This is an optimization exercise on Yosys and OpenROAD, whose aim is small area and a short achievable clock period, not a production implementation. RTL that was checked went through simulation tests only; none was proved equivalent to the original. Not every run is shown, and edits may drop behaviour that the tests do not exercise. The RTL of runs 3 and 4 was laid out without a check of its function. Power and IR drop assume default switching activity.

$ cat design.v
module Register_File(clk, rst, RegWrite, Rs1, Rs2, Rd, Write_data, read_data1, read_data2);
input clk, rst, RegWrite;
input [4:0] Rs1, Rs2, Rd;
input [31:0] Write_data;
output [31:0] read_data1, read_data2;
wire [31:0] wd = Write_data & {32{~rst}};
wire [31:0] q [0:31];
assign q[0] = 32'b0;
genvar k, b;
generate
  for (k = 1; k < 32; k = k + 1) begin : row
    reg [31:0] r;
    wire en = rst | (RegWrite & (Rd == k));
    always @(posedge clk)
      if (en) r <= wd;
    assign q[k] = r;
  end
endgenerate
wire [31:0] oh1, oh2;
generate
  for (k = 0; k < 32; k = k + 1) begin : dec
    assign oh1[k] = (Rs1 == k);
    assign oh2[k] = (Rs2 == k);
  end
  for (b = 0; b < 32; b = b + 1) begin : rb
    wire [10:0] y1, y2;
    for (k = 0; k < 10; k = k + 1) begin : g
      aoi222 u1(.a1(q[3*k+1][b]), .b1(oh1[3*k+1]), .a2(q[3*k+2][b]), .b2(oh1[3*k+2]),
                .a3(q[3*k+3][b]), .b3(oh1[3*k+3]), .y(y1[k]));
      aoi222 u2(.a1(q[3*k+1][b]), .b1(oh2[3*k+1]), .a2(q[3*k+2][b]), .b2(oh2[3*k+2]),
                .a3(q[3*k+3][b]), .b3(oh2[3*k+3]), .y(y2[k]));
    end
    assign y1[10] = ~(q[31][b] & oh1[31]);
    assign y2[10] = ~(q[31][b] & oh2[31]);
    assign read_data1[b] = ~&y1;
    assign read_data2[b] = ~&y2;
  end
endgenerate
endmodule
module aoi222(a1, b1, a2, b2, a3, b3, y);
input a1, b1, a2, b2, a3, b3;
output y;
assign y = ~((a1 & b1) | (a2 & b2) | (a3 & b3));
endmodule
module RISCV_Top(
		  input         clk,
		  input         rst,
		  output [31:0] imem_addr,
		  input  [31:0] imem_rdata,
		  output [31:0] dmem_addr,
		  output [31:0] dmem_wdata,
		  output        dmem_we,
		  output        dmem_re,
		  input  [31:0] dmem_rdata
		);
wire [31:0] ins = imem_rdata;
wire [6:0]  op  = ins[6:0];
wire [2:0]  f3  = ins[14:12];
wire [6:0]  f7  = ins[31:25];
wire is_r  = (op == 7'b0110011);
wire is_i  = (op == 7'b0010011);
wire is_ld = (op == 7'b0000011);
wire is_st = (op == 7'b0100011);
wire is_br = (op == 7'b1100011);
reg  [31:0] pc;
wire [31:0] rs1v, rs2v;
wire [11:0] mimm = ins[5] ? {ins[31:25], ins[11:7]} : ins[31:20];
wire [12:0] alo  = {1'b0, rs1v[11:0]} + {1'b0, mimm};
wire [19:0] ahi  = rs1v[31:12];
wire [19:0] ainc = ahi + 20'd1;
wire [19:0] adec = ahi - 20'd1;
wire        msgn = mimm[11];
wire [19:0] ahi_c1 = msgn ? ahi  : ainc;         
wire [19:0] ahi_c0 = msgn ? adec : ahi;          
wire [31:0] addr = {alo[12] ? ahi_c1 : ahi_c0, alo[11:0]};
wire [31:0] immI = {{20{ins[31]}}, ins[31:20]};
wire [31:0] opb  = ins[5] ? rs2v : immI;         
wire        f7z  = (f7 == 7'b0000000);
wire        lsel = ~ins[5] | f7z;                
wire        do_sub = ins[5] & (f7 == 7'b0100000) & (f3 == 3'b000);
wire        do_and = lsel & (f3 == 3'b111);
wire        do_or  = lsel & (f3 == 3'b110);
wire        do_xor = lsel & (f3 == 3'b100);
wire [31:0] sum  = rs1v + (opb ^ {32{do_sub}}) + {31'b0, do_sub};
wire [31:0] x    = rs1v ^ opb;
wire [31:0] alu  = do_and ? (rs1v & opb) :
                   do_or  ? (rs1v | opb) :
                   do_xor ? x : sum;
wire [31:0] wb   = ins[4] ? alu : dmem_rdata;
wire        we   = is_r | is_i | is_ld;
Register_File Reg_File(.clk(clk), .rst(rst), .RegWrite(we),
                       .Rs1(ins[19:15]), .Rs2(ins[24:20]), .Rd(ins[11:7]),
                       .Write_data(wb), .read_data1(rs1v), .read_data2(rs2v));
wire [31:0] immB   = {{20{ins[31]}}, ins[7], ins[30:25], ins[11:8], 1'b0};
wire        taken  = is_br & ~|x;                
wire [31:0] pc_nx  = pc + (taken ? immB : 32'd4);
always @(posedge clk)
  if (rst) pc <= 32'b0;
  else     pc <= pc_nx;
assign imem_addr  = pc;
assign dmem_addr  = addr;
assign dmem_wdata = rs2v;
assign dmem_we    = is_st;
assign dmem_re    = is_ld;
endmodule
$ cat run.sh
#!/bin/bash
# synth_recipe.tcl (not shown) runs the flow's synth.tcl, then flattens the netlist and writes it again
# the make line also repeats each setting of config.mk as NAME=value (left out here)
make -C /OpenROAD-flow-scripts/flow DESIGN_CONFIG=/design/flow/config.mk WORK_HOME=/design/flow/orfs CLKGATE_MAP_FILE= SYNTH_SCRIPT=/design/flow/synth_recipe.tcl finish
$ cat config.mk
export PLATFORM = sky130hd
export DESIGN_NAME = RISCV_Top
export DESIGN_NICKNAME = RISCV_Top
export VERILOG_FILES = /design/flow/design.v
export SDC_FILE = /design/flow/constraint.sdc
export NUM_CORES = 4
export LEC_CHECK = 0
export CAP_MARGIN = 20
export CORE_MARGIN = 2
export CORE_UTILIZATION = 40
export PLACE_DENSITY = 0.6
export SETUP_SLACK_MARGIN = 2
export SLEW_MARGIN = 20
export SYNTH_HIERARCHICAL = 1
$ cat constraint.sdc
create_clock -name core_clock -period 10.0 [get_ports {clk}]
set_input_delay 2.0000 -clock core_clock [delete_from_list [all_inputs] [get_ports {clk}]]
set_output_delay 2.0000 -clock core_clock [all_outputs]
set_load 0.01 [all_outputs]
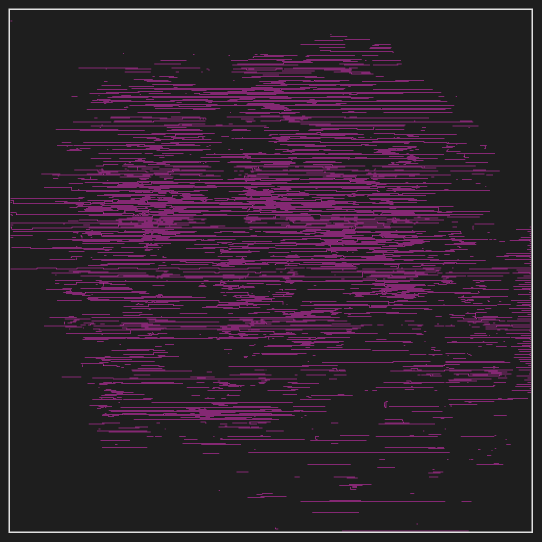
(run_1/layer_met3.png)
(1.5 px per um)
main direction	horizontal
wire length on this layer	31.6 mm
longest straight run	195 um
met3 Usage GRT: 12.3%
Vias: 39,700
drt total wl: 204,000 um

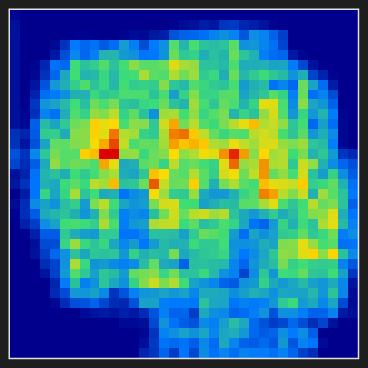
(run_1/metal_density.png)
(1 px per um) 35 x 35 tiles, from dark blue (low) to red (high), scaled to the fullest tile. Values are wire area over tile area, all layers added.
tiles over half the peak	25%
nearly empty tiles	19%
fullest tile	0.93
emptiest ninth of the die	lower left
mean over tiles	0.30

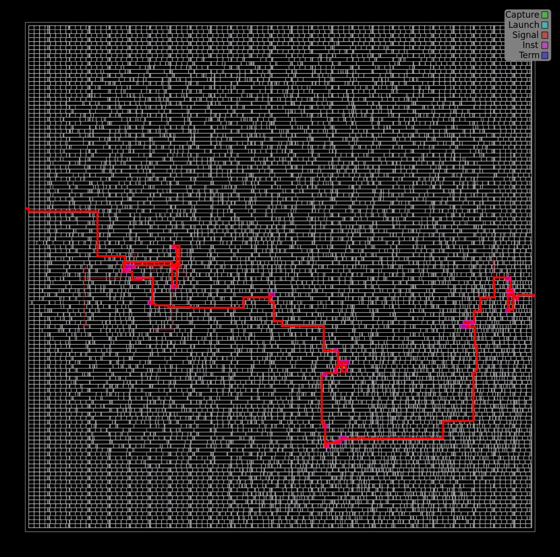
(run_1/worst_path.png)
final setup margin: 1.81 ns
Final Critical Period: 8.19 ns

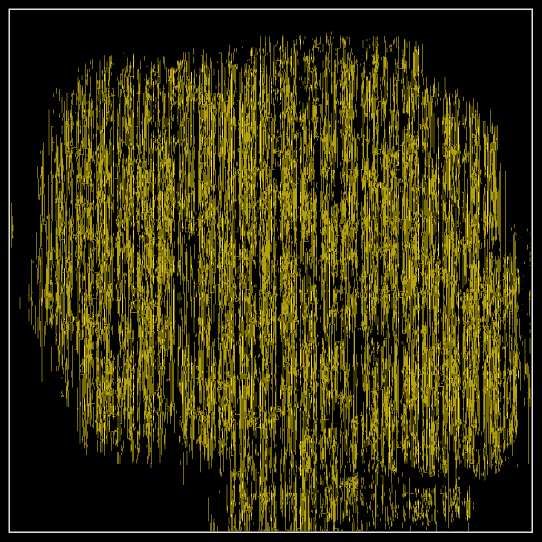
(run_1/layer_met2.png)
(1.5 px per um)
longest straight run	97.9 um
main direction	vertical
share of all routed wire	43%
wire length on this layer	87.3 mm
nets with wire on the layer	3,674
met2 Track Usage GR: 47.9%

==> results.cfg, run 1 <==
[finish]
num-multi-input-gates = 2078
n_fill_cell = 9884
seq_share_pct = 51.6
finalInstanceArea_um2 = 58900
drive_gt1_share_pct = 21.6

[critical_path]
cp_data_arrival_time_ns = 6.19
crit_path_end = dmem_addr[25]
critPathMaxStageDelay_ns = 0.49
cp_top_family = compound AO/OA/AOI/OAI gates

[grt]
antenna_found_initial = 11
grt.busiest_layer = met2
grt_remaining_overflow = 0

[routing]
met3WireLength_um = 31600
vias_per_cell = 7.23

[power_and_ir_drop]
p_clk_share_pct = 32.7
power.leakage_nw = 21.4
comb-power_w = 0.00235

[sta]
final_max_slew_viol_count = 0
max_slew_margin_pct = 21.0

[outcome]
outcome = timing/DRC/antenna clean

[logic_synthesis]
syn_avg_cell_area_um2 = 14.6
synth_compound_area_share_pct = 20.4
syn_inst = 3247

[hold_path]
hold_class = register to register

[placement]
place_ws_ns = 0.145
--- run 2 (diff from run 1) ---
--- a/config.mk
+++ b/config.mk
@@ -7,8 +7,11 @@
 export LEC_CHECK = 0
 export CAP_MARGIN = 20
 export CORE_MARGIN = 2
-export CORE_UTILIZATION = 40
-export PLACE_DENSITY = 0.6
-export SETUP_SLACK_MARGIN = 2
+export CORE_UTILIZATION = 45
+export CTS_CLUSTER_DIAMETER = 70
+export CTS_CLUSTER_SIZE = 20
+export PLACE_DENSITY = 0.62
+export SETUP_SLACK_MARGIN = 2.5
 export SLEW_MARGIN = 20
 export SYNTH_HIERARCHICAL = 1
+export TNS_END_PERCENT = 5
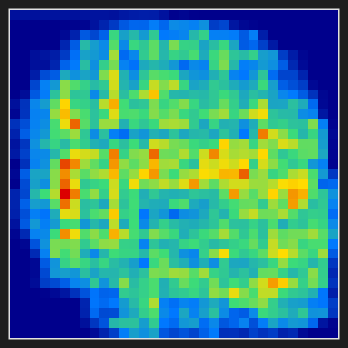
(run_2/metal_density.png)
(1 px per um) 33 x 33 tiles, from dark blue (low) to red (high), scaled to the fullest tile. Values are wire area over tile area, all layers added.
fullest tile	0.85
nearly empty tiles	13%
emptiest ninth of the die	upper right
tiles over half the peak	28%
mean over tiles	0.31

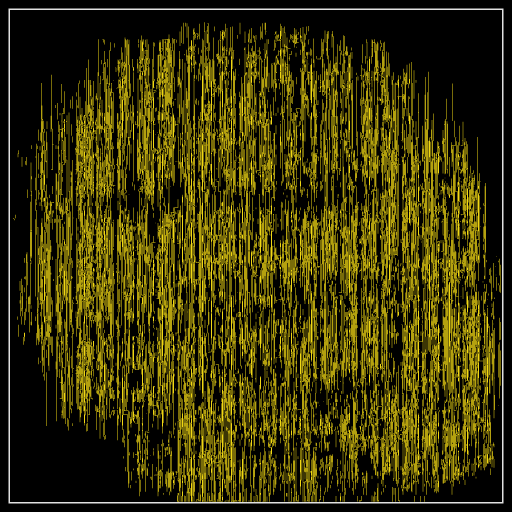
(run_2/layer_met2.png)
(1.5 px per um)
drt total wl: 187,000 um
Vias: 38,600
met2 Track Usage GR: 50.1%

==> run 2 against run 1 <==
Still clean; clock skew fell by 0.029 ns; clock power fell by 23%; sequential share of layout area grew 1.7 points; sequential power hardly changed; synthesized cell count did not move; global-route usage increased by 1.2 points; register-to-register slack better by 0.04 ns; largest cell class unchanged.
==> results.cfg, run 2 <==
[hold_path]
hold_class = register to register
hp-start = pc[1]

[sta]
max_slew_margin_pct = 18.4
final_max_slew_viol_count = 0
setup_slack_ns = 1.80
tightest_slew_ns = 1.22
period_needed_ns = 8.20

[clock_network]
numCtsBuffers = 70
path_clk_slew_ns = 0.06
ctsResizeCount = 301

[finish]
signal_buffer_area_fraction_pct = 7.91
seq_share_pct = 53.3
multi_input_area_share_pct = 31.2
drive_gt1_share_pct = 19.7
n_fill_cell = 8353
num-multi-input-gates = 2073
finalInstanceArea_um2 = 57000
syn_to_final_growth_pct = 20.7

[grt]
grtUsageMet3_pct = 7.51
grt_pass1_vias = 36500
grt.busiest_layer = met2
antenna_found_initial = 9
grt_remaining_overflow = 0

[routing]
met3WireLength_um = 25900

[critical_path]
setup.worst_path.start = imem_rdata[18]
critPathMaxStageDelay_ns = 0.56
cp_data_arrival_time_ns = 6.20
cp_top_family = compound AO/OA/AOI/OAI gates
cp.depth = 21
crit_path_end = dmem_addr[20]

[power_and_ir_drop]
p_sw_share_pct = 30.0
clock_net_power_w = 0.00298
power.leakage_nw = 20.5
p_clk_share_pct = 27.6
comb-power_w = 0.00224

[outcome]
outcome = timing/DRC/antenna clean

[logic_synthesis]
syn_avg_cell_area_um2 = 14.6
syn_inst = 3247
synth_top_family_by_area = compound AO/OA/AOI/OAI gates
synth_ff_type = edfxtp_1
ys_async_sr_fraction_pct = 0

[placement]
place_congestion = 0.971
place_ws_ns = 0.206
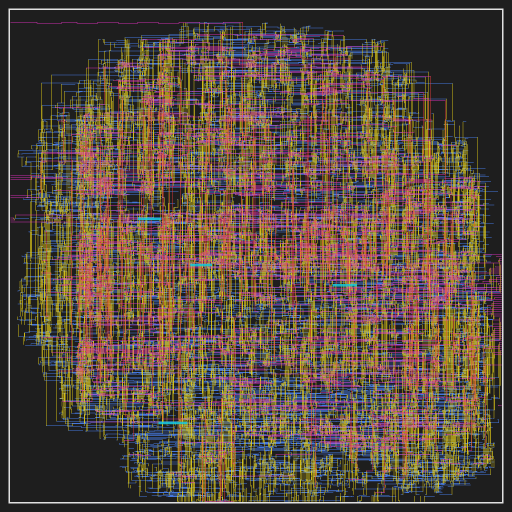
(run_2/wires.png)
(1.5 px per um)
layer	colour	wire length
metal 2	yellow	80.8 mm
metal 1	blue	67.6 mm
metal 5	cyan	58.9 um
metal 4	red	13,000 um
metal 3	magenta	25.9 mm
wire per inst: 36.2 um
GRT Total Usage: 33.6%

--- run 3 (diff from run 2) ---
--- a/design.v
+++ b/design.v
@@ -64,36 +64,30 @@
 wire is_br = (op == 7'b1100011);
 reg  [31:0] pc;
 wire [31:0] rs1v, rs2v;
-wire [11:0] mimm = ins[5] ? {ins[31:25], ins[11:7]} : ins[31:20];
-wire [12:0] alo  = {1'b0, rs1v[11:0]} + {1'b0, mimm};
-wire [19:0] ahi  = rs1v[31:12];
-wire [19:0] ainc = ahi + 20'd1;
-wire [19:0] adec = ahi - 20'd1;
-wire        msgn = mimm[11];
-wire [19:0] ahi_c1 = msgn ? ahi  : ainc;         
-wire [19:0] ahi_c0 = msgn ? adec : ahi;          
-wire [31:0] addr = {alo[12] ? ahi_c1 : ahi_c0, alo[11:0]};
+wire [11:0] mimm = is_st ? {ins[31:25], ins[11:7]} : ins[31:20];
+wire [31:0] addr = rs1v + {{20{mimm[11]}}, mimm};
 wire [31:0] immI = {{20{ins[31]}}, ins[31:20]};
-wire [31:0] opb  = ins[5] ? rs2v : immI;         
+wire [31:0] opb  = is_r ? rs2v : immI;
 wire        f7z  = (f7 == 7'b0000000);
-wire        lsel = ~ins[5] | f7z;                
-wire        do_sub = ins[5] & (f7 == 7'b0100000) & (f3 == 3'b000);
+wire        lsel = is_i | f7z;                    
+wire        do_sub = is_r & (f7 == 7'b0100000) & (f3 == 3'b000);
 wire        do_and = lsel & (f3 == 3'b111);
 wire        do_or  = lsel & (f3 == 3'b110);
 wire        do_xor = lsel & (f3 == 3'b100);
 wire [31:0] sum  = rs1v + (opb ^ {32{do_sub}}) + {31'b0, do_sub};
-wire [31:0] x    = rs1v ^ opb;
 wire [31:0] alu  = do_and ? (rs1v & opb) :
                    do_or  ? (rs1v | opb) :
-                   do_xor ? x : sum;
-wire [31:0] wb   = ins[4] ? alu : dmem_rdata;
+                   do_xor ? (rs1v ^ opb) : sum;
+wire [31:0] wb   = is_ld ? dmem_rdata : alu;
 wire        we   = is_r | is_i | is_ld;
 Register_File Reg_File(.clk(clk), .rst(rst), .RegWrite(we),
                        .Rs1(ins[19:15]), .Rs2(ins[24:20]), .Rd(ins[11:7]),
                        .Write_data(wb), .read_data1(rs1v), .read_data2(rs2v));
 wire [31:0] immB   = {{20{ins[31]}}, ins[7], ins[30:25], ins[11:8], 1'b0};
-wire        taken  = is_br & ~|x;                
-wire [31:0] pc_nx  = pc + (taken ? immB : 32'd4);
+wire [31:0] pc_br  = pc + immB;
+wire [31:0] pc_4   = {pc[31:2] + 30'd1, pc[1:0]};
+wire        taken  = is_br & (rs1v == rs2v);
+wire [31:0] pc_nx  = taken ? pc_br : pc_4;
 always @(posedge clk)
   if (rst) pc <= 32'b0;
   else     pc <= pc_nx;
==> config.mk (replaced) <==
export PLATFORM = sky130hd
export DESIGN_NAME = RISCV_Top
export DESIGN_NICKNAME = RISCV_Top
export VERILOG_FILES = /design/flow/design.v
export SDC_FILE = /design/flow/constraint.sdc
export NUM_CORES = 4
export LEC_CHECK = 0
export CAP_MARGIN = 20
export CORE_MARGIN = 2
export CORE_UTILIZATION = 40
export PLACE_DENSITY = 0.6
export SETUP_SLACK_MARGIN = 0.3
export SLEW_MARGIN = 20
export SYNTH_HIERARCHICAL = 1
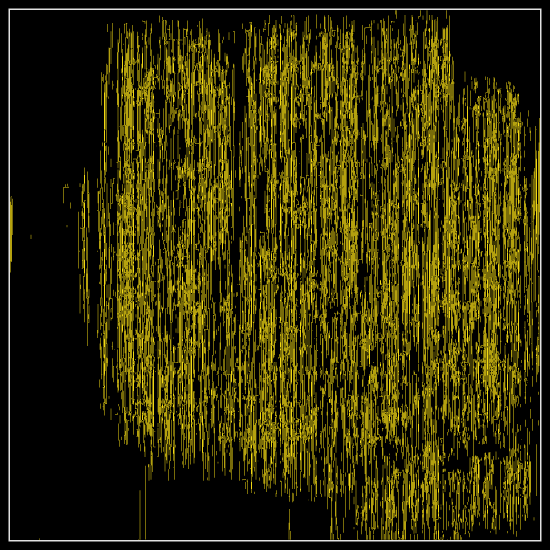
(run_3/layer_met2.png)
(1.5 px per um)
longest straight run	102 um
share of all routed wire	45%
main direction	vertical
Vias: 39,000
drt total wl: 183,000 um

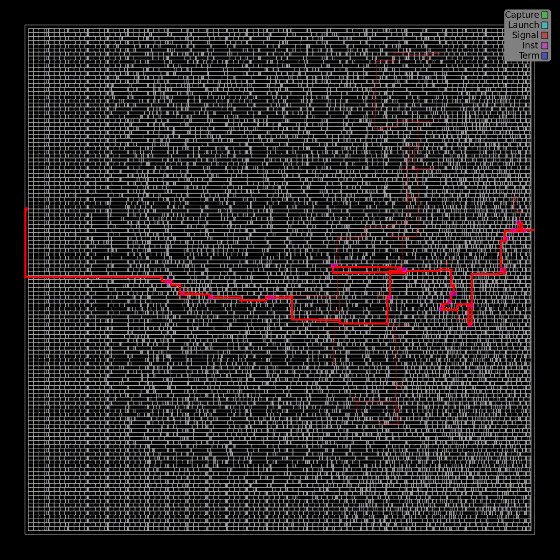
(run_3/worst_path.png)
setup TNS: 0 ns
final setup margin: 0.509 ns
fin cells: 5,601

==> run 3 against run 2 <==
Count of clock-buffer cells in the layout rose by 44; critical path depth decreased by 1; clock power up 28%; sequential power grew 13%; first-iteration DRC count down 14%; flip-flop and latch count did not move; hold slack got worse by 0.062 ns; cell count up 8.1%; clock skew grew 0.012 ns; largest power group unchanged.
==> results.cfg, run 3 <==
[logic_synthesis]
syn_avg_cell_area_um2 = 14.1
synth_top_family_by_area = compound AO/OA/AOI/OAI gates
syn_inst = 3474
synth_ff_type = edfxtp_1
ys_async_sr_fraction_pct = 0

[grt]
antenna_found_initial = 10
grtUsageMet2_pct = 44.1
grt.busiest_layer = met2
grt_remaining_overflow = 0
grtUsageMet3_pct = 7.60

[outcome]
outcome = timing/DRC/antenna clean

[power_and_ir_drop]
clock_net_power_w = 0.00382
comb-power_w = 0.00282

[finish]
drive_gt1_share_pct = 13.5
n_fill_cell = 10600
multi_input_area_share_pct = 31.9
syn_to_final_growth_pct = 18.6
seq_share_pct = 52.5
num-multi-input-gates = 2286

[sta]
max_slew_margin_pct = 25.1
final_max_slew_viol_count = 0
tightest_slew_ns = 1.12
period_needed_ns = 9.49

[critical_path]
critPathMaxStageDelay_ns = 0.57
setup.worst_path.start = imem_rdata[19]
cp.depth = 20

[clock_network]
path_clk_slew_ns = 0.06
numCtsBuffers = 104
ctsResizeCount = 12

[placement]
place_congestion = 1.02
place_ws_ns = 0.0124

[hold_path]
hold_class = register to register

[routing]
wire_per_inst_um = 32.7
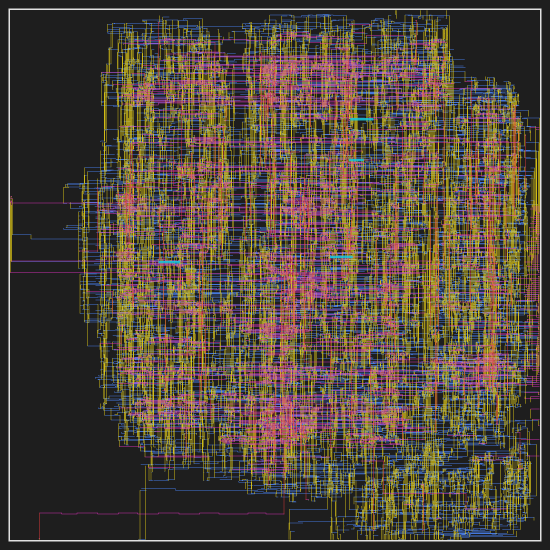
(run_3/wires.png)
(1.5 px per um)
layer	colour	wire length
metal 1	blue	68.1 mm
metal 2	yellow	82.4 mm
metal 4	red	6,320 um
metal 3	magenta	26.1 mm
metal 5	cyan	48.8 um

--- run 4 (changed files replaced; the others as in run 3) ---
==> design.v <==
module program_counter(clk, rst, pc_in, pc_out);
input clk;                
input rst;                
input [31:0] pc_in;       
output reg [31:0] pc_out; 
    always @(posedge clk) begin
        if (rst) begin
            pc_out <= 32'b00;  
        end else begin
            pc_out <= pc_in;  
        end
    end
endmodule
module pc_adder(pc_in, pc_next);
input [31:0] pc_in;      
output reg [31:0] pc_next;
    always @(*) begin
        pc_next = pc_in + 4;  
    end
endmodule
module pc_mux(pc_in, pc_branch, pc_select, pc_out);
input [31:0] pc_in;       
input [31:0] pc_branch;  
input pc_select;          
output reg[31:0] pc_out; 
   always @(*) begin
        if (pc_select==1'b0) begin
            pc_out = pc_in;  
        end else begin
            pc_out = pc_branch;      
        end
    end
endmodule
module Register_File(clk, rst, RegWrite,Rs1,Rs2, Rd,Write_data,read_data1, read_data2);
input clk, rst, RegWrite;
input [4:0] Rs1,Rs2, Rd;
input [31:0] Write_data;
output [31:0] read_data1, read_data2;
reg [31:0] Registers [31:0];
integer k;
always @(posedge clk) begin
if (rst) 
begin
      for (k = 0; k < 32; k = k + 1) begin
        Registers[k] <= 32'b00;
      end
    end
    else if (RegWrite && (Rd != 5'd0)) begin
      Registers[Rd] <= Write_data;
    end
  end
  assign read_data1 = (Rs1 == 5'd0) ? 32'b0 : Registers[Rs1];
  assign read_data2 = (Rs2 == 5'd0) ? 32'b0 : Registers[Rs2];
endmodule
module main_control_unit(opcode, RegWrite, MemRead, MemWrite, MemToReg, ALUSrc, Branch, ALUOp);
	 input [6:0] opcode;          
    output reg RegWrite;        
    output reg MemRead;         
    output reg MemWrite;         
    output reg MemToReg;        
    output reg ALUSrc;                      
    output reg Branch;                       
    output reg [1:0] ALUOp;       
    always @(*) begin
        case (opcode)
            7'b0110011:   
            begin  {ALUSrc, MemToReg, RegWrite, MemRead, MemWrite, Branch, ALUOp} = {1'b0, 1'b0, 1'b1, 1'b0, 1'b0, 1'b0, 2'b10};end
            7'b0010011:    
            begin {ALUSrc, MemToReg, RegWrite, MemRead, MemWrite, Branch, ALUOp} = {1'b1, 1'b0, 1'b1, 1'b0, 1'b0, 1'b0, 2'b01};end
            7'b0000011:    
            begin {ALUSrc, MemToReg, RegWrite, MemRead, MemWrite, Branch, ALUOp} = {1'b1, 1'b1, 1'b1, 1'b1, 1'b0, 1'b0, 2'b00};end
            7'b0100011:    
            begin {ALUSrc, MemToReg, RegWrite, MemRead, MemWrite, Branch, ALUOp} = {1'b1, 1'b0, 1'b0, 1'b0, 1'b1, 1'b0, 2'b00};end
            7'b1100011:    
            begin {ALUSrc, MemToReg, RegWrite, MemRead, MemWrite, Branch, ALUOp} = {1'b0, 1'b0, 1'b0, 1'b0, 1'b0, 1'b1, 2'b11};end  
            default: 
            begin {ALUSrc, MemToReg, RegWrite, MemRead, MemWrite, Branch, ALUOp} = {1'b0, 1'b0, 1'b0, 1'b0, 1'b0, 1'b0, 2'b00};end  
        endcase
    end
endmodule
module immediate_generator(instruction, imm_out);
    input [31:0] instruction;   
    output reg [31:0] imm_out;  
    always @(*) begin
        case (instruction[6:0]) 
				7'b0010011: imm_out = {{20{instruction[31]}}, instruction[31:20]};  
            7'b0000011: imm_out = {{20{instruction[31]}}, instruction[31:20]};  
            7'b0100011: imm_out = {{20{instruction[31]}}, instruction[31:25], instruction[11:7]};  
            7'b1100011: imm_out = {{20{instruction[31]}}, instruction[7], instruction[30:25], instruction[11:8], 1'b0};  
            default: imm_out = 32'b0;  
        endcase
    end
endmodule
module ALU(A, B, ALUcontrol_In, Result, Zero);
	 input [31:0] A;             
    input [31:0] B;            
    input [3:0] ALUcontrol_In;          
    output reg [31:0] Result;   
    output reg Zero;             
    always @(A or B or ALUcontrol_In) begin
        case (ALUcontrol_In)
            4'b0000: Result = A + B;           		 
            4'b0001: Result = A - B;           		 
            4'b0010: Result = A & B;           		 
            4'b0011: Result = A | B;           		 
            4'b0100: Result = A ^ B;           		 
            default: Result = 32'b0;          		
        endcase
        Zero = (Result == 32'b0) ? 1 : 0;
    end
endmodule
module ALU_Control(funct3, funct7, ALUOp,ALUcontrol_Out);        
	 input [2:0] funct3;         
    input [6:0]funct7;       
    input [1:0] ALUOp;          
    output reg [3:0] ALUcontrol_Out; 
always @(*) begin
  casez ({ALUOp, funct7, funct3})
    12'b10_0000000_000 : ALUcontrol_Out = 4'b0000;     
    12'b00_0000000_000 : ALUcontrol_Out = 4'b0000;     
    12'b00_0000000_001 : ALUcontrol_Out = 4'b0000;     
    12'b00_0000000_010 : ALUcontrol_Out = 4'b0000;     
    12'b10_0100000_000 : ALUcontrol_Out = 4'b0001;     
    12'b10_0000000_111 : ALUcontrol_Out = 4'b0010;     
    12'b10_0000000_110 : ALUcontrol_Out = 4'b0011;     
    12'b10_0000000_100 : ALUcontrol_Out = 4'b0100;     
    12'b01_???????_111 : ALUcontrol_Out = 4'b0010;     
    12'b01_???????_110 : ALUcontrol_Out = 4'b0011;     
    12'b01_???????_100 : ALUcontrol_Out = 4'b0100;     
    12'b11_???????_??? : ALUcontrol_Out = 4'b0001;     
    default            : ALUcontrol_Out = 4'b0000; 
  endcase
end
endmodule
module MUX2to1 (input0, input1, select, out);
	 input [31:0] input0;  
    input [31:0] input1;   
    input select;          
    output [31:0] out;     
    assign out = (select) ? input1 : input0;  
endmodule
module MUX2to1_DataMemory (input0, input1, select, out);
	 input [31:0] input0;  
    input [31:0] input1;
    input select;         
    output [31:0] out;     
    assign out = (select) ? input1 : input0; 
endmodule
module Branch_Adder(PC, offset, branch_target);
    input [31:0] PC;                    
    input [31:0] offset;                 
    output reg [31:0] branch_target;    
    always @(*) begin
        branch_target <= PC + (offset);  
    end
endmodule
module RISCV_Top(
		  input         clk,
		  input         rst,
		  output [31:0] imem_addr,
		  input  [31:0] imem_rdata,
		  output [31:0] dmem_addr,
		  output [31:0] dmem_wdata,
		  output        dmem_we,
		  output        dmem_re,
		  input  [31:0] dmem_rdata
		); 
wire [31:0] pc_out_wire, pc_next_wire, pc_wire, decode_wire, read_data1, regtomux, WB_wire, branch_target, immgen_wire,muxtoAlu,read_data_wire,WB_data_wire;
wire RegWrite,ALUSrc, MemRead,MemWrite,MemToReg,Branch,Zero;
wire [1:0] ALUOp_wire;
wire [3:0] ALUcontrol_wire;
assign imem_addr      = pc_out_wire;
assign decode_wire    = imem_rdata;
assign dmem_addr      = WB_wire;
assign dmem_wdata     = regtomux;
assign dmem_we        = MemWrite;
assign dmem_re        = MemRead;
assign read_data_wire = dmem_rdata;
program_counter PC(.clk(clk),.rst(rst),.pc_in(pc_wire),.pc_out(pc_out_wire));
pc_adder PC_Adder(.pc_in(pc_out_wire),.pc_next(pc_next_wire));
pc_mux pc_mux(.pc_in(pc_next_wire),.pc_branch(branch_target),.pc_select(Branch&Zero),.pc_out(pc_wire));
Register_File Reg_File(.rst(rst), .clk(clk), .RegWrite(RegWrite), .Rs1(decode_wire[19:15]), .Rs2(decode_wire[24:20]), .Rd(decode_wire[11:7]), .Write_data(WB_data_wire), .read_data1(read_data1), .read_data2(regtomux));
main_control_unit Control_Unit(.opcode(decode_wire[6:0]),.RegWrite(RegWrite),.MemRead(MemRead),.MemWrite(MemWrite),.MemToReg(MemToReg),.ALUSrc(ALUSrc),.Branch(Branch),.ALUOp(ALUOp_wire));
ALU_Control ALU_Control(.funct3(decode_wire[14:12]),.funct7(decode_wire[31:25]),.ALUOp(ALUOp_wire),.ALUcontrol_Out(ALUcontrol_wire));
ALU ALU(.A(read_data1),.B(muxtoAlu),.ALUcontrol_In(ALUcontrol_wire),.Result(WB_wire),.Zero(Zero));
immediate_generator Imm_Gen(.instruction(decode_wire),.imm_out(immgen_wire));
MUX2to1 Imm_Mux(.input0(regtomux),.input1(immgen_wire),.select(ALUSrc),.out(muxtoAlu));
MUX2to1_DataMemory WB_Mux(.input0(WB_wire),.input1(read_data_wire),.select(MemToReg),.out(WB_data_wire));
Branch_Adder Branch_Adder(.PC(pc_out_wire), .offset(immgen_wire), .branch_target(branch_target));
endmodule
==> config.mk <==
export PLATFORM = sky130hd
export DESIGN_NAME = RISCV_Top
export DESIGN_NICKNAME = RISCV_Top
export VERILOG_FILES = /design/flow/design.v
export SDC_FILE = /design/flow/constraint.sdc
export NUM_CORES = 4
export LEC_CHECK = 0
export CAP_MARGIN = 20
export CORE_MARGIN = 2
export CORE_UTILIZATION = 40
export PLACE_DENSITY = 0.6
export SETUP_SLACK_MARGIN = 0.3
export SLEW_MARGIN = 20
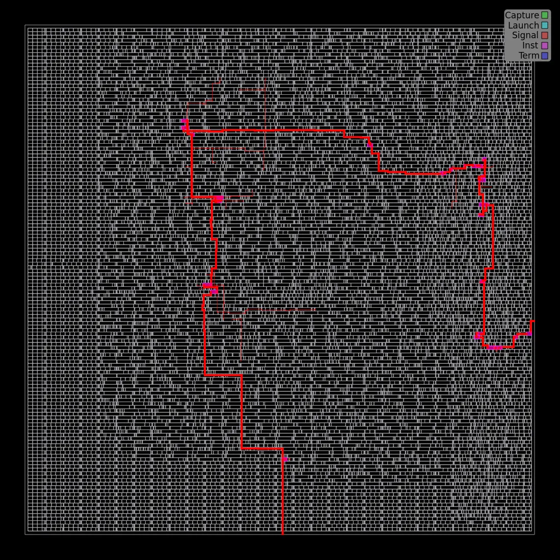
(run_4/worst_path.png)
Final Critical Period: 9.76 ns
fin cells: 7,622
final setup margin: 0.236 ns
Finished Core Util: 48.5%

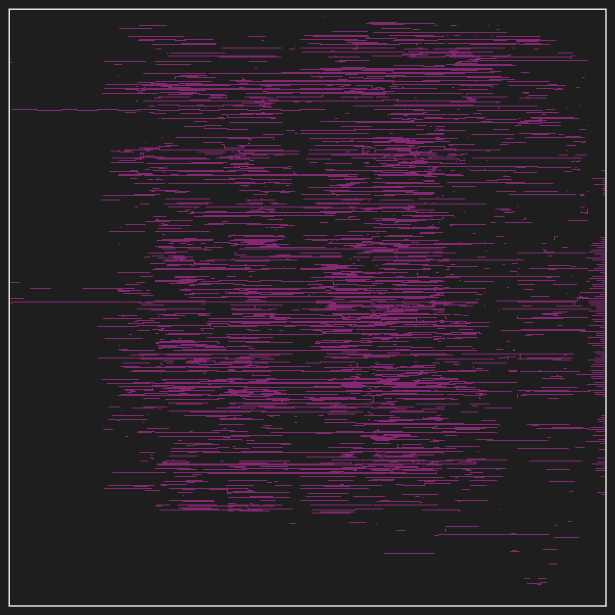
(run_4/layer_met3.png)
(1.5 px per um)
share of all routed wire	14%
longest straight run	202 um
nets with wire on the layer	807
wire length on this layer	34.0 mm
main direction	horizontal

==> run 4 against run 3 <==
Critical endpoint unchanged; hold slack improved by 0.012 ns; highest routed layer unchanged; final area increased by 29%; setup slack got worse by 0.27 ns; die area increased by 26%; sequential power decreased by about 20%; cell count increased by 36%; via count increased by 24%; synthesized area increased by 26%; first-iteration DRC count decreased by 15%; global-route usage increased by 2.5 points; flip-flop and latch count increased by 33; power increased by 2.4%; largest cell class unchanged.
==> results.cfg, run 4 <==
[outcome]
outcome = timing/DRC/antenna clean

[hold_path]
hold_class = register to register

[placement]
place_ws_ns = -0.688
place_congestion = 0.967

[critical_path]
setup.worst_path.start = imem_rdata[20]
cp.depth = 28
critPathMaxStageDelay_ns = 0.59

[clock_network]
path_clk_slew_ns = 0.06
numCtsBuffers = 111
ctsResizeCount = 115

[routing]
wire_per_inst_um = 32.3
wl_met1_um = 89400

[logic_synthesis]
syn_avg_cell_area_um2 = 12.3
ys_async_sr_fraction_pct = 0
syn_inst = 5006
synth_ff_type = edfxtp_1

[floorplanning]
tap-cell-count = 2044

[finish]
drive_gt1_share_pct = 26.4
num-multi-input-gates = 3419
n_fill_cell = 13500
num-nonclk-buffers = 794
n_all_inverters = 103
multi_input_area_share_pct = 39.0
syn_to_final_growth_pct = 20.7
seq_share_pct = 42.1
nFlopsAndLatches = 1056

[sta]
tightest_slew_ns = 1.15
max_slew_margin_pct = 23.4
final_max_slew_viol_count = 0

[power_and_ir_drop]
comb-power_w = 0.00404

[grt]
grt_max_degree = 65
grt_remaining_overflow = 0
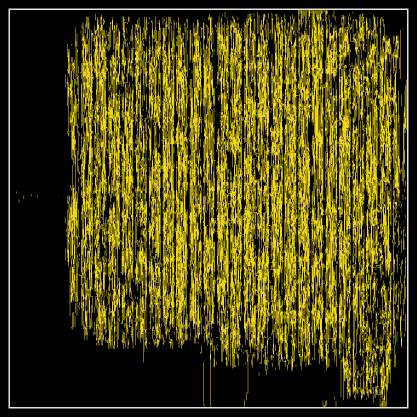
(run_4/layer_met2.png)
(1 px per um)
drt total wl: 246,000 um
met2 Track Usage GR: 47.2%

==> run 5: a larger rewrite; changed files in full <==
==> design.v <==
module Register_File(clk, rst, RegWrite, Rs1, Rs2, Rd, Write_data, read_data1_n, read_data2_n);
input clk, rst, RegWrite;
input [4:0] Rs1, Rs2, Rd;
input [31:0] Write_data;
output [31:0] read_data1_n, read_data2_n;
wire [31:0] wd = Write_data & {32{~rst}};
wire [31:0] q [0:31];
assign q[0] = 32'b0;
genvar k, b;
generate
  for (k = 1; k < 32; k = k + 1) begin : row
    reg [31:0] r;
    wire en = rst | (RegWrite & (Rd == k));
    always @(posedge clk)
      if (en) r <= wd;
    assign q[k] = r;
  end
endgenerate
wire [31:0] oh1, oh2;
generate
  for (k = 0; k < 32; k = k + 1) begin : dec
    assign oh1[k] = (Rs1 == k);
    assign oh2[k] = (Rs2 == k);
  end
  for (b = 0; b < 32; b = b + 1) begin : rb
    wire [10:0] y1, y2;
    wire [2:0]  n1, n2;
    for (k = 0; k < 10; k = k + 1) begin : g
      aoi222 u1(.a1(q[3*k+1][b]), .b1(oh1[3*k+1]), .a2(q[3*k+2][b]), .b2(oh1[3*k+2]),
                .a3(q[3*k+3][b]), .b3(oh1[3*k+3]), .y(y1[k]));
      aoi222 u2(.a1(q[3*k+1][b]), .b1(oh2[3*k+1]), .a2(q[3*k+2][b]), .b2(oh2[3*k+2]),
                .a3(q[3*k+3][b]), .b3(oh2[3*k+3]), .y(y2[k]));
    end
    c_nand2 t1(.a(q[31][b]), .b(oh1[31]), .y(y1[10]));
    c_nand2 t2(.a(q[31][b]), .b(oh2[31]), .y(y2[10]));
    c_nand4 a1(.a(y1[0]), .b(y1[1]), .c(y1[2]), .d(y1[3]), .y(n1[0]));
    c_nand4 b1(.a(y1[4]), .b(y1[5]), .c(y1[6]), .d(y1[7]), .y(n1[1]));
    c_nand3 c1(.a(y1[8]), .b(y1[9]), .c(y1[10]), .y(n1[2]));
    c_nor3  d1(.a(n1[0]), .b(n1[1]), .c(n1[2]), .y(read_data1_n[b]));
    c_nand4 a2(.a(y2[0]), .b(y2[1]), .c(y2[2]), .d(y2[3]), .y(n2[0]));
    c_nand4 b2(.a(y2[4]), .b(y2[5]), .c(y2[6]), .d(y2[7]), .y(n2[1]));
    c_nand3 c2(.a(y2[8]), .b(y2[9]), .c(y2[10]), .y(n2[2]));
    c_nor3  d2(.a(n2[0]), .b(n2[1]), .c(n2[2]), .y(read_data2_n[b]));
  end
endgenerate
endmodule
module aoi222(a1, b1, a2, b2, a3, b3, y);
input a1, b1, a2, b2, a3, b3;
output y;
assign y = ~((a1 & b1) | (a2 & b2) | (a3 & b3));
endmodule
module ks_add(an, b, bn, cin, s);
input  [31:0] an, b, bn;
input  cin;
output [31:0] s;
wire p0, p1, p2, p3, p4, p5, p6, p7, p8, p9, p10, p11, p12, p13, p14, p15, p16, p17, p18, p19, p20, p21, p22, p23, p24, p25, p26, p27, p28, p29, p30, p31, g0, g1, g2, g3, g4, g5, g6, g7, g8, g9, g10, g11, g12, g13, g14, g15, g16, g17, g18, g19, g20, g21, g22, g23, g24, g25, g26, g27, g28, g29, g30, g31, G1_1, G1_2, P1_2, G1_3, P1_3, G1_4, P1_4, G1_5, P1_5, G1_6, P1_6, G1_7, P1_7, G1_8, P1_8, G1_9, P1_9, G1_10, P1_10, G1_11, P1_11, G1_12, P1_12, G1_13, P1_13, G1_14, P1_14, G1_15, P1_15, G1_16, P1_16, G1_17, P1_17, G1_18, P1_18, G1_19, P1_19, G1_20, P1_20, G1_21, P1_21, G1_22, P1_22, G1_23, P1_23, G1_24, P1_24, G1_25, P1_25, G1_26, P1_26, G1_27, P1_27, G1_28, P1_28, G1_29, P1_29, G1_30, P1_30, G1_31, P1_31, g0_i, G2_2, G2_3, G2_4, P2_4, G2_5, P2_5, G2_6, P2_6, G2_7, P2_7, G2_8, P2_8, G2_9, P2_9, G2_10, P2_10, G2_11, P2_11, G2_12, P2_12, G2_13, P2_13, G2_14, P2_14, G2_15, P2_15, G2_16, P2_16, G2_17, P2_17, G2_18, P2_18, G2_19, P2_19, G2_20, P2_20, G2_21, P2_21, G2_22, P2_22, G2_23, P2_23, G2_24, P2_24, G2_25, P2_25, G2_26, P2_26, G2_27, P2_27, G2_28, P2_28, G2_29, P2_29, G2_30, P2_30, G2_31, P2_31, G3_4, G1_1_i, G3_5, G3_6, G3_7, G3_8, P3_8, G3_9, P3_9, G3_10, P3_10, G3_11, P3_11, G3_12, P3_12, G3_13, P3_13, G3_14, P3_14, G3_15, P3_15, G3_16, P3_16, G3_17, P3_17, G3_18, P3_18, G3_19, P3_19, G3_20, P3_20, G3_21, P3_21, G3_22, P3_22, G3_23, P3_23, G3_24, P3_24, G3_25, P3_25, G3_26, P3_26, G3_27, P3_27, G3_28, P3_28, G3_29, P3_29, G3_30, P3_30, G3_31, P3_31, G4_8, G4_9, G2_2_i, G4_10, G2_3_i, G4_11, G4_12, G4_13, G4_14, G4_15, G4_16, P4_16, G4_17, P4_17, G4_18, P4_18, G4_19, P4_19, G4_20, P4_20, G4_21, P4_21, G4_22, P4_22, G4_23, P4_23, G4_24, P4_24, G4_25, P4_25, G4_26, P4_26, G4_27, P4_27, G4_28, P4_28, G4_29, P4_29, G4_30, P4_30, G4_31, P4_31, G5_16, G5_17, G5_18, G5_19, G3_4_i, G5_20, G3_5_i, G5_21, G3_6_i, G5_22, G3_7_i, G5_23, G5_24, G5_25, G5_26, G5_27, G5_28, G5_29, G5_30, G5_31;
  c_xnor2 u1(.a(an[0]), .b(b[0]), .y(p0));
  c_xnor2 u2(.a(an[1]), .b(b[1]), .y(p1));
  c_xnor2 u3(.a(an[2]), .b(b[2]), .y(p2));
  c_xnor2 u4(.a(an[3]), .b(b[3]), .y(p3));
  c_xnor2 u5(.a(an[4]), .b(b[4]), .y(p4));
  c_xnor2 u6(.a(an[5]), .b(b[5]), .y(p5));
  c_xnor2 u7(.a(an[6]), .b(b[6]), .y(p6));
  c_xnor2 u8(.a(an[7]), .b(b[7]), .y(p7));
  c_xnor2 u9(.a(an[8]), .b(b[8]), .y(p8));
  c_xnor2 u10(.a(an[9]), .b(b[9]), .y(p9));
  c_xnor2 u11(.a(an[10]), .b(b[10]), .y(p10));
  c_xnor2 u12(.a(an[11]), .b(b[11]), .y(p11));
  c_xnor2 u13(.a(an[12]), .b(b[12]), .y(p12));
  c_xnor2 u14(.a(an[13]), .b(b[13]), .y(p13));
  c_xnor2 u15(.a(an[14]), .b(b[14]), .y(p14));
  c_xnor2 u16(.a(an[15]), .b(b[15]), .y(p15));
  c_xnor2 u17(.a(an[16]), .b(b[16]), .y(p16));
  c_xnor2 u18(.a(an[17]), .b(b[17]), .y(p17));
  c_xnor2 u19(.a(an[18]), .b(b[18]), .y(p18));
  c_xnor2 u20(.a(an[19]), .b(b[19]), .y(p19));
  c_xnor2 u21(.a(an[20]), .b(b[20]), .y(p20));
  c_xnor2 u22(.a(an[21]), .b(b[21]), .y(p21));
  c_xnor2 u23(.a(an[22]), .b(b[22]), .y(p22));
  c_xnor2 u24(.a(an[23]), .b(b[23]), .y(p23));
  c_xnor2 u25(.a(an[24]), .b(b[24]), .y(p24));
  c_xnor2 u26(.a(an[25]), .b(b[25]), .y(p25));
  c_xnor2 u27(.a(an[26]), .b(b[26]), .y(p26));
  c_xnor2 u28(.a(an[27]), .b(b[27]), .y(p27));
  c_xnor2 u29(.a(an[28]), .b(b[28]), .y(p28));
  c_xnor2 u30(.a(an[29]), .b(b[29]), .y(p29));
  c_xnor2 u31(.a(an[30]), .b(b[30]), .y(p30));
  c_xnor2 u32(.a(an[31]), .b(b[31]), .y(p31));
  c_gcin u33(.an(an[0]), .bn(bn[0]), .c(cin), .y(g0));
  c_nor2 u34(.a(an[1]), .b(bn[1]), .y(g1));
  c_nor2 u35(.a(an[2]), .b(bn[2]), .y(g2));
  c_nor2 u36(.a(an[3]), .b(bn[3]), .y(g3));
  c_nor2 u37(.a(an[4]), .b(bn[4]), .y(g4));
  c_nor2 u38(.a(an[5]), .b(bn[5]), .y(g5));
  c_nor2 u39(.a(an[6]), .b(bn[6]), .y(g6));
  c_nor2 u40(.a(an[7]), .b(bn[7]), .y(g7));
  c_nor2 u41(.a(an[8]), .b(bn[8]), .y(g8));
  c_nor2 u42(.a(an[9]), .b(bn[9]), .y(g9));
  c_nor2 u43(.a(an[10]), .b(bn[10]), .y(g10));
  c_nor2 u44(.a(an[11]), .b(bn[11]), .y(g11));
  c_nor2 u45(.a(an[12]), .b(bn[12]), .y(g12));
  c_nor2 u46(.a(an[13]), .b(bn[13]), .y(g13));
  c_nor2 u47(.a(an[14]), .b(bn[14]), .y(g14));
  c_nor2 u48(.a(an[15]), .b(bn[15]), .y(g15));
  c_nor2 u49(.a(an[16]), .b(bn[16]), .y(g16));
  c_nor2 u50(.a(an[17]), .b(bn[17]), .y(g17));
  c_nor2 u51(.a(an[18]), .b(bn[18]), .y(g18));
  c_nor2 u52(.a(an[19]), .b(bn[19]), .y(g19));
  c_nor2 u53(.a(an[20]), .b(bn[20]), .y(g20));
  c_nor2 u54(.a(an[21]), .b(bn[21]), .y(g21));
  c_nor2 u55(.a(an[22]), .b(bn[22]), .y(g22));
  c_nor2 u56(.a(an[23]), .b(bn[23]), .y(g23));
  c_nor2 u57(.a(an[24]), .b(bn[24]), .y(g24));
  c_nor2 u58(.a(an[25]), .b(bn[25]), .y(g25));
  c_nor2 u59(.a(an[26]), .b(bn[26]), .y(g26));
  c_nor2 u60(.a(an[27]), .b(bn[27]), .y(g27));
  c_nor2 u61(.a(an[28]), .b(bn[28]), .y(g28));
  c_nor2 u62(.a(an[29]), .b(bn[29]), .y(g29));
  c_nor2 u63(.a(an[30]), .b(bn[30]), .y(g30));
  c_nor2 u64(.a(an[31]), .b(bn[31]), .y(g31));
  c_a21oi u65(.a1(p1), .a2(g0), .b1(g1), .y(G1_1));
  c_a21oi u66(.a1(p2), .a2(g1), .b1(g2), .y(G1_2));
  c_nand2 u67(.a(p2), .b(p1), .y(P1_2));
  c_a21oi u68(.a1(p3), .a2(g2), .b1(g3), .y(G1_3));
  c_nand2 u69(.a(p3), .b(p2), .y(P1_3));
  c_a21oi u70(.a1(p4), .a2(g3), .b1(g4), .y(G1_4));
  c_nand2 u71(.a(p4), .b(p3), .y(P1_4));
  c_a21oi u72(.a1(p5), .a2(g4), .b1(g5), .y(G1_5));
  c_nand2 u73(.a(p5), .b(p4), .y(P1_5));
  c_a21oi u74(.a1(p6), .a2(g5), .b1(g6), .y(G1_6));
  c_nand2 u75(.a(p6), .b(p5), .y(P1_6));
  c_a21oi u76(.a1(p7), .a2(g6), .b1(g7), .y(G1_7));
  c_nand2 u77(.a(p7), .b(p6), .y(P1_7));
  c_a21oi u78(.a1(p8), .a2(g7), .b1(g8), .y(G1_8));
  c_nand2 u79(.a(p8), .b(p7), .y(P1_8));
  c_a21oi u80(.a1(p9), .a2(g8), .b1(g9), .y(G1_9));
  c_nand2 u81(.a(p9), .b(p8), .y(P1_9));
  c_a21oi u82(.a1(p10), .a2(g9), .b1(g10), .y(G1_10));
  c_nand2 u83(.a(p10), .b(p9), .y(P1_10));
  c_a21oi u84(.a1(p11), .a2(g10), .b1(g11), .y(G1_11));
  c_nand2 u85(.a(p11), .b(p10), .y(P1_11));
  c_a21oi u86(.a1(p12), .a2(g11), .b1(g12), .y(G1_12));
  c_nand2 u87(.a(p12), .b(p11), .y(P1_12));
  c_a21oi u88(.a1(p13), .a2(g12), .b1(g13), .y(G1_13));
  c_nand2 u89(.a(p13), .b(p12), .y(P1_13));
  c_a21oi u90(.a1(p14), .a2(g13), .b1(g14), .y(G1_14));
  c_nand2 u91(.a(p14), .b(p13), .y(P1_14));
  c_a21oi u92(.a1(p15), .a2(g14), .b1(g15), .y(G1_15));
  c_nand2 u93(.a(p15), .b(p14), .y(P1_15));
  c_a21oi u94(.a1(p16), .a2(g15), .b1(g16), .y(G1_16));
  c_nand2 u95(.a(p16), .b(p15), .y(P1_16));
  c_a21oi u96(.a1(p17), .a2(g16), .b1(g17), .y(G1_17));
  c_nand2 u97(.a(p17), .b(p16), .y(P1_17));
  c_a21oi u98(.a1(p18), .a2(g17), .b1(g18), .y(G1_18));
  c_nand2 u99(.a(p18), .b(p17), .y(P1_18));
  c_a21oi u100(.a1(p19), .a2(g18), .b1(g19), .y(G1_19));
  c_nand2 u101(.a(p19), .b(p18), .y(P1_19));
  c_a21oi u102(.a1(p20), .a2(g19), .b1(g20), .y(G1_20));
  c_nand2 u103(.a(p20), .b(p19), .y(P1_20));
  c_a21oi u104(.a1(p21), .a2(g20), .b1(g21), .y(G1_21));
  c_nand2 u105(.a(p21), .b(p20), .y(P1_21));
  c_a21oi u106(.a1(p22), .a2(g21), .b1(g22), .y(G1_22));
  c_nand2 u107(.a(p22), .b(p21), .y(P1_22));
  c_a21oi u108(.a1(p23), .a2(g22), .b1(g23), .y(G1_23));
  c_nand2 u109(.a(p23), .b(p22), .y(P1_23));
  c_a21oi u110(.a1(p24), .a2(g23), .b1(g24), .y(G1_24));
  c_nand2 u111(.a(p24), .b(p23), .y(P1_24));
  c_a21oi u112(.a1(p25), .a2(g24), .b1(g25), .y(G1_25));
  c_nand2 u113(.a(p25), .b(p24), .y(P1_25));
  c_a21oi u114(.a1(p26), .a2(g25), .b1(g26), .y(G1_26));
  c_nand2 u115(.a(p26), .b(p25), .y(P1_26));
  c_a21oi u116(.a1(p27), .a2(g26), .b1(g27), .y(G1_27));
  c_nand2 u117(.a(p27), .b(p26), .y(P1_27));
  c_a21oi u118(.a1(p28), .a2(g27), .b1(g28), .y(G1_28));
  c_nand2 u119(.a(p28), .b(p27), .y(P1_28));
  c_a21oi u120(.a1(p29), .a2(g28), .b1(g29), .y(G1_29));
  c_nand2 u121(.a(p29), .b(p28), .y(P1_29));
  c_a21oi u122(.a1(p30), .a2(g29), .b1(g30), .y(G1_30));
  c_nand2 u123(.a(p30), .b(p29), .y(P1_30));
  c_a21oi u124(.a1(p31), .a2(g30), .b1(g31), .y(G1_31));
  c_nand2 u125(.a(p31), .b(p30), .y(P1_31));
  c_inv u126(.a(g0), .y(g0_i));
  c_o21ai u127(.a1(P1_2), .a2(g0_i), .b1(G1_2), .y(G2_2));
  c_o21ai u128(.a1(P1_3), .a2(G1_1), .b1(G1_3), .y(G2_3));
  c_o21ai u129(.a1(P1_4), .a2(G1_2), .b1(G1_4), .y(G2_4));
  c_nor2 u130(.a(P1_4), .b(P1_2), .y(P2_4));
  c_o21ai u131(.a1(P1_5), .a2(G1_3), .b1(G1_5), .y(G2_5));
  c_nor2 u132(.a(P1_5), .b(P1_3), .y(P2_5));
  c_o21ai u133(.a1(P1_6), .a2(G1_4), .b1(G1_6), .y(G2_6));
  c_nor2 u134(.a(P1_6), .b(P1_4), .y(P2_6));
  c_o21ai u135(.a1(P1_7), .a2(G1_5), .b1(G1_7), .y(G2_7));
  c_nor2 u136(.a(P1_7), .b(P1_5), .y(P2_7));
  c_o21ai u137(.a1(P1_8), .a2(G1_6), .b1(G1_8), .y(G2_8));
  c_nor2 u138(.a(P1_8), .b(P1_6), .y(P2_8));
  c_o21ai u139(.a1(P1_9), .a2(G1_7), .b1(G1_9), .y(G2_9));
  c_nor2 u140(.a(P1_9), .b(P1_7), .y(P2_9));
  c_o21ai u141(.a1(P1_10), .a2(G1_8), .b1(G1_10), .y(G2_10));
  c_nor2 u142(.a(P1_10), .b(P1_8), .y(P2_10));
  c_o21ai u143(.a1(P1_11), .a2(G1_9), .b1(G1_11), .y(G2_11));
  c_nor2 u144(.a(P1_11), .b(P1_9), .y(P2_11));
  c_o21ai u145(.a1(P1_12), .a2(G1_10), .b1(G1_12), .y(G2_12));
  c_nor2 u146(.a(P1_12), .b(P1_10), .y(P2_12));
  c_o21ai u147(.a1(P1_13), .a2(G1_11), .b1(G1_13), .y(G2_13));
  c_nor2 u148(.a(P1_13), .b(P1_11), .y(P2_13));
  c_o21ai u149(.a1(P1_14), .a2(G1_12), .b1(G1_14), .y(G2_14));
  c_nor2 u150(.a(P1_14), .b(P1_12), .y(P2_14));
  c_o21ai u151(.a1(P1_15), .a2(G1_13), .b1(G1_15), .y(G2_15));
  c_nor2 u152(.a(P1_15), .b(P1_13), .y(P2_15));
  c_o21ai u153(.a1(P1_16), .a2(G1_14), .b1(G1_16), .y(G2_16));
  c_nor2 u154(.a(P1_16), .b(P1_14), .y(P2_16));
  c_o21ai u155(.a1(P1_17), .a2(G1_15), .b1(G1_17), .y(G2_17));
  c_nor2 u156(.a(P1_17), .b(P1_15), .y(P2_17));
  c_o21ai u157(.a1(P1_18), .a2(G1_16), .b1(G1_18), .y(G2_18));
  c_nor2 u158(.a(P1_18), .b(P1_16), .y(P2_18));
  c_o21ai u159(.a1(P1_19), .a2(G1_17), .b1(G1_19), .y(G2_19));
  c_nor2 u160(.a(P1_19), .b(P1_17), .y(P2_19));
  c_o21ai u161(.a1(P1_20), .a2(G1_18), .b1(G1_20), .y(G2_20));
  c_nor2 u162(.a(P1_20), .b(P1_18), .y(P2_20));
  c_o21ai u163(.a1(P1_21), .a2(G1_19), .b1(G1_21), .y(G2_21));
  c_nor2 u164(.a(P1_21), .b(P1_19), .y(P2_21));
  c_o21ai u165(.a1(P1_22), .a2(G1_20), .b1(G1_22), .y(G2_22));
  c_nor2 u166(.a(P1_22), .b(P1_20), .y(P2_22));
  c_o21ai u167(.a1(P1_23), .a2(G1_21), .b1(G1_23), .y(G2_23));
  c_nor2 u168(.a(P1_23), .b(P1_21), .y(P2_23));
  c_o21ai u169(.a1(P1_24), .a2(G1_22), .b1(G1_24), .y(G2_24));
  c_nor2 u170(.a(P1_24), .b(P1_22), .y(P2_24));
  c_o21ai u171(.a1(P1_25), .a2(G1_23), .b1(G1_25), .y(G2_25));
  c_nor2 u172(.a(P1_25), .b(P1_23), .y(P2_25));
  c_o21ai u173(.a1(P1_26), .a2(G1_24), .b1(G1_26), .y(G2_26));
  c_nor2 u174(.a(P1_26), .b(P1_24), .y(P2_26));
  c_o21ai u175(.a1(P1_27), .a2(G1_25), .b1(G1_27), .y(G2_27));
  c_nor2 u176(.a(P1_27), .b(P1_25), .y(P2_27));
  c_o21ai u177(.a1(P1_28), .a2(G1_26), .b1(G1_28), .y(G2_28));
  c_nor2 u178(.a(P1_28), .b(P1_26), .y(P2_28));
  c_o21ai u179(.a1(P1_29), .a2(G1_27), .b1(G1_29), .y(G2_29));
  c_nor2 u180(.a(P1_29), .b(P1_27), .y(P2_29));
  c_o21ai u181(.a1(P1_30), .a2(G1_28), .b1(G1_30), .y(G2_30));
  c_nor2 u182(.a(P1_30), .b(P1_28), .y(P2_30));
  c_o21ai u183(.a1(P1_31), .a2(G1_29), .b1(G1_31), .y(G2_31));
  c_nor2 u184(.a(P1_31), .b(P1_29), .y(P2_31));
  c_a21oi u185(.a1(P2_4), .a2(g0), .b1(G2_4), .y(G3_4));
  c_inv u186(.a(G1_1), .y(G1_1_i));
  c_a21oi u187(.a1(P2_5), .a2(G1_1_i), .b1(G2_5), .y(G3_5));
  c_a21oi u188(.a1(P2_6), .a2(G2_2), .b1(G2_6), .y(G3_6));
  c_a21oi u189(.a1(P2_7), .a2(G2_3), .b1(G2_7), .y(G3_7));
  c_a21oi u190(.a1(P2_8), .a2(G2_4), .b1(G2_8), .y(G3_8));
  c_nand2 u191(.a(P2_8), .b(P2_4), .y(P3_8));
  c_a21oi u192(.a1(P2_9), .a2(G2_5), .b1(G2_9), .y(G3_9));
  c_nand2 u193(.a(P2_9), .b(P2_5), .y(P3_9));
  c_a21oi u194(.a1(P2_10), .a2(G2_6), .b1(G2_10), .y(G3_10));
  c_nand2 u195(.a(P2_10), .b(P2_6), .y(P3_10));
  c_a21oi u196(.a1(P2_11), .a2(G2_7), .b1(G2_11), .y(G3_11));
  c_nand2 u197(.a(P2_11), .b(P2_7), .y(P3_11));
  c_a21oi u198(.a1(P2_12), .a2(G2_8), .b1(G2_12), .y(G3_12));
  c_nand2 u199(.a(P2_12), .b(P2_8), .y(P3_12));
  c_a21oi u200(.a1(P2_13), .a2(G2_9), .b1(G2_13), .y(G3_13));
  c_nand2 u201(.a(P2_13), .b(P2_9), .y(P3_13));
  c_a21oi u202(.a1(P2_14), .a2(G2_10), .b1(G2_14), .y(G3_14));
  c_nand2 u203(.a(P2_14), .b(P2_10), .y(P3_14));
  c_a21oi u204(.a1(P2_15), .a2(G2_11), .b1(G2_15), .y(G3_15));
  c_nand2 u205(.a(P2_15), .b(P2_11), .y(P3_15));
  c_a21oi u206(.a1(P2_16), .a2(G2_12), .b1(G2_16), .y(G3_16));
  c_nand2 u207(.a(P2_16), .b(P2_12), .y(P3_16));
  c_a21oi u208(.a1(P2_17), .a2(G2_13), .b1(G2_17), .y(G3_17));
  c_nand2 u209(.a(P2_17), .b(P2_13), .y(P3_17));
  c_a21oi u210(.a1(P2_18), .a2(G2_14), .b1(G2_18), .y(G3_18));
  c_nand2 u211(.a(P2_18), .b(P2_14), .y(P3_18));
  c_a21oi u212(.a1(P2_19), .a2(G2_15), .b1(G2_19), .y(G3_19));
  c_nand2 u213(.a(P2_19), .b(P2_15), .y(P3_19));
  c_a21oi u214(.a1(P2_20), .a2(G2_16), .b1(G2_20), .y(G3_20));
  c_nand2 u215(.a(P2_20), .b(P2_16), .y(P3_20));
  c_a21oi u216(.a1(P2_21), .a2(G2_17), .b1(G2_21), .y(G3_21));
  c_nand2 u217(.a(P2_21), .b(P2_17), .y(P3_21));
  c_a21oi u218(.a1(P2_22), .a2(G2_18), .b1(G2_22), .y(G3_22));
  c_nand2 u219(.a(P2_22), .b(P2_18), .y(P3_22));
  c_a21oi u220(.a1(P2_23), .a2(G2_19), .b1(G2_23), .y(G3_23));
  c_nand2 u221(.a(P2_23), .b(P2_19), .y(P3_23));
  c_a21oi u222(.a1(P2_24), .a2(G2_20), .b1(G2_24), .y(G3_24));
  c_nand2 u223(.a(P2_24), .b(P2_20), .y(P3_24));
  c_a21oi u224(.a1(P2_25), .a2(G2_21), .b1(G2_25), .y(G3_25));
  c_nand2 u225(.a(P2_25), .b(P2_21), .y(P3_25));
  c_a21oi u226(.a1(P2_26), .a2(G2_22), .b1(G2_26), .y(G3_26));
  c_nand2 u227(.a(P2_26), .b(P2_22), .y(P3_26));
  c_a21oi u228(.a1(P2_27), .a2(G2_23), .b1(G2_27), .y(G3_27));
  c_nand2 u229(.a(P2_27), .b(P2_23), .y(P3_27));
  c_a21oi u230(.a1(P2_28), .a2(G2_24), .b1(G2_28), .y(G3_28));
  c_nand2 u231(.a(P2_28), .b(P2_24), .y(P3_28));
  c_a21oi u232(.a1(P2_29), .a2(G2_25), .b1(G2_29), .y(G3_29));
  c_nand2 u233(.a(P2_29), .b(P2_25), .y(P3_29));
  c_a21oi u234(.a1(P2_30), .a2(G2_26), .b1(G2_30), .y(G3_30));
  c_nand2 u235(.a(P2_30), .b(P2_26), .y(P3_30));
  c_a21oi u236(.a1(P2_31), .a2(G2_27), .b1(G2_31), .y(G3_31));
  c_nand2 u237(.a(P2_31), .b(P2_27), .y(P3_31));
  c_o21ai u238(.a1(P3_8), .a2(g0_i), .b1(G3_8), .y(G4_8));
  c_o21ai u239(.a1(P3_9), .a2(G1_1), .b1(G3_9), .y(G4_9));
  c_inv u240(.a(G2_2), .y(G2_2_i));
  c_o21ai u241(.a1(P3_10), .a2(G2_2_i), .b1(G3_10), .y(G4_10));
  c_inv u242(.a(G2_3), .y(G2_3_i));
  c_o21ai u243(.a1(P3_11), .a2(G2_3_i), .b1(G3_11), .y(G4_11));
  c_o21ai u244(.a1(P3_12), .a2(G3_4), .b1(G3_12), .y(G4_12));
  c_o21ai u245(.a1(P3_13), .a2(G3_5), .b1(G3_13), .y(G4_13));
  c_o21ai u246(.a1(P3_14), .a2(G3_6), .b1(G3_14), .y(G4_14));
  c_o21ai u247(.a1(P3_15), .a2(G3_7), .b1(G3_15), .y(G4_15));
  c_o21ai u248(.a1(P3_16), .a2(G3_8), .b1(G3_16), .y(G4_16));
  c_nor2 u249(.a(P3_16), .b(P3_8), .y(P4_16));
  c_o21ai u250(.a1(P3_17), .a2(G3_9), .b1(G3_17), .y(G4_17));
  c_nor2 u251(.a(P3_17), .b(P3_9), .y(P4_17));
  c_o21ai u252(.a1(P3_18), .a2(G3_10), .b1(G3_18), .y(G4_18));
  c_nor2 u253(.a(P3_18), .b(P3_10), .y(P4_18));
  c_o21ai u254(.a1(P3_19), .a2(G3_11), .b1(G3_19), .y(G4_19));
  c_nor2 u255(.a(P3_19), .b(P3_11), .y(P4_19));
  c_o21ai u256(.a1(P3_20), .a2(G3_12), .b1(G3_20), .y(G4_20));
  c_nor2 u257(.a(P3_20), .b(P3_12), .y(P4_20));
  c_o21ai u258(.a1(P3_21), .a2(G3_13), .b1(G3_21), .y(G4_21));
  c_nor2 u259(.a(P3_21), .b(P3_13), .y(P4_21));
  c_o21ai u260(.a1(P3_22), .a2(G3_14), .b1(G3_22), .y(G4_22));
  c_nor2 u261(.a(P3_22), .b(P3_14), .y(P4_22));
  c_o21ai u262(.a1(P3_23), .a2(G3_15), .b1(G3_23), .y(G4_23));
  c_nor2 u263(.a(P3_23), .b(P3_15), .y(P4_23));
  c_o21ai u264(.a1(P3_24), .a2(G3_16), .b1(G3_24), .y(G4_24));
  c_nor2 u265(.a(P3_24), .b(P3_16), .y(P4_24));
  c_o21ai u266(.a1(P3_25), .a2(G3_17), .b1(G3_25), .y(G4_25));
  c_nor2 u267(.a(P3_25), .b(P3_17), .y(P4_25));
  c_o21ai u268(.a1(P3_26), .a2(G3_18), .b1(G3_26), .y(G4_26));
  c_nor2 u269(.a(P3_26), .b(P3_18), .y(P4_26));
  c_o21ai u270(.a1(P3_27), .a2(G3_19), .b1(G3_27), .y(G4_27));
  c_nor2 u271(.a(P3_27), .b(P3_19), .y(P4_27));
  c_o21ai u272(.a1(P3_28), .a2(G3_20), .b1(G3_28), .y(G4_28));
  c_nor2 u273(.a(P3_28), .b(P3_20), .y(P4_28));
  c_o21ai u274(.a1(P3_29), .a2(G3_21), .b1(G3_29), .y(G4_29));
  c_nor2 u275(.a(P3_29), .b(P3_21), .y(P4_29));
  c_o21ai u276(.a1(P3_30), .a2(G3_22), .b1(G3_30), .y(G4_30));
  c_nor2 u277(.a(P3_30), .b(P3_22), .y(P4_30));
  c_o21ai u278(.a1(P3_31), .a2(G3_23), .b1(G3_31), .y(G4_31));
  c_nor2 u279(.a(P3_31), .b(P3_23), .y(P4_31));
  c_a21oi u280(.a1(P4_16), .a2(g0), .b1(G4_16), .y(G5_16));
  c_a21oi u281(.a1(P4_17), .a2(G1_1_i), .b1(G4_17), .y(G5_17));
  c_a21oi u282(.a1(P4_18), .a2(G2_2), .b1(G4_18), .y(G5_18));
  c_a21oi u283(.a1(P4_19), .a2(G2_3), .b1(G4_19), .y(G5_19));
  c_inv u284(.a(G3_4), .y(G3_4_i));
  c_a21oi u285(.a1(P4_20), .a2(G3_4_i), .b1(G4_20), .y(G5_20));
  c_inv u286(.a(G3_5), .y(G3_5_i));
  c_a21oi u287(.a1(P4_21), .a2(G3_5_i), .b1(G4_21), .y(G5_21));
  c_inv u288(.a(G3_6), .y(G3_6_i));
  c_a21oi u289(.a1(P4_22), .a2(G3_6_i), .b1(G4_22), .y(G5_22));
  c_inv u290(.a(G3_7), .y(G3_7_i));
  c_a21oi u291(.a1(P4_23), .a2(G3_7_i), .b1(G4_23), .y(G5_23));
  c_a21oi u292(.a1(P4_24), .a2(G4_8), .b1(G4_24), .y(G5_24));
  c_a21oi u293(.a1(P4_25), .a2(G4_9), .b1(G4_25), .y(G5_25));
  c_a21oi u294(.a1(P4_26), .a2(G4_10), .b1(G4_26), .y(G5_26));
  c_a21oi u295(.a1(P4_27), .a2(G4_11), .b1(G4_27), .y(G5_27));
  c_a21oi u296(.a1(P4_28), .a2(G4_12), .b1(G4_28), .y(G5_28));
  c_a21oi u297(.a1(P4_29), .a2(G4_13), .b1(G4_29), .y(G5_29));
  c_a21oi u298(.a1(P4_30), .a2(G4_14), .b1(G4_30), .y(G5_30));
  c_a21oi u299(.a1(P4_31), .a2(G4_15), .b1(G4_31), .y(G5_31));
  assign s[0] = p0 ^ cin;
  c_xor2 u300(.a(p1), .b(g0), .y(s[1]));
  c_xnor2 u301(.a(p2), .b(G1_1), .y(s[2]));
  c_xor2 u302(.a(p3), .b(G2_2), .y(s[3]));
  c_xor2 u303(.a(p4), .b(G2_3), .y(s[4]));
  c_xnor2 u304(.a(p5), .b(G3_4), .y(s[5]));
  c_xnor2 u305(.a(p6), .b(G3_5), .y(s[6]));
  c_xnor2 u306(.a(p7), .b(G3_6), .y(s[7]));
  c_xnor2 u307(.a(p8), .b(G3_7), .y(s[8]));
  c_xor2 u308(.a(p9), .b(G4_8), .y(s[9]));
  c_xor2 u309(.a(p10), .b(G4_9), .y(s[10]));
  c_xor2 u310(.a(p11), .b(G4_10), .y(s[11]));
  c_xor2 u311(.a(p12), .b(G4_11), .y(s[12]));
  c_xor2 u312(.a(p13), .b(G4_12), .y(s[13]));
  c_xor2 u313(.a(p14), .b(G4_13), .y(s[14]));
  c_xor2 u314(.a(p15), .b(G4_14), .y(s[15]));
  c_xor2 u315(.a(p16), .b(G4_15), .y(s[16]));
  c_xnor2 u316(.a(p17), .b(G5_16), .y(s[17]));
  c_xnor2 u317(.a(p18), .b(G5_17), .y(s[18]));
  c_xnor2 u318(.a(p19), .b(G5_18), .y(s[19]));
  c_xnor2 u319(.a(p20), .b(G5_19), .y(s[20]));
  c_xnor2 u320(.a(p21), .b(G5_20), .y(s[21]));
  c_xnor2 u321(.a(p22), .b(G5_21), .y(s[22]));
  c_xnor2 u322(.a(p23), .b(G5_22), .y(s[23]));
  c_xnor2 u323(.a(p24), .b(G5_23), .y(s[24]));
  c_xnor2 u324(.a(p25), .b(G5_24), .y(s[25]));
  c_xnor2 u325(.a(p26), .b(G5_25), .y(s[26]));
  c_xnor2 u326(.a(p27), .b(G5_26), .y(s[27]));
  c_xnor2 u327(.a(p28), .b(G5_27), .y(s[28]));
  c_xnor2 u328(.a(p29), .b(G5_28), .y(s[29]));
  c_xnor2 u329(.a(p30), .b(G5_29), .y(s[30]));
  c_xnor2 u330(.a(p31), .b(G5_30), .y(s[31]));
endmodule
module c_xor2(a, b, y);   input a, b; output y; assign y = a ^ b; endmodule
module c_xnor2(a, b, y);  input a, b; output y; assign y = ~(a ^ b); endmodule
module c_and2(a, b, y);   input a, b; output y; assign y = a & b; endmodule
module c_nand2(a, b, y);  input a, b; output y; assign y = ~(a & b); endmodule
module c_nor2(a, b, y);   input a, b; output y; assign y = ~(a | b); endmodule
module c_inv(a, y);       input a; output y; assign y = ~a; endmodule
module c_nand3(a, b, c, y); input a, b, c; output y; assign y = ~(a & b & c); endmodule
module c_nand4(a, b, c, d, y); input a, b, c, d; output y; assign y = ~(a & b & c & d); endmodule
module c_nor3(a, b, c, y); input a, b, c; output y; assign y = ~(a | b | c); endmodule
module c_gcin(an, bn, c, y); input an, bn, c; output y; assign y = c ? ~(an & bn) : ~(an | bn); endmodule
module c_a21oi(a1, a2, b1, y); input a1, a2, b1; output y; assign y = ~((a1 & a2) | b1); endmodule
module c_o21ai(a1, a2, b1, y); input a1, a2, b1; output y; assign y = ~((a1 | a2) & b1); endmodule
module RISCV_Top(
		  input         clk,
		  input         rst,
		  output [31:0] imem_addr,
		  input  [31:0] imem_rdata,
		  output [31:0] dmem_addr,
		  output [31:0] dmem_wdata,
		  output        dmem_we,
		  output        dmem_re,
		  input  [31:0] dmem_rdata
		);
wire [31:0] ins = imem_rdata;
wire [6:0]  op  = ins[6:0];
wire [2:0]  f3  = ins[14:12];
wire [6:0]  f7  = ins[31:25];
wire is_r  = (op == 7'b0110011);
wire is_i  = (op == 7'b0010011);
wire is_ld = (op == 7'b0000011);
wire is_st = (op == 7'b0100011);
wire is_br = (op == 7'b1100011);
reg  [31:0] pc;
wire [31:0] rs1n, rs2n;              
wire [31:0] rs1v = ~rs1n;
wire [31:0] rs2v = ~rs2n;
wire [11:0] mimm = ins[5] ? {ins[31:25], ins[11:7]} : ins[31:20];
wire [31:0] aimm = {{20{mimm[11]}}, mimm};
wire [31:0] addr;
ks_add add_addr(.an(rs1n), .b(aimm), .bn(~aimm), .cin(1'b0), .s(addr));
wire [31:0] immI = {{20{ins[31]}}, ins[31:20]};
wire [31:0] opb  = ins[5] ? rs2v : immI;         
wire        f7z  = (f7 == 7'b0000000);
wire        lsel = ~ins[5] | f7z;                
wire        do_sub = ins[5] & (f7 == 7'b0100000) & (f3 == 3'b000);
wire        do_and = lsel & (f3 == 3'b111);
wire        do_or  = lsel & (f3 == 3'b110);
wire        do_xor = lsel & (f3 == 3'b100);
wire [31:0] bsum = opb ^ {32{do_sub}};
wire [31:0] sum;
ks_add add_alu(.an(rs1n), .b(bsum), .bn(~bsum), .cin(do_sub), .s(sum));
wire [31:0] x    = rs1v ^ opb;
wire [31:0] alu  = do_and ? (rs1v & opb) :
                   do_or  ? (rs1v | opb) :
                   do_xor ? x : sum;
wire [31:0] wb   = ins[4] ? alu : dmem_rdata;
wire        we   = is_r | is_i | is_ld;
Register_File Reg_File(.clk(clk), .rst(rst), .RegWrite(we),
                       .Rs1(ins[19:15]), .Rs2(ins[24:20]), .Rd(ins[11:7]),
                       .Write_data(wb), .read_data1_n(rs1n), .read_data2_n(rs2n));
wire [31:0] immB   = {{20{ins[31]}}, ins[7], ins[30:25], ins[11:8], 1'b0};
wire [31:0] pc_br  = pc + immB;
wire [31:0] pc_4   = {pc[31:2] + 30'd1, pc[1:0]};
wire        taken  = is_br & ~|x;                
wire [31:0] pc_nx  = taken ? pc_br : pc_4;
always @(posedge clk)
  if (rst) pc <= 32'b0;
  else     pc <= pc_nx;
assign imem_addr  = pc;
assign dmem_addr  = addr;
assign dmem_wdata = rs2v;
assign dmem_we    = is_st;
assign dmem_re    = is_ld;
endmodule
==> config.mk <==
export PLATFORM = sky130hd
export DESIGN_NAME = RISCV_Top
export DESIGN_NICKNAME = RISCV_Top
export VERILOG_FILES = /design/flow/design.v
export SDC_FILE = /design/flow/constraint.sdc
export NUM_CORES = 4
export LEC_CHECK = 0
export CAP_MARGIN = 20
export CORE_MARGIN = 2
export CORE_UTILIZATION = 50
export CTS_CLUSTER_DIAMETER = 60
export CTS_CLUSTER_SIZE = 16
export PLACE_DENSITY = 0.66
export SETUP_SLACK_MARGIN = 3
export SLEW_MARGIN = 20
export SYNTH_HIERARCHICAL = 1
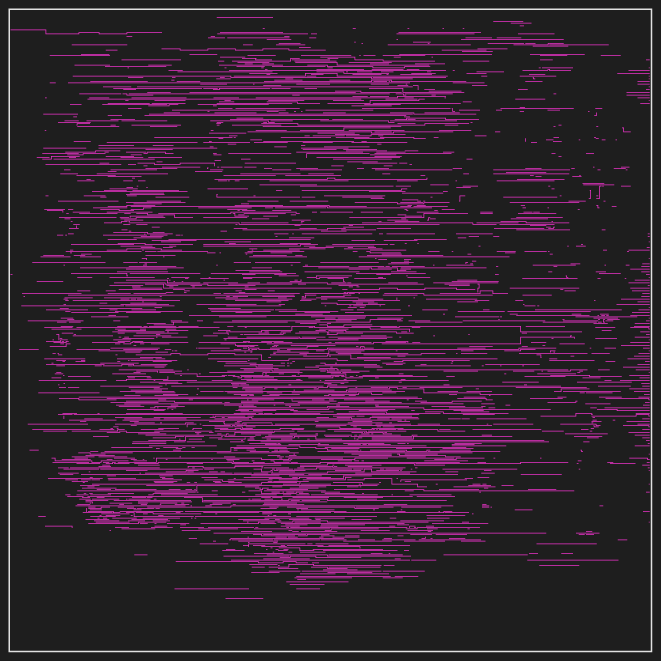
(run_5/layer_met3.png)
(2 px per um)
share of all routed wire	16%
longest straight run	173 um
main direction	horizontal
nets with wire on the layer	1,021

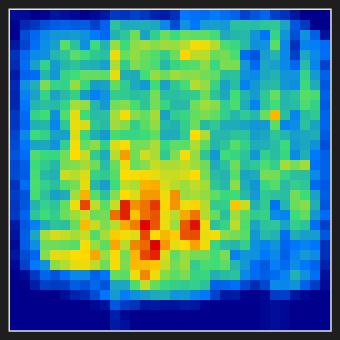
(run_5/metal_density.png)
(1 px per um) 32 x 32 tiles, from dark blue (low) to red (high), scaled to the fullest tile. Values are wire area over tile area, all layers added.
densest ninth of the die	centre
fullest tile	0.96
tiles over half the peak	33%
mean over tiles	0.38

==> run 5 against run 4 <==
Still clean; critical path depth fell by 10; sequential power rose by 15%; non-clock buffer count down 121; synthesized cell count fell by 25%; flip-flop and latch count down 33; combinational power down 15%; sequential share of layout area is 5.8 points higher; clock power down 22%; global-route usage rose by 8.2 points; register-to-register slack better by 2.3 ns; critical path type unchanged; largest power group unchanged.
==> results.cfg, run 5 <==
[routing]
wire_per_inst_um = 35.7
wl_met1_um = 67200

[finish]
nFlopsAndLatches = 1023
num-nonclk-buffers = 673
fin_util_pct = 63.6
seq_share_pct = 47.9
final_cell_mix = 992 x edfxtp_1, 640 x a222oi_1, 359 x buf_4
final_cells = 5809
syn_to_final_growth_pct = 26.8
drive_gt1_share_pct = 28.5
multi_input_area_share_pct = 34.0
n_fill_cell = 7277
n_all_inverters = 181

[logic_synthesis]
yosys_warnings = 8
syn_avg_cell_area_um2 = 13.3

[critical_path]
setup.worst_path.start = imem_rdata[18]
critPathMaxStageDelay_ns = 0.60
cp.depth = 18

[power_and_ir_drop]
comb-power_w = 0.00344
p_sw_share_pct = 32.8

[hold_path]
hold_class = register to register

[outcome]
outcome = timing/DRC/antenna clean

[clock_network]
cts_setup_buffers = 244
path_clk_slew_ns = 0.07
ctsResizeCount = 528

[sta]
setup_slack_ns = 2.31
tightest_slew_ns = 1.24
max_slew_margin_pct = 17.0

[placement]
place_congestion = 1.01
place_ws_ns = 0.702

[floorplanning]
core_um2 = 99700
tap-cell-count = 1298

[grt]
grt_max_degree = 84
grt_remaining_overflow = 0
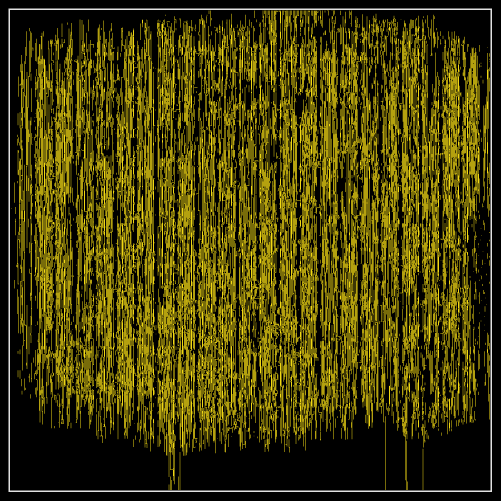
(run_5/layer_met2.png)
(1.5 px per um)
Vias: 43,300
drt total wl: 208,000 um
met2 Track Usage GR: 59.8%

--- run 6 (diff from run 5) ---
==> flow/run.sh (new file) <==
#!/bin/bash
# Own flow: the standard layout (standard.sh, unchanged synthesis), with
#  - the port buffers inserted as buf_2 cells (the resizer sizes them up
#    where timing needs it) instead of the default delay-buffer cell,
#  - clock tree synthesis without dummy balancing loads, with larger sink
#    clusters.
set -euo pipefail
export BUFFER_PORTS_ARGS="-buffer_cell sky130_fd_sc_hd__buf_2"
export CTS_ARGS="-sink_clustering_enable -repair_clock_nets -dont_use_dummy_load -sink_clustering_size 16 -sink_clustering_max_diameter 60"
bash standard.sh synth > synth.log 2>&1
bash standard.sh finish > layout.log 2>&1
==> standard.sh (new file) <==
#!/bin/bash
# synth_recipe.tcl (not shown) runs the flow's synth.tcl, then flattens the netlist and writes it again
# the make line also repeats each setting of config.mk as NAME=value (left out here)
make -C /OpenROAD-flow-scripts/flow DESIGN_CONFIG=/design/flow/config.mk WORK_HOME=/design/flow/orfs CLKGATE_MAP_FILE= SYNTH_SCRIPT=/design/flow/synth_recipe.tcl "${@:-finish}"
--- a/config.mk
+++ b/config.mk
@@ -8,8 +8,6 @@
 export CAP_MARGIN = 20
 export CORE_MARGIN = 2
 export CORE_UTILIZATION = 50
-export CTS_CLUSTER_DIAMETER = 60
-export CTS_CLUSTER_SIZE = 16
 export PLACE_DENSITY = 0.66
 export SETUP_SLACK_MARGIN = 3
 export SLEW_MARGIN = 20
removed: run.sh
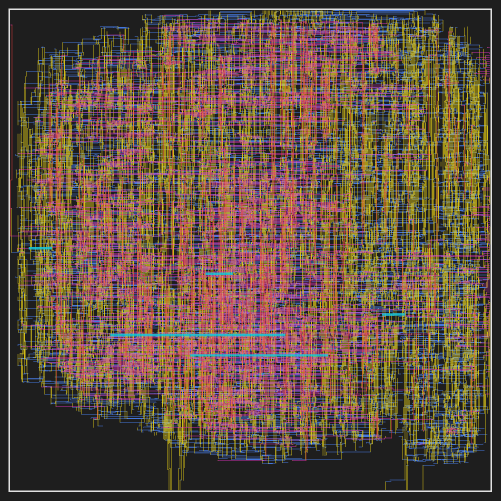
(run_6/wires.png)
(1.5 px per um)
layer	colour	wire length
metal 2	yellow	91.6 mm
metal 3	magenta	33.9 mm
metal 5	cyan	249 um
metal 4	red	14,900 um
metal 1	blue	67.4 mm
drt total wl: 208,000 um
GRT Total Usage: 39.2%
Vias: 43,300

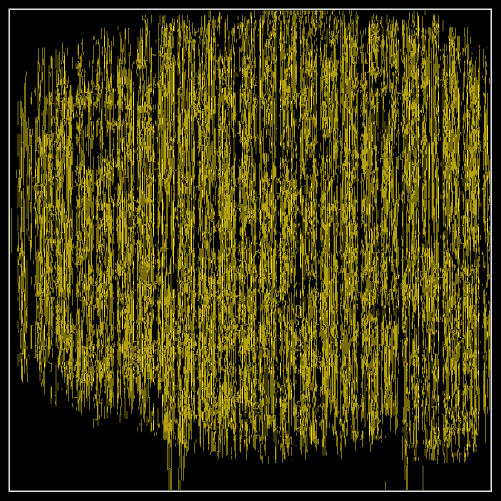
(run_6/layer_met2.png)
(1.5 px per um)
nets with wire on the layer	4,136
share of all routed wire	44%
wire length on this layer	91.6 mm
met2 Track Usage GR: 60.4%

==> run 6 against run 5 <==
Still clean; wire length increased by 0.23%; via count decreased by 0.18%; non-clock buffer count decreased by 53; register-to-register slack got worse by 0.06 ns; synthesized cell count unchanged; power decreased by 3.6%; first-iteration DRC count decreased by 2.2%; setup slack improved by 0.11 ns; clock skew increased by 0.073 ns; critical endpoint is now dmem_addr[10]; largest power group unchanged.
==> results.cfg, run 6 <==
[hold_path]
hold_class = register to register
min_path_cells = 2
hp-start = pc[1]

[routing]
wire_per_inst_um = 36.4
wl_met1_um = 67400

[sta]
final_max_slew_viol_count = 0
tightest_slew_ns = 1.19
max_slew_margin_pct = 20.7
rsz0062_at_grt = true
fmax_mhz = 132

[finish]
final_cell_mix = 992 x edfxtp_1, 640 x a222oi_1, 321 x buf_4
seq_share_pct = 49.0
signal_buffer_area_fraction_pct = 8.86
n_all_inverters = 181
largestClassByArea = flip-flops and latches
final-clk-cell-share_pct = 3.47
syn_to_final_growth_pct = 23.9
multi_input_area_share_pct = 34.9
final_cells = 5720
nFlopsAndLatches = 1023
finalInstanceArea_um2 = 62000
n_fill_cell = 7417
drive_gt1_share_pct = 29.8
final_common_cell = edfxtp_1
num-nonclk-buffers = 620

[critical_path]
crit_slowest_cell = nand4_1
cp.depth = 17
start_kind = primary input
r2r-start = Reg_File.row[13].r[6]
critPathMaxStageDelay_ns = 0.66
critPathKind = primary input to output port
worstPathRequired_ns = 8.00
critPathMaxFanout = 6
setup.worst_path.start = imem_rdata[15]

[grt]
grt_max_degree = 65
grt_pass1_wl_um = 290000
use_met1_pct = 47.4
antenna_found_initial = 6
grt_remaining_overflow = 0

[clock_network]
cts.path.max_buffers = 3
path_clk_slew_ns = 0.06
cts_setup_buffers = 221
cts_max_level = 3
ctsResizeCount = 397

[logic_synthesis]
yosys_warnings = 8
syn_avg_cell_area_um2 = 13.3

[placement]
dp.cells = 5318
place_ws_ns = 1.21
place_congestion = 0.950

[power_and_ir_drop]
clock_net_power_w = 0.00297
p_sw_share_pct = 32.3
comb-power_w = 0.00329
power_frac_comb_pct = 27.2
ir_worst_vdd_uv = 155

[floorplanning]
core_um2 = 99700
tap-cell-count = 1298
die_y_um = 320

[outcome]
outcome = timing/DRC/antenna clean
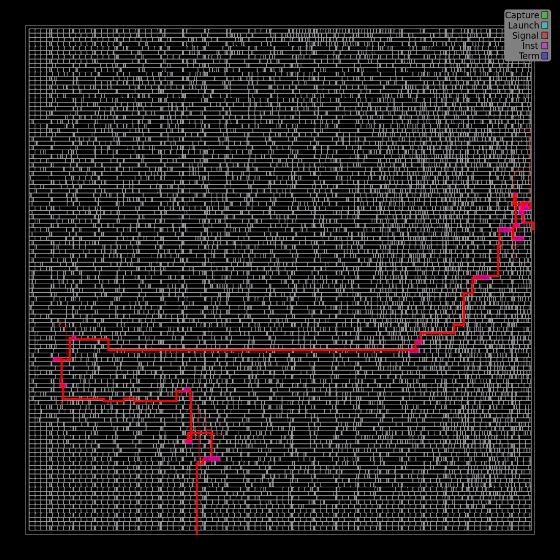
(run_6/worst_path.png)
Finished Core Util: 62.2%
Final Critical Period: 7.59 ns
final setup margin: 2.41 ns

--- run 7 (diff from run 6) ---
--- a/flow/run.sh
+++ b/flow/run.sh
@@ -6,6 +6,6 @@
 #    clusters.
 set -euo pipefail
 export BUFFER_PORTS_ARGS="-buffer_cell sky130_fd_sc_hd__buf_2"
-export CTS_ARGS="-sink_clustering_enable -repair_clock_nets -dont_use_dummy_load -sink_clustering_size 16 -sink_clustering_max_diameter 60"
+export CTS_ARGS="-sink_clustering_enable -repair_clock_nets -dont_use_dummy_load -sink_clustering_size 20 -sink_clustering_max_diameter 70"
 bash standard.sh synth > synth.log 2>&1
 bash standard.sh finish > layout.log 2>&1
--- a/config.mk
+++ b/config.mk
@@ -7,8 +7,9 @@
 export LEC_CHECK = 0
 export CAP_MARGIN = 20
 export CORE_MARGIN = 2
-export CORE_UTILIZATION = 50
-export PLACE_DENSITY = 0.66
-export SETUP_SLACK_MARGIN = 3
+export CORE_UTILIZATION = 45
+export PLACE_DENSITY = 0.62
+export SETUP_SLACK_MARGIN = 2.5
 export SLEW_MARGIN = 20
 export SYNTH_HIERARCHICAL = 1
+export TNS_END_PERCENT = 5
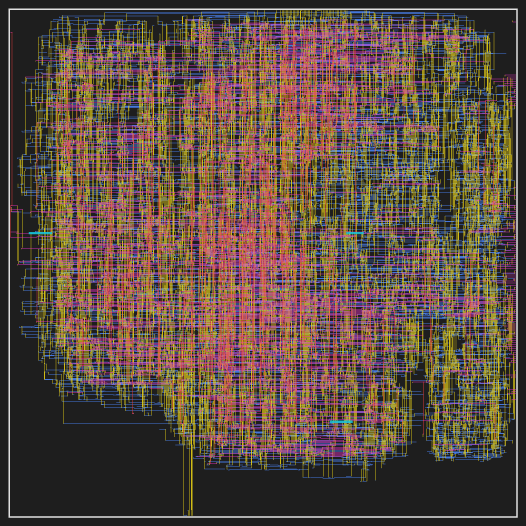
(run_7/wires.png)
(1.5 px per um)
layer	colour	wire length
metal 3	magenta	34.3 mm
metal 2	yellow	89.0 mm
metal 1	blue	73.3 mm
metal 5	cyan	37.7 um
metal 4	red	12,900 um
GRT Total Usage: 35.5%
wire per inst: 36.1 um
drt total wl: 210,000 um

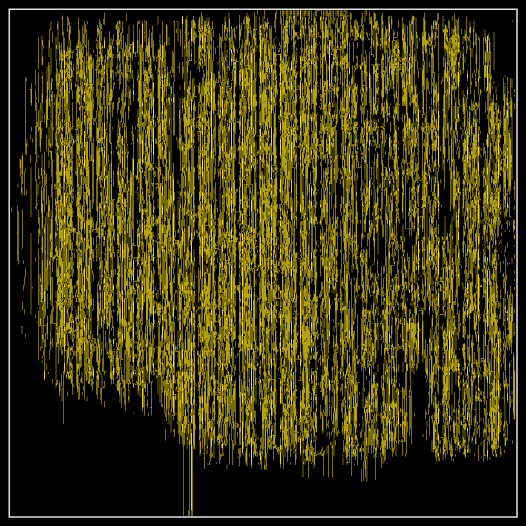
(run_7/layer_met2.png)
(1.5 px per um)
main direction	vertical
nets with wire on the layer	3,949

==> run 7 against run 6 <==
Non-clock buffer count down 94; hold slack worse by 0.031 ns; critical path depth up 2; power down 6.2%; cell count up 1.5%.
==> results.cfg, run 7 <==
[power_and_ir_drop]
p_sw_share_pct = 32.3
clock_net_power_w = 0.00258
comb-power_w = 0.00295
power_frac_comb_pct = 26.0

[critical_path]
critPathMaxStageDelay_ns = 0.67
worstPathRequired_ns = 8.00
start_kind = primary input
critPathKind = primary input to output port
r2r-start = Reg_File.row[22].r[29]
crit_slowest_cell = nand4_1

[sta]
fmax_mhz = 132
rsz0062_at_grt = true
setup_slack_ns = 2.40
final_max_slew_viol_count = 0
period_needed_ns = 7.60

[finish]
syn_to_final_growth_pct = 19.5
final_cell_mix = 992 x edfxtp_1, 640 x a222oi_1, 284 x buf_4
nFlopsAndLatches = 1023
final_cells = 5805
n_fill_cell = 9176
finalInstanceArea_um2 = 59800
n_all_inverters = 181
fin_util_pct = 54.1
final_common_cell = edfxtp_1
signal_buffer_area_fraction_pct = 7.54

[hold_path]
min_path_cells = 2
hold_class = register to register

[placement]
place_ws_ns = 1.28
place_congestion = 1.00

[routing]
wl_met1_um = 73300

[clock_network]
ctsResizeCount = 105
cts_max_level = 3
cts_setup_buffers = 120

[outcome]
outcome = timing/DRC/antenna clean

[logic_synthesis]
yosys_warnings = 8
syn_avg_cell_area_um2 = 13.3

[grt]
grt_max_degree = 85
antenna_found_initial = 9
grtUsageMet2_pct = 52.3

[floorplanning]
tap-cell-count = 1488
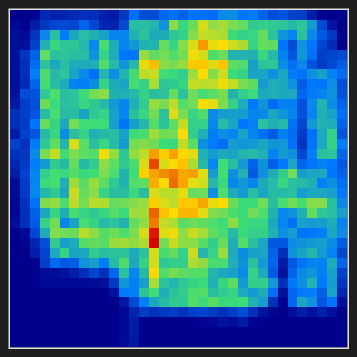
(run_7/metal_density.png)
(1 px per um) 34 x 34 tiles, from dark blue (low) to red (high), scaled to the fullest tile. Values are wire area over tile area, all layers added.
fullest tile	0.99
nearly empty tiles	14%
emptiest ninth of the die	lower left
densest ninth of the die	centre

--- run 8 (diff from run 7) ---
--- a/config.mk
+++ b/config.mk
@@ -9,7 +9,7 @@
 export CORE_MARGIN = 2
 export CORE_UTILIZATION = 45
 export PLACE_DENSITY = 0.62
-export SETUP_SLACK_MARGIN = 2.5
+export SETUP_SLACK_MARGIN = 3
 export SLEW_MARGIN = 20
 export SYNTH_HIERARCHICAL = 1
-export TNS_END_PERCENT = 5
+export TNS_END_PERCENT = 0
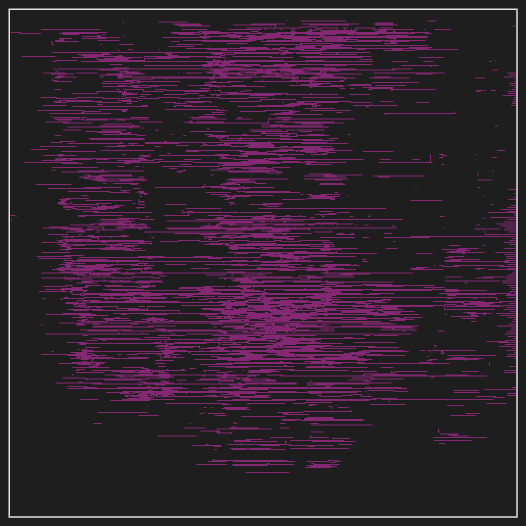
(run_8/layer_met3.png)
(1.5 px per um)
wire length on this layer	32.4 mm
nets with wire on the layer	872
longest straight run	221 um
main direction	horizontal
share of all routed wire	16%

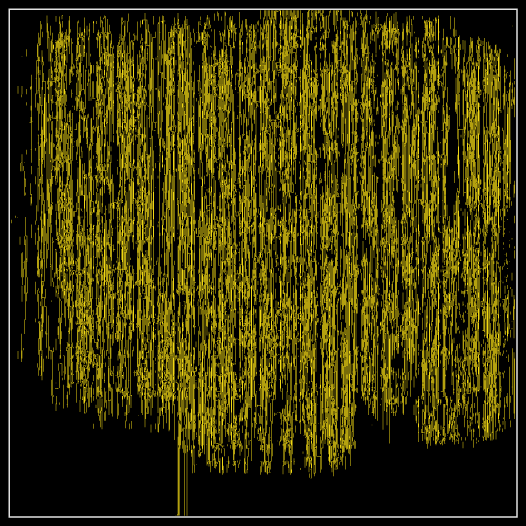
(run_8/layer_met2.png)
(1.5 px per um)
Vias: 41,900
drt total wl: 202,000 um
met2 Track Usage GR: 51.6%

==> run 8 against run 7 <==
Global-route usage fell by 1.1 points; largest cell class unchanged; sequential share of layout area rose by 0.39 points; die area did not move; hold slack barely moved; wire length fell by 3.6%; synthesized cell count did not move; clock power barely moved; synthesized area did not move; highest routed layer unchanged; largest power group unchanged; still clean; final area fell by 0.77%; core utilization fell by 0.42 points; clock skew rose by 0.0037 ns.
==> results.cfg, run 8 <==
[outcome]
outcome = timing/DRC/antenna clean

[critical_path]
crit_slowest_cell = nand4_1
start_kind = primary input
worstPathRequired_ns = 8.00
critPathMaxStageDelay_ns = 0.54
r2r_cells = 18
cp_data_arrival_time_ns = 5.65
r2r-start = Reg_File.row[13].r[22]
crit_path_end = dmem_addr[13]
critPathMaxFanout = 6
critPathKind = primary input to output port
cp.depth = 17

[run]
max_cap_viol_count = 0

[routing]
wl_met1_um = 71500
drtIter0Drc = 9667
routed-wl-met2_um = 86800
highest_layer = met5
wire_per_inst_um = 34.9

[power_and_ir_drop]
clock_net_power_w = 0.00261
comb-power_w = 0.00294
power_frac_comb_pct = 25.9
p_sw_share_pct = 32.2

[placement]
place_congestion = 0.977
place_ws_ns = 1.37

[floorplanning]
fp-row-count = 122
tap-cell-count = 1488
pin_count = 164

[logic_synthesis]
syn_avg_cell_area_um2 = 13.3
yosys_warnings = 8

[grt]
antenna_found_initial = 7
grt_use_total_pct = 34.4
grt_max_degree = 65
grtUsageMet3_pct = 12.6

[sta]
setup_slack_ns = 2.35
hold_viol = 0
period_needed_ns = 7.65
rsz0062_at_grt = true
fmax_mhz = 131
final_max_slew_viol_count = 0

[clock_network]
cts_setup_buffers = 139
ctsResizeCount = 146
cts_root_buf = clkbuf_16
cts_max_level = 3

[finish]
syn_to_final_growth_pct = 18.6
final_cell_mix = 992 x edfxtp_1, 640 x a222oi_1, 306 x buf_4
final-clk-cell-share_pct = 2.91
num-nonclk-buffers = 525
final_cells = 5792
fin_util_pct = 53.7
seq_share_pct = 51.2
nFlopsAndLatches = 1023
n_all_inverters = 181
n_fill_cell = 9179
finalInstanceArea_um2 = 59300
largestClassByArea = flip-flops and latches
final_common_cell = edfxtp_1
signal_buffer_area_fraction_pct = 7.00

[hold_path]
min_path_cells = 2
hold_class = register to register
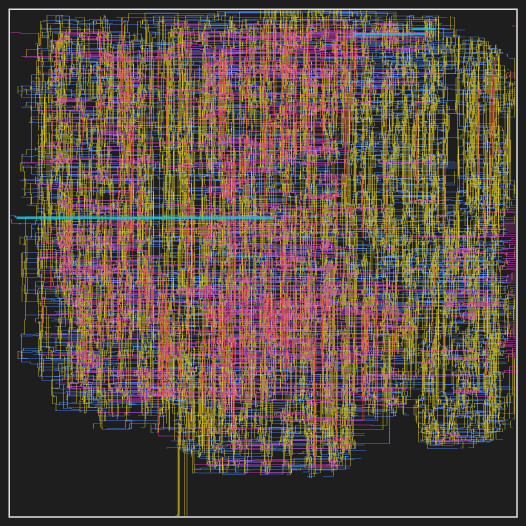
(run_8/wires.png)
(1.5 px per um)
layer	colour	wire length
metal 1	blue	71.5 mm
metal 2	yellow	86.8 mm
metal 4	red	11,100 um
metal 3	magenta	32.4 mm
metal 5	cyan	230 um

--- run 9: outline of the changes from run 8 ---
design.v: 462 -> 704 lines; modules unchanged: 15
  hc_add: new, 242 lines
  RISCV_Top: edited, 62 -> 62 lines
==> module RISCV_Top as of run 9 <==
module RISCV_Top(
		  input         clk,
		  input         rst,
		  output [31:0] imem_addr,
		  input  [31:0] imem_rdata,
		  output [31:0] dmem_addr,
		  output [31:0] dmem_wdata,
		  output        dmem_we,
		  output        dmem_re,
		  input  [31:0] dmem_rdata
		);
wire [31:0] ins = imem_rdata;
wire [6:0]  op  = ins[6:0];
wire [2:0]  f3  = ins[14:12];
wire [6:0]  f7  = ins[31:25];
wire is_r  = (op == 7'b0110011);
wire is_i  = (op == 7'b0010011);
wire is_ld = (op == 7'b0000011);
wire is_st = (op == 7'b0100011);
wire is_br = (op == 7'b1100011);
reg  [31:0] pc;
wire [31:0] rs1n, rs2n;              
wire [31:0] rs1v = ~rs1n;
wire [31:0] rs2v = ~rs2n;
wire [11:0] mimm = ins[5] ? {ins[31:25], ins[11:7]} : ins[31:20];
wire [31:0] aimm = {{20{mimm[11]}}, mimm};
wire [31:0] addr;
ks_add add_addr(.an(rs1n), .b(aimm), .bn(~aimm), .cin(1'b0), .s(addr));
wire [31:0] immI = {{20{ins[31]}}, ins[31:20]};
wire [31:0] opb  = ins[5] ? rs2v : immI;         
wire        f7z  = (f7 == 7'b0000000);
wire        lsel = ~ins[5] | f7z;                
wire        do_sub = ins[5] & (f7 == 7'b0100000) & (f3 == 3'b000);
wire        do_and = lsel & (f3 == 3'b111);
wire        do_or  = lsel & (f3 == 3'b110);
wire        do_xor = lsel & (f3 == 3'b100);
wire [31:0] bsum = opb ^ {32{do_sub}};
wire [31:0] sum;
hc_add add_alu(.an(rs1n), .b(bsum), .bn(~bsum), .cin(do_sub), .s(sum));
wire [31:0] x    = rs1v ^ opb;
wire [31:0] alu  = do_and ? (rs1v & opb) :
                   do_or  ? (rs1v | opb) :
                   do_xor ? x : sum;
wire [31:0] wb   = ins[4] ? alu : dmem_rdata;
wire        we   = is_r | is_i | is_ld;
Register_File Reg_File(.clk(clk), .rst(rst), .RegWrite(we),
                       .Rs1(ins[19:15]), .Rs2(ins[24:20]), .Rd(ins[11:7]),
                       .Write_data(wb), .read_data1_n(rs1n), .read_data2_n(rs2n));
wire [31:0] immB   = {{20{ins[31]}}, ins[7], ins[30:25], ins[11:8], 1'b0};
wire [31:0] pc_br  = pc + immB;
wire [31:0] pc_4   = {pc[31:2] + 30'd1, pc[1:0]};
wire        taken  = is_br & ~|x;                
wire [31:0] pc_nx  = taken ? pc_br : pc_4;
always @(posedge clk)
  if (rst) pc <= 32'b0;
  else     pc <= pc_nx;
assign imem_addr  = pc;
assign dmem_addr  = addr;
assign dmem_wdata = rs2v;
assign dmem_we    = is_st;
assign dmem_re    = is_ld;
endmodule
--- a/config.mk
+++ b/config.mk
@@ -10,5 +10,5 @@
 export CORE_UTILIZATION = 45
 export PLACE_DENSITY = 0.62
-export SETUP_SLACK_MARGIN = 3
+export SETUP_SLACK_MARGIN = 2.5
 export SLEW_MARGIN = 20
 export SYNTH_HIERARCHICAL = 1
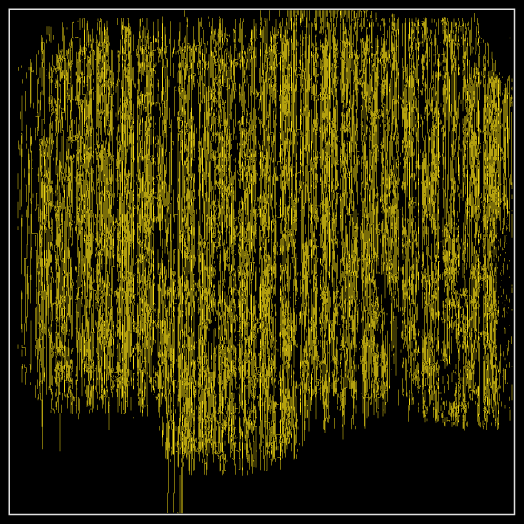
(run_9/layer_met2.png)
(1.5 px per um)
met2 Track Usage GR: 50.4%
drt total wl: 193,000 um
Vias: 40,800

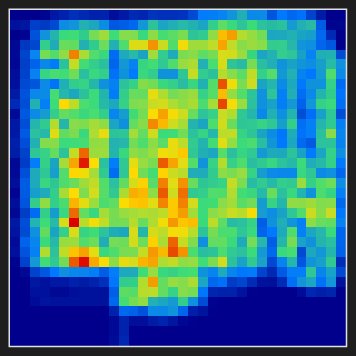
(run_9/metal_density.png)
(1 px per um) 34 x 34 tiles, from dark blue (low) to red (high), scaled to the fullest tile. Values are wire area over tile area, all layers added.
nearly empty tiles	14%
fullest tile	0.81
emptiest ninth of the die	lower right
densest ninth of the die	centre
mean over tiles	0.30
tiles over half the peak	33%

==> run 9 against run 8 <==
Synthesized area fell by 1.0%; critical endpoint is now dmem_addr[28]; synthesized cell count is 2.5% lower; still clean on timing, DRC and antenna; largest cell class unchanged; sequential power is essentially flat; largest power group unchanged; critical path depth increased by 1.
==> results.cfg, run 9 <==
[grt]
antenna_found_initial = 2
grt_max_degree = 83
grt_use_total_pct = 32.7
grtUsageMet3_pct = 10.3
grt_pass1_wl_um = 268000

[logic_synthesis]
syn_avg_cell_area_um2 = 13.5
yosys_warnings = 8

[finish]
final-clk-cell-share_pct = 2.87
seq_share_pct = 51.4
final_cell_mix = 992 x edfxtp_1, 640 x a222oi_1, 294 x buf_4
num-multi-input-gates = 2423
signal_buffer_area_fraction_pct = 7.34
syn_to_final_growth_pct = 19.5
n_fill_cell = 8895
finalInstanceArea_um2 = 59200
nFlopsAndLatches = 1023
final_common_cell = edfxtp_1
num-nonclk-buffers = 534
largestClassByArea = flip-flops and latches

[critical_path]
cp_data_arrival_time_ns = 5.63
cp.depth = 18
r2r_cells = 18
critPathKind = primary input to output port
crit_path_end = dmem_addr[28]
crit_slowest_cell = nand4_1
start_kind = primary input
critPathMaxFanout = 7
r2r-start = Reg_File.row[22].r[6]
worstPathRequired_ns = 8.00

[outcome]
outcome = timing/DRC/antenna clean

[placement]
place_ws_ns = 1.37
place_congestion = 0.926

[hold_path]
min_path_cells = 2
hold_class = register to register

[sta]
fmax_mhz = 131
hold_viol = 0
rsz0062_at_grt = true
period_needed_ns = 7.63
final_max_slew_viol_count = 0

[power_and_ir_drop]
powerDensity_nw_per_um2 = 189
p_sw_share_pct = 31.5
comb-power_w = 0.00283
clock_net_power_w = 0.00260

[floorplanning]
fp-row-count = 121
pin_count = 164
tap-cell-count = 1414

[routing]
routed-wl-met2_um = 86400
wire_per_inst_um = 34.1
drtIter0Drc = 9040
wl_met1_um = 69300

[clock_network]
ctsResizeCount = 160
cts_root_buf = clkbuf_16
cts_max_level = 3
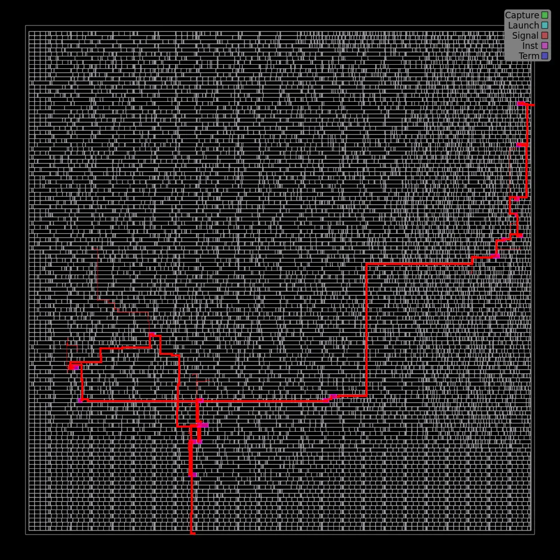
(run_9/worst_path.png)
fin cells: 5,647
final setup margin: 2.37 ns
Finished Core Util: 54.3%

--- run 10 (diff from run 9) ---
--- a/flow/run.sh
+++ b/flow/run.sh
@@ -6,6 +6,6 @@
 #    clusters.
 set -euo pipefail
 export BUFFER_PORTS_ARGS="-buffer_cell sky130_fd_sc_hd__buf_2"
-export CTS_ARGS="-sink_clustering_enable -repair_clock_nets -dont_use_dummy_load -sink_clustering_size 20 -sink_clustering_max_diameter 70"
+export CTS_ARGS="-sink_clustering_enable -repair_clock_nets -dont_use_dummy_load -sink_clustering_size 24 -sink_clustering_max_diameter 80"
 bash standard.sh synth > synth.log 2>&1
 bash standard.sh finish > layout.log 2>&1
--- a/config.mk
+++ b/config.mk
@@ -7,8 +7,8 @@
 export LEC_CHECK = 0
 export CAP_MARGIN = 20
 export CORE_MARGIN = 2
-export CORE_UTILIZATION = 45
-export PLACE_DENSITY = 0.62
+export CORE_UTILIZATION = 48
+export PLACE_DENSITY = 0.64
 export SETUP_SLACK_MARGIN = 2.5
 export SLEW_MARGIN = 20
 export SYNTH_HIERARCHICAL = 1
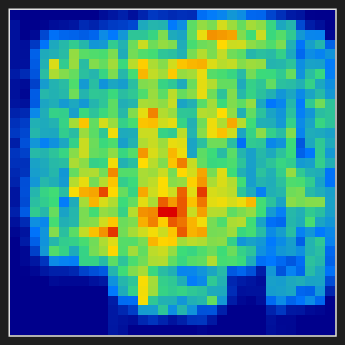
(run_10/metal_density.png)
(1 px per um) 33 x 33 tiles, from dark blue (low) to red (high), scaled to the fullest tile. Values are wire area over tile area, all layers added.
Vias: 40,800
drt total wl: 195,000 um
GRT Total Usage: 35.1%
wire per inst: 35.1 um

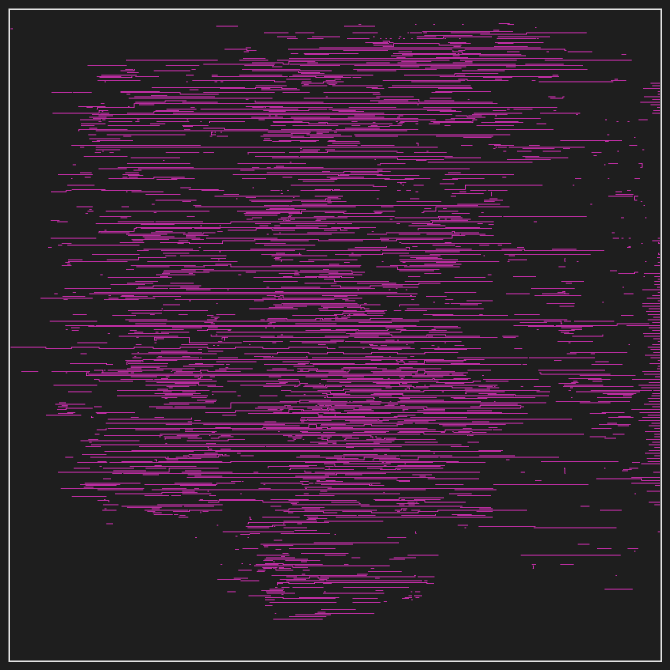
(run_10/layer_met3.png)
(2 px per um)
nets with wire on the layer	846
longest straight run	190 um
wire length on this layer	30.0 mm
share of all routed wire	15%
main direction	horizontal

==> run 10 against run 9 <==
Synthesized area unchanged; still clean; clock skew increased by 0.036 ns; setup slack improved by 0.056 ns.
==> results.cfg, run 10 <==
[outcome]
outcome = timing/DRC/antenna clean

[routing]
wl_met1_um = 66400
drtIter0Drc = 9005

[finish]
num-nonclk-buffers = 516
signal_buffer_area_fraction_pct = 7.34
final_cells = 5557
final_common_cell = edfxtp_1
finalInstanceArea_um2 = 58700
final_cell_mix = 992 x edfxtp_1, 640 x a222oi_1, 269 x buf_4
num-multi-input-gates = 2410
n_fill_cell = 8078

[placement]
place_congestion = 0.971
place_ws_ns = 1.32

[critical_path]
critPathMaxFanout = 23
r2r_cells = 18
start_kind = primary input
critPathKind = primary input to output port

[grt]
grt_pass1_wl_um = 270000
grtUsageMet3_pct = 11.5
grt_max_degree = 76
antenna_found_initial = 5

[sta]
final_max_slew_viol_count = 0
hold_viol = 0
setup_slack_ns = 2.42
period_needed_ns = 7.58

[clock_network]
cts_max_level = 2
cts_root_buf = clkbuf_16

[power_and_ir_drop]
comb-power_w = 0.00284
p_sw_share_pct = 31.9

[floorplanning]
fp-row-count = 117

[logic_synthesis]
syn_avg_cell_area_um2 = 13.5
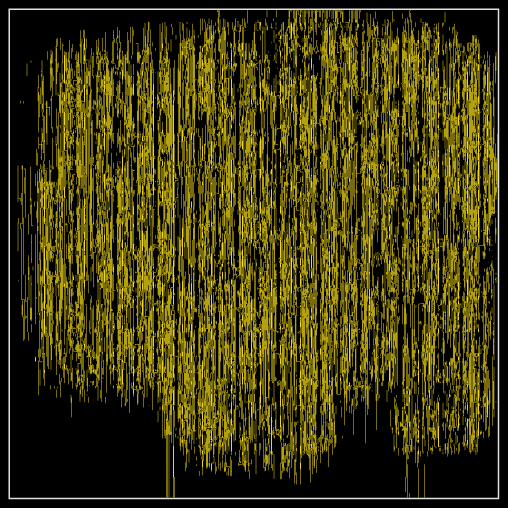
(run_10/layer_met2.png)
(1.5 px per um)
longest straight run	100 um
main direction	vertical
share of all routed wire	45%
nets with wire on the layer	3,845
wire length on this layer	87.3 mm
met2 Track Usage GR: 54.6%


==> gallery <==
The metal 3 layer.
(1.5 px per um)
Plate I
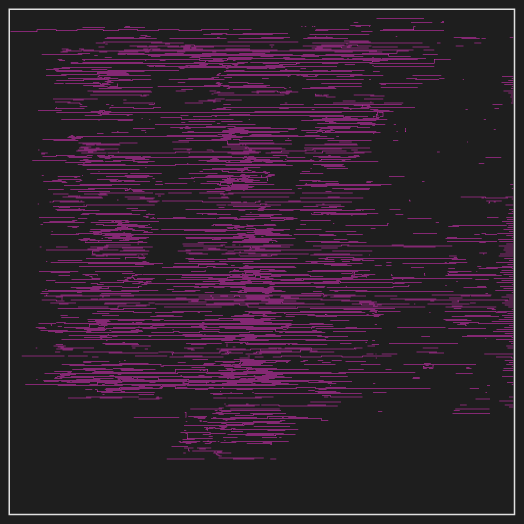
Plate II
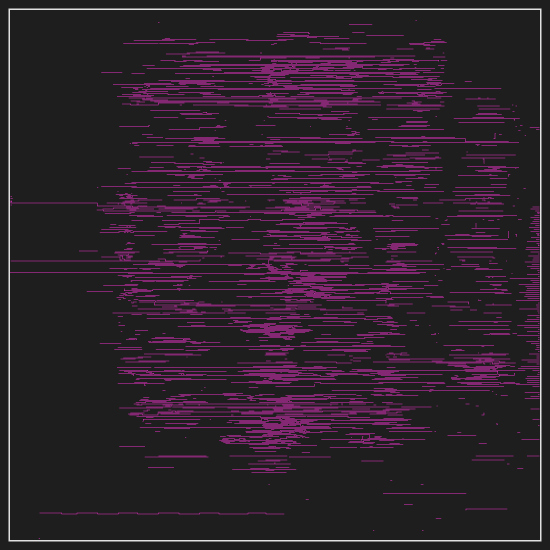
Plate III
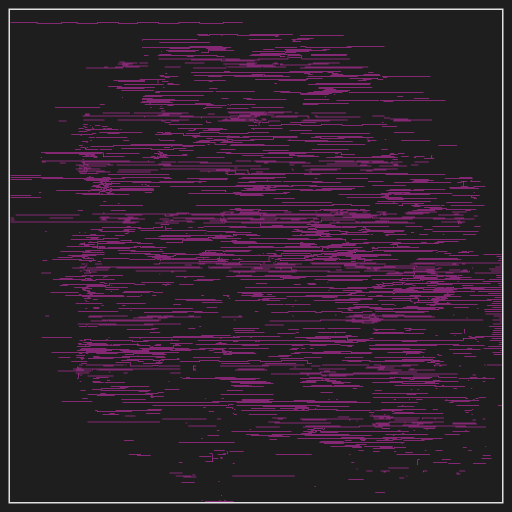
Run 9 is Plate I.
Run 3 is Plate II.
Run 2 is Plate III.

Key to Plate III:
share of all routed wire	14%
wire length on this layer	25.9 mm
nets with wire on the layer	824


==> gallery <==
Wire density map.
(a)
(1 px per um) 32 x 32 tiles, from dark blue (low) to red (high), scaled to the fullest tile. Values are wire area over tile area, all layers added.
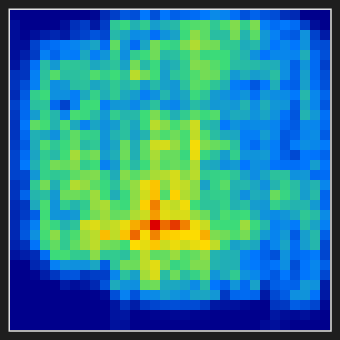
(b)
(1 px per um) 35 x 35 tiles, from dark blue (low) to red (high), scaled to the fullest tile. Values are wire area over tile area, all layers added.
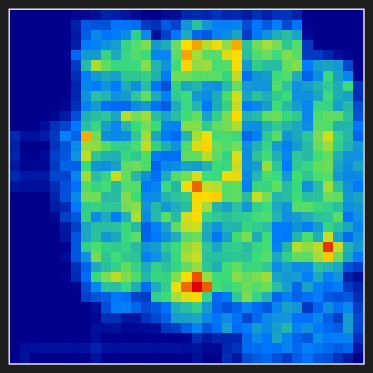
(c)
(1 px per um) 40 x 40 tiles, from dark blue (low) to red (high), scaled to the fullest tile. Values are wire area over tile area, all layers added.
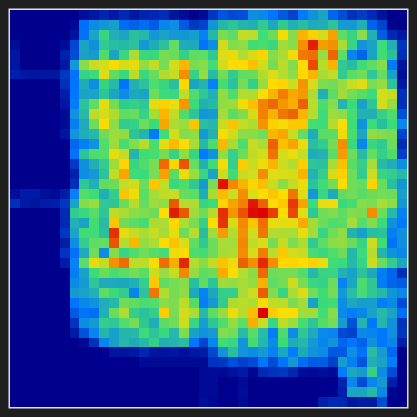
- run 3 = (b)
- run 6 = (a)
- run 4 = (c)

-- what the ideal ports hide --
The results above use ideal ports. As a check the final layouts listed here were re-extracted and re-timed, cells and wires unchanged. Step 1, drivers: a clkbuf_16 drives clk and a buf_2 each remaining input, both assumed. Step 2 times the ports against the registers' clock, not the clock port: input delays grow and output delays shrink by t, the midpoint of the rising clock arrivals with the driver on. a / b / c = no drivers / after step 1 / after step 2; a / b = the first two.
| run | t, ns | setup WS [ns] | pins driven straight from the clock port |
|---|---|---|---|
| run 1 | 0.776 | 1.814 / 1.666 / 1.272 | 1 |
| run 2 | 0.726 | 1.800 / 1.742 / 1.442 | 1 |
| run 3 | 0.777 | 0.509 / 0.363 / 0.363 | 1 |
| run 4 | 0.823 | 0.236 / 0.180 / 0.180 | 1 |
| run 5 | 0.750 | 2.307 / 2.262 / 2.262 | 1 |
| run 6 | 0.718 | 2.414 / 2.287 / 2.234 | 1 |
| run 7 | 0.715 | 2.401 / 2.269 / 1.811 | 1 |
| run 8 | 0.712 | 2.354 / 2.251 / 1.745 | 1 |
| run 9 | 0.709 | 2.369 / 2.288 / 1.978 | 1 |
| run 10 | 0.747 | 2.425 / 2.279 / 1.741 | 1 |
After both steps every run listed still meets setup and hold. For run 10, which loses most, drivers alone change the setup slack by -0.146 ns; drivers and shift together by -0.684 ns.
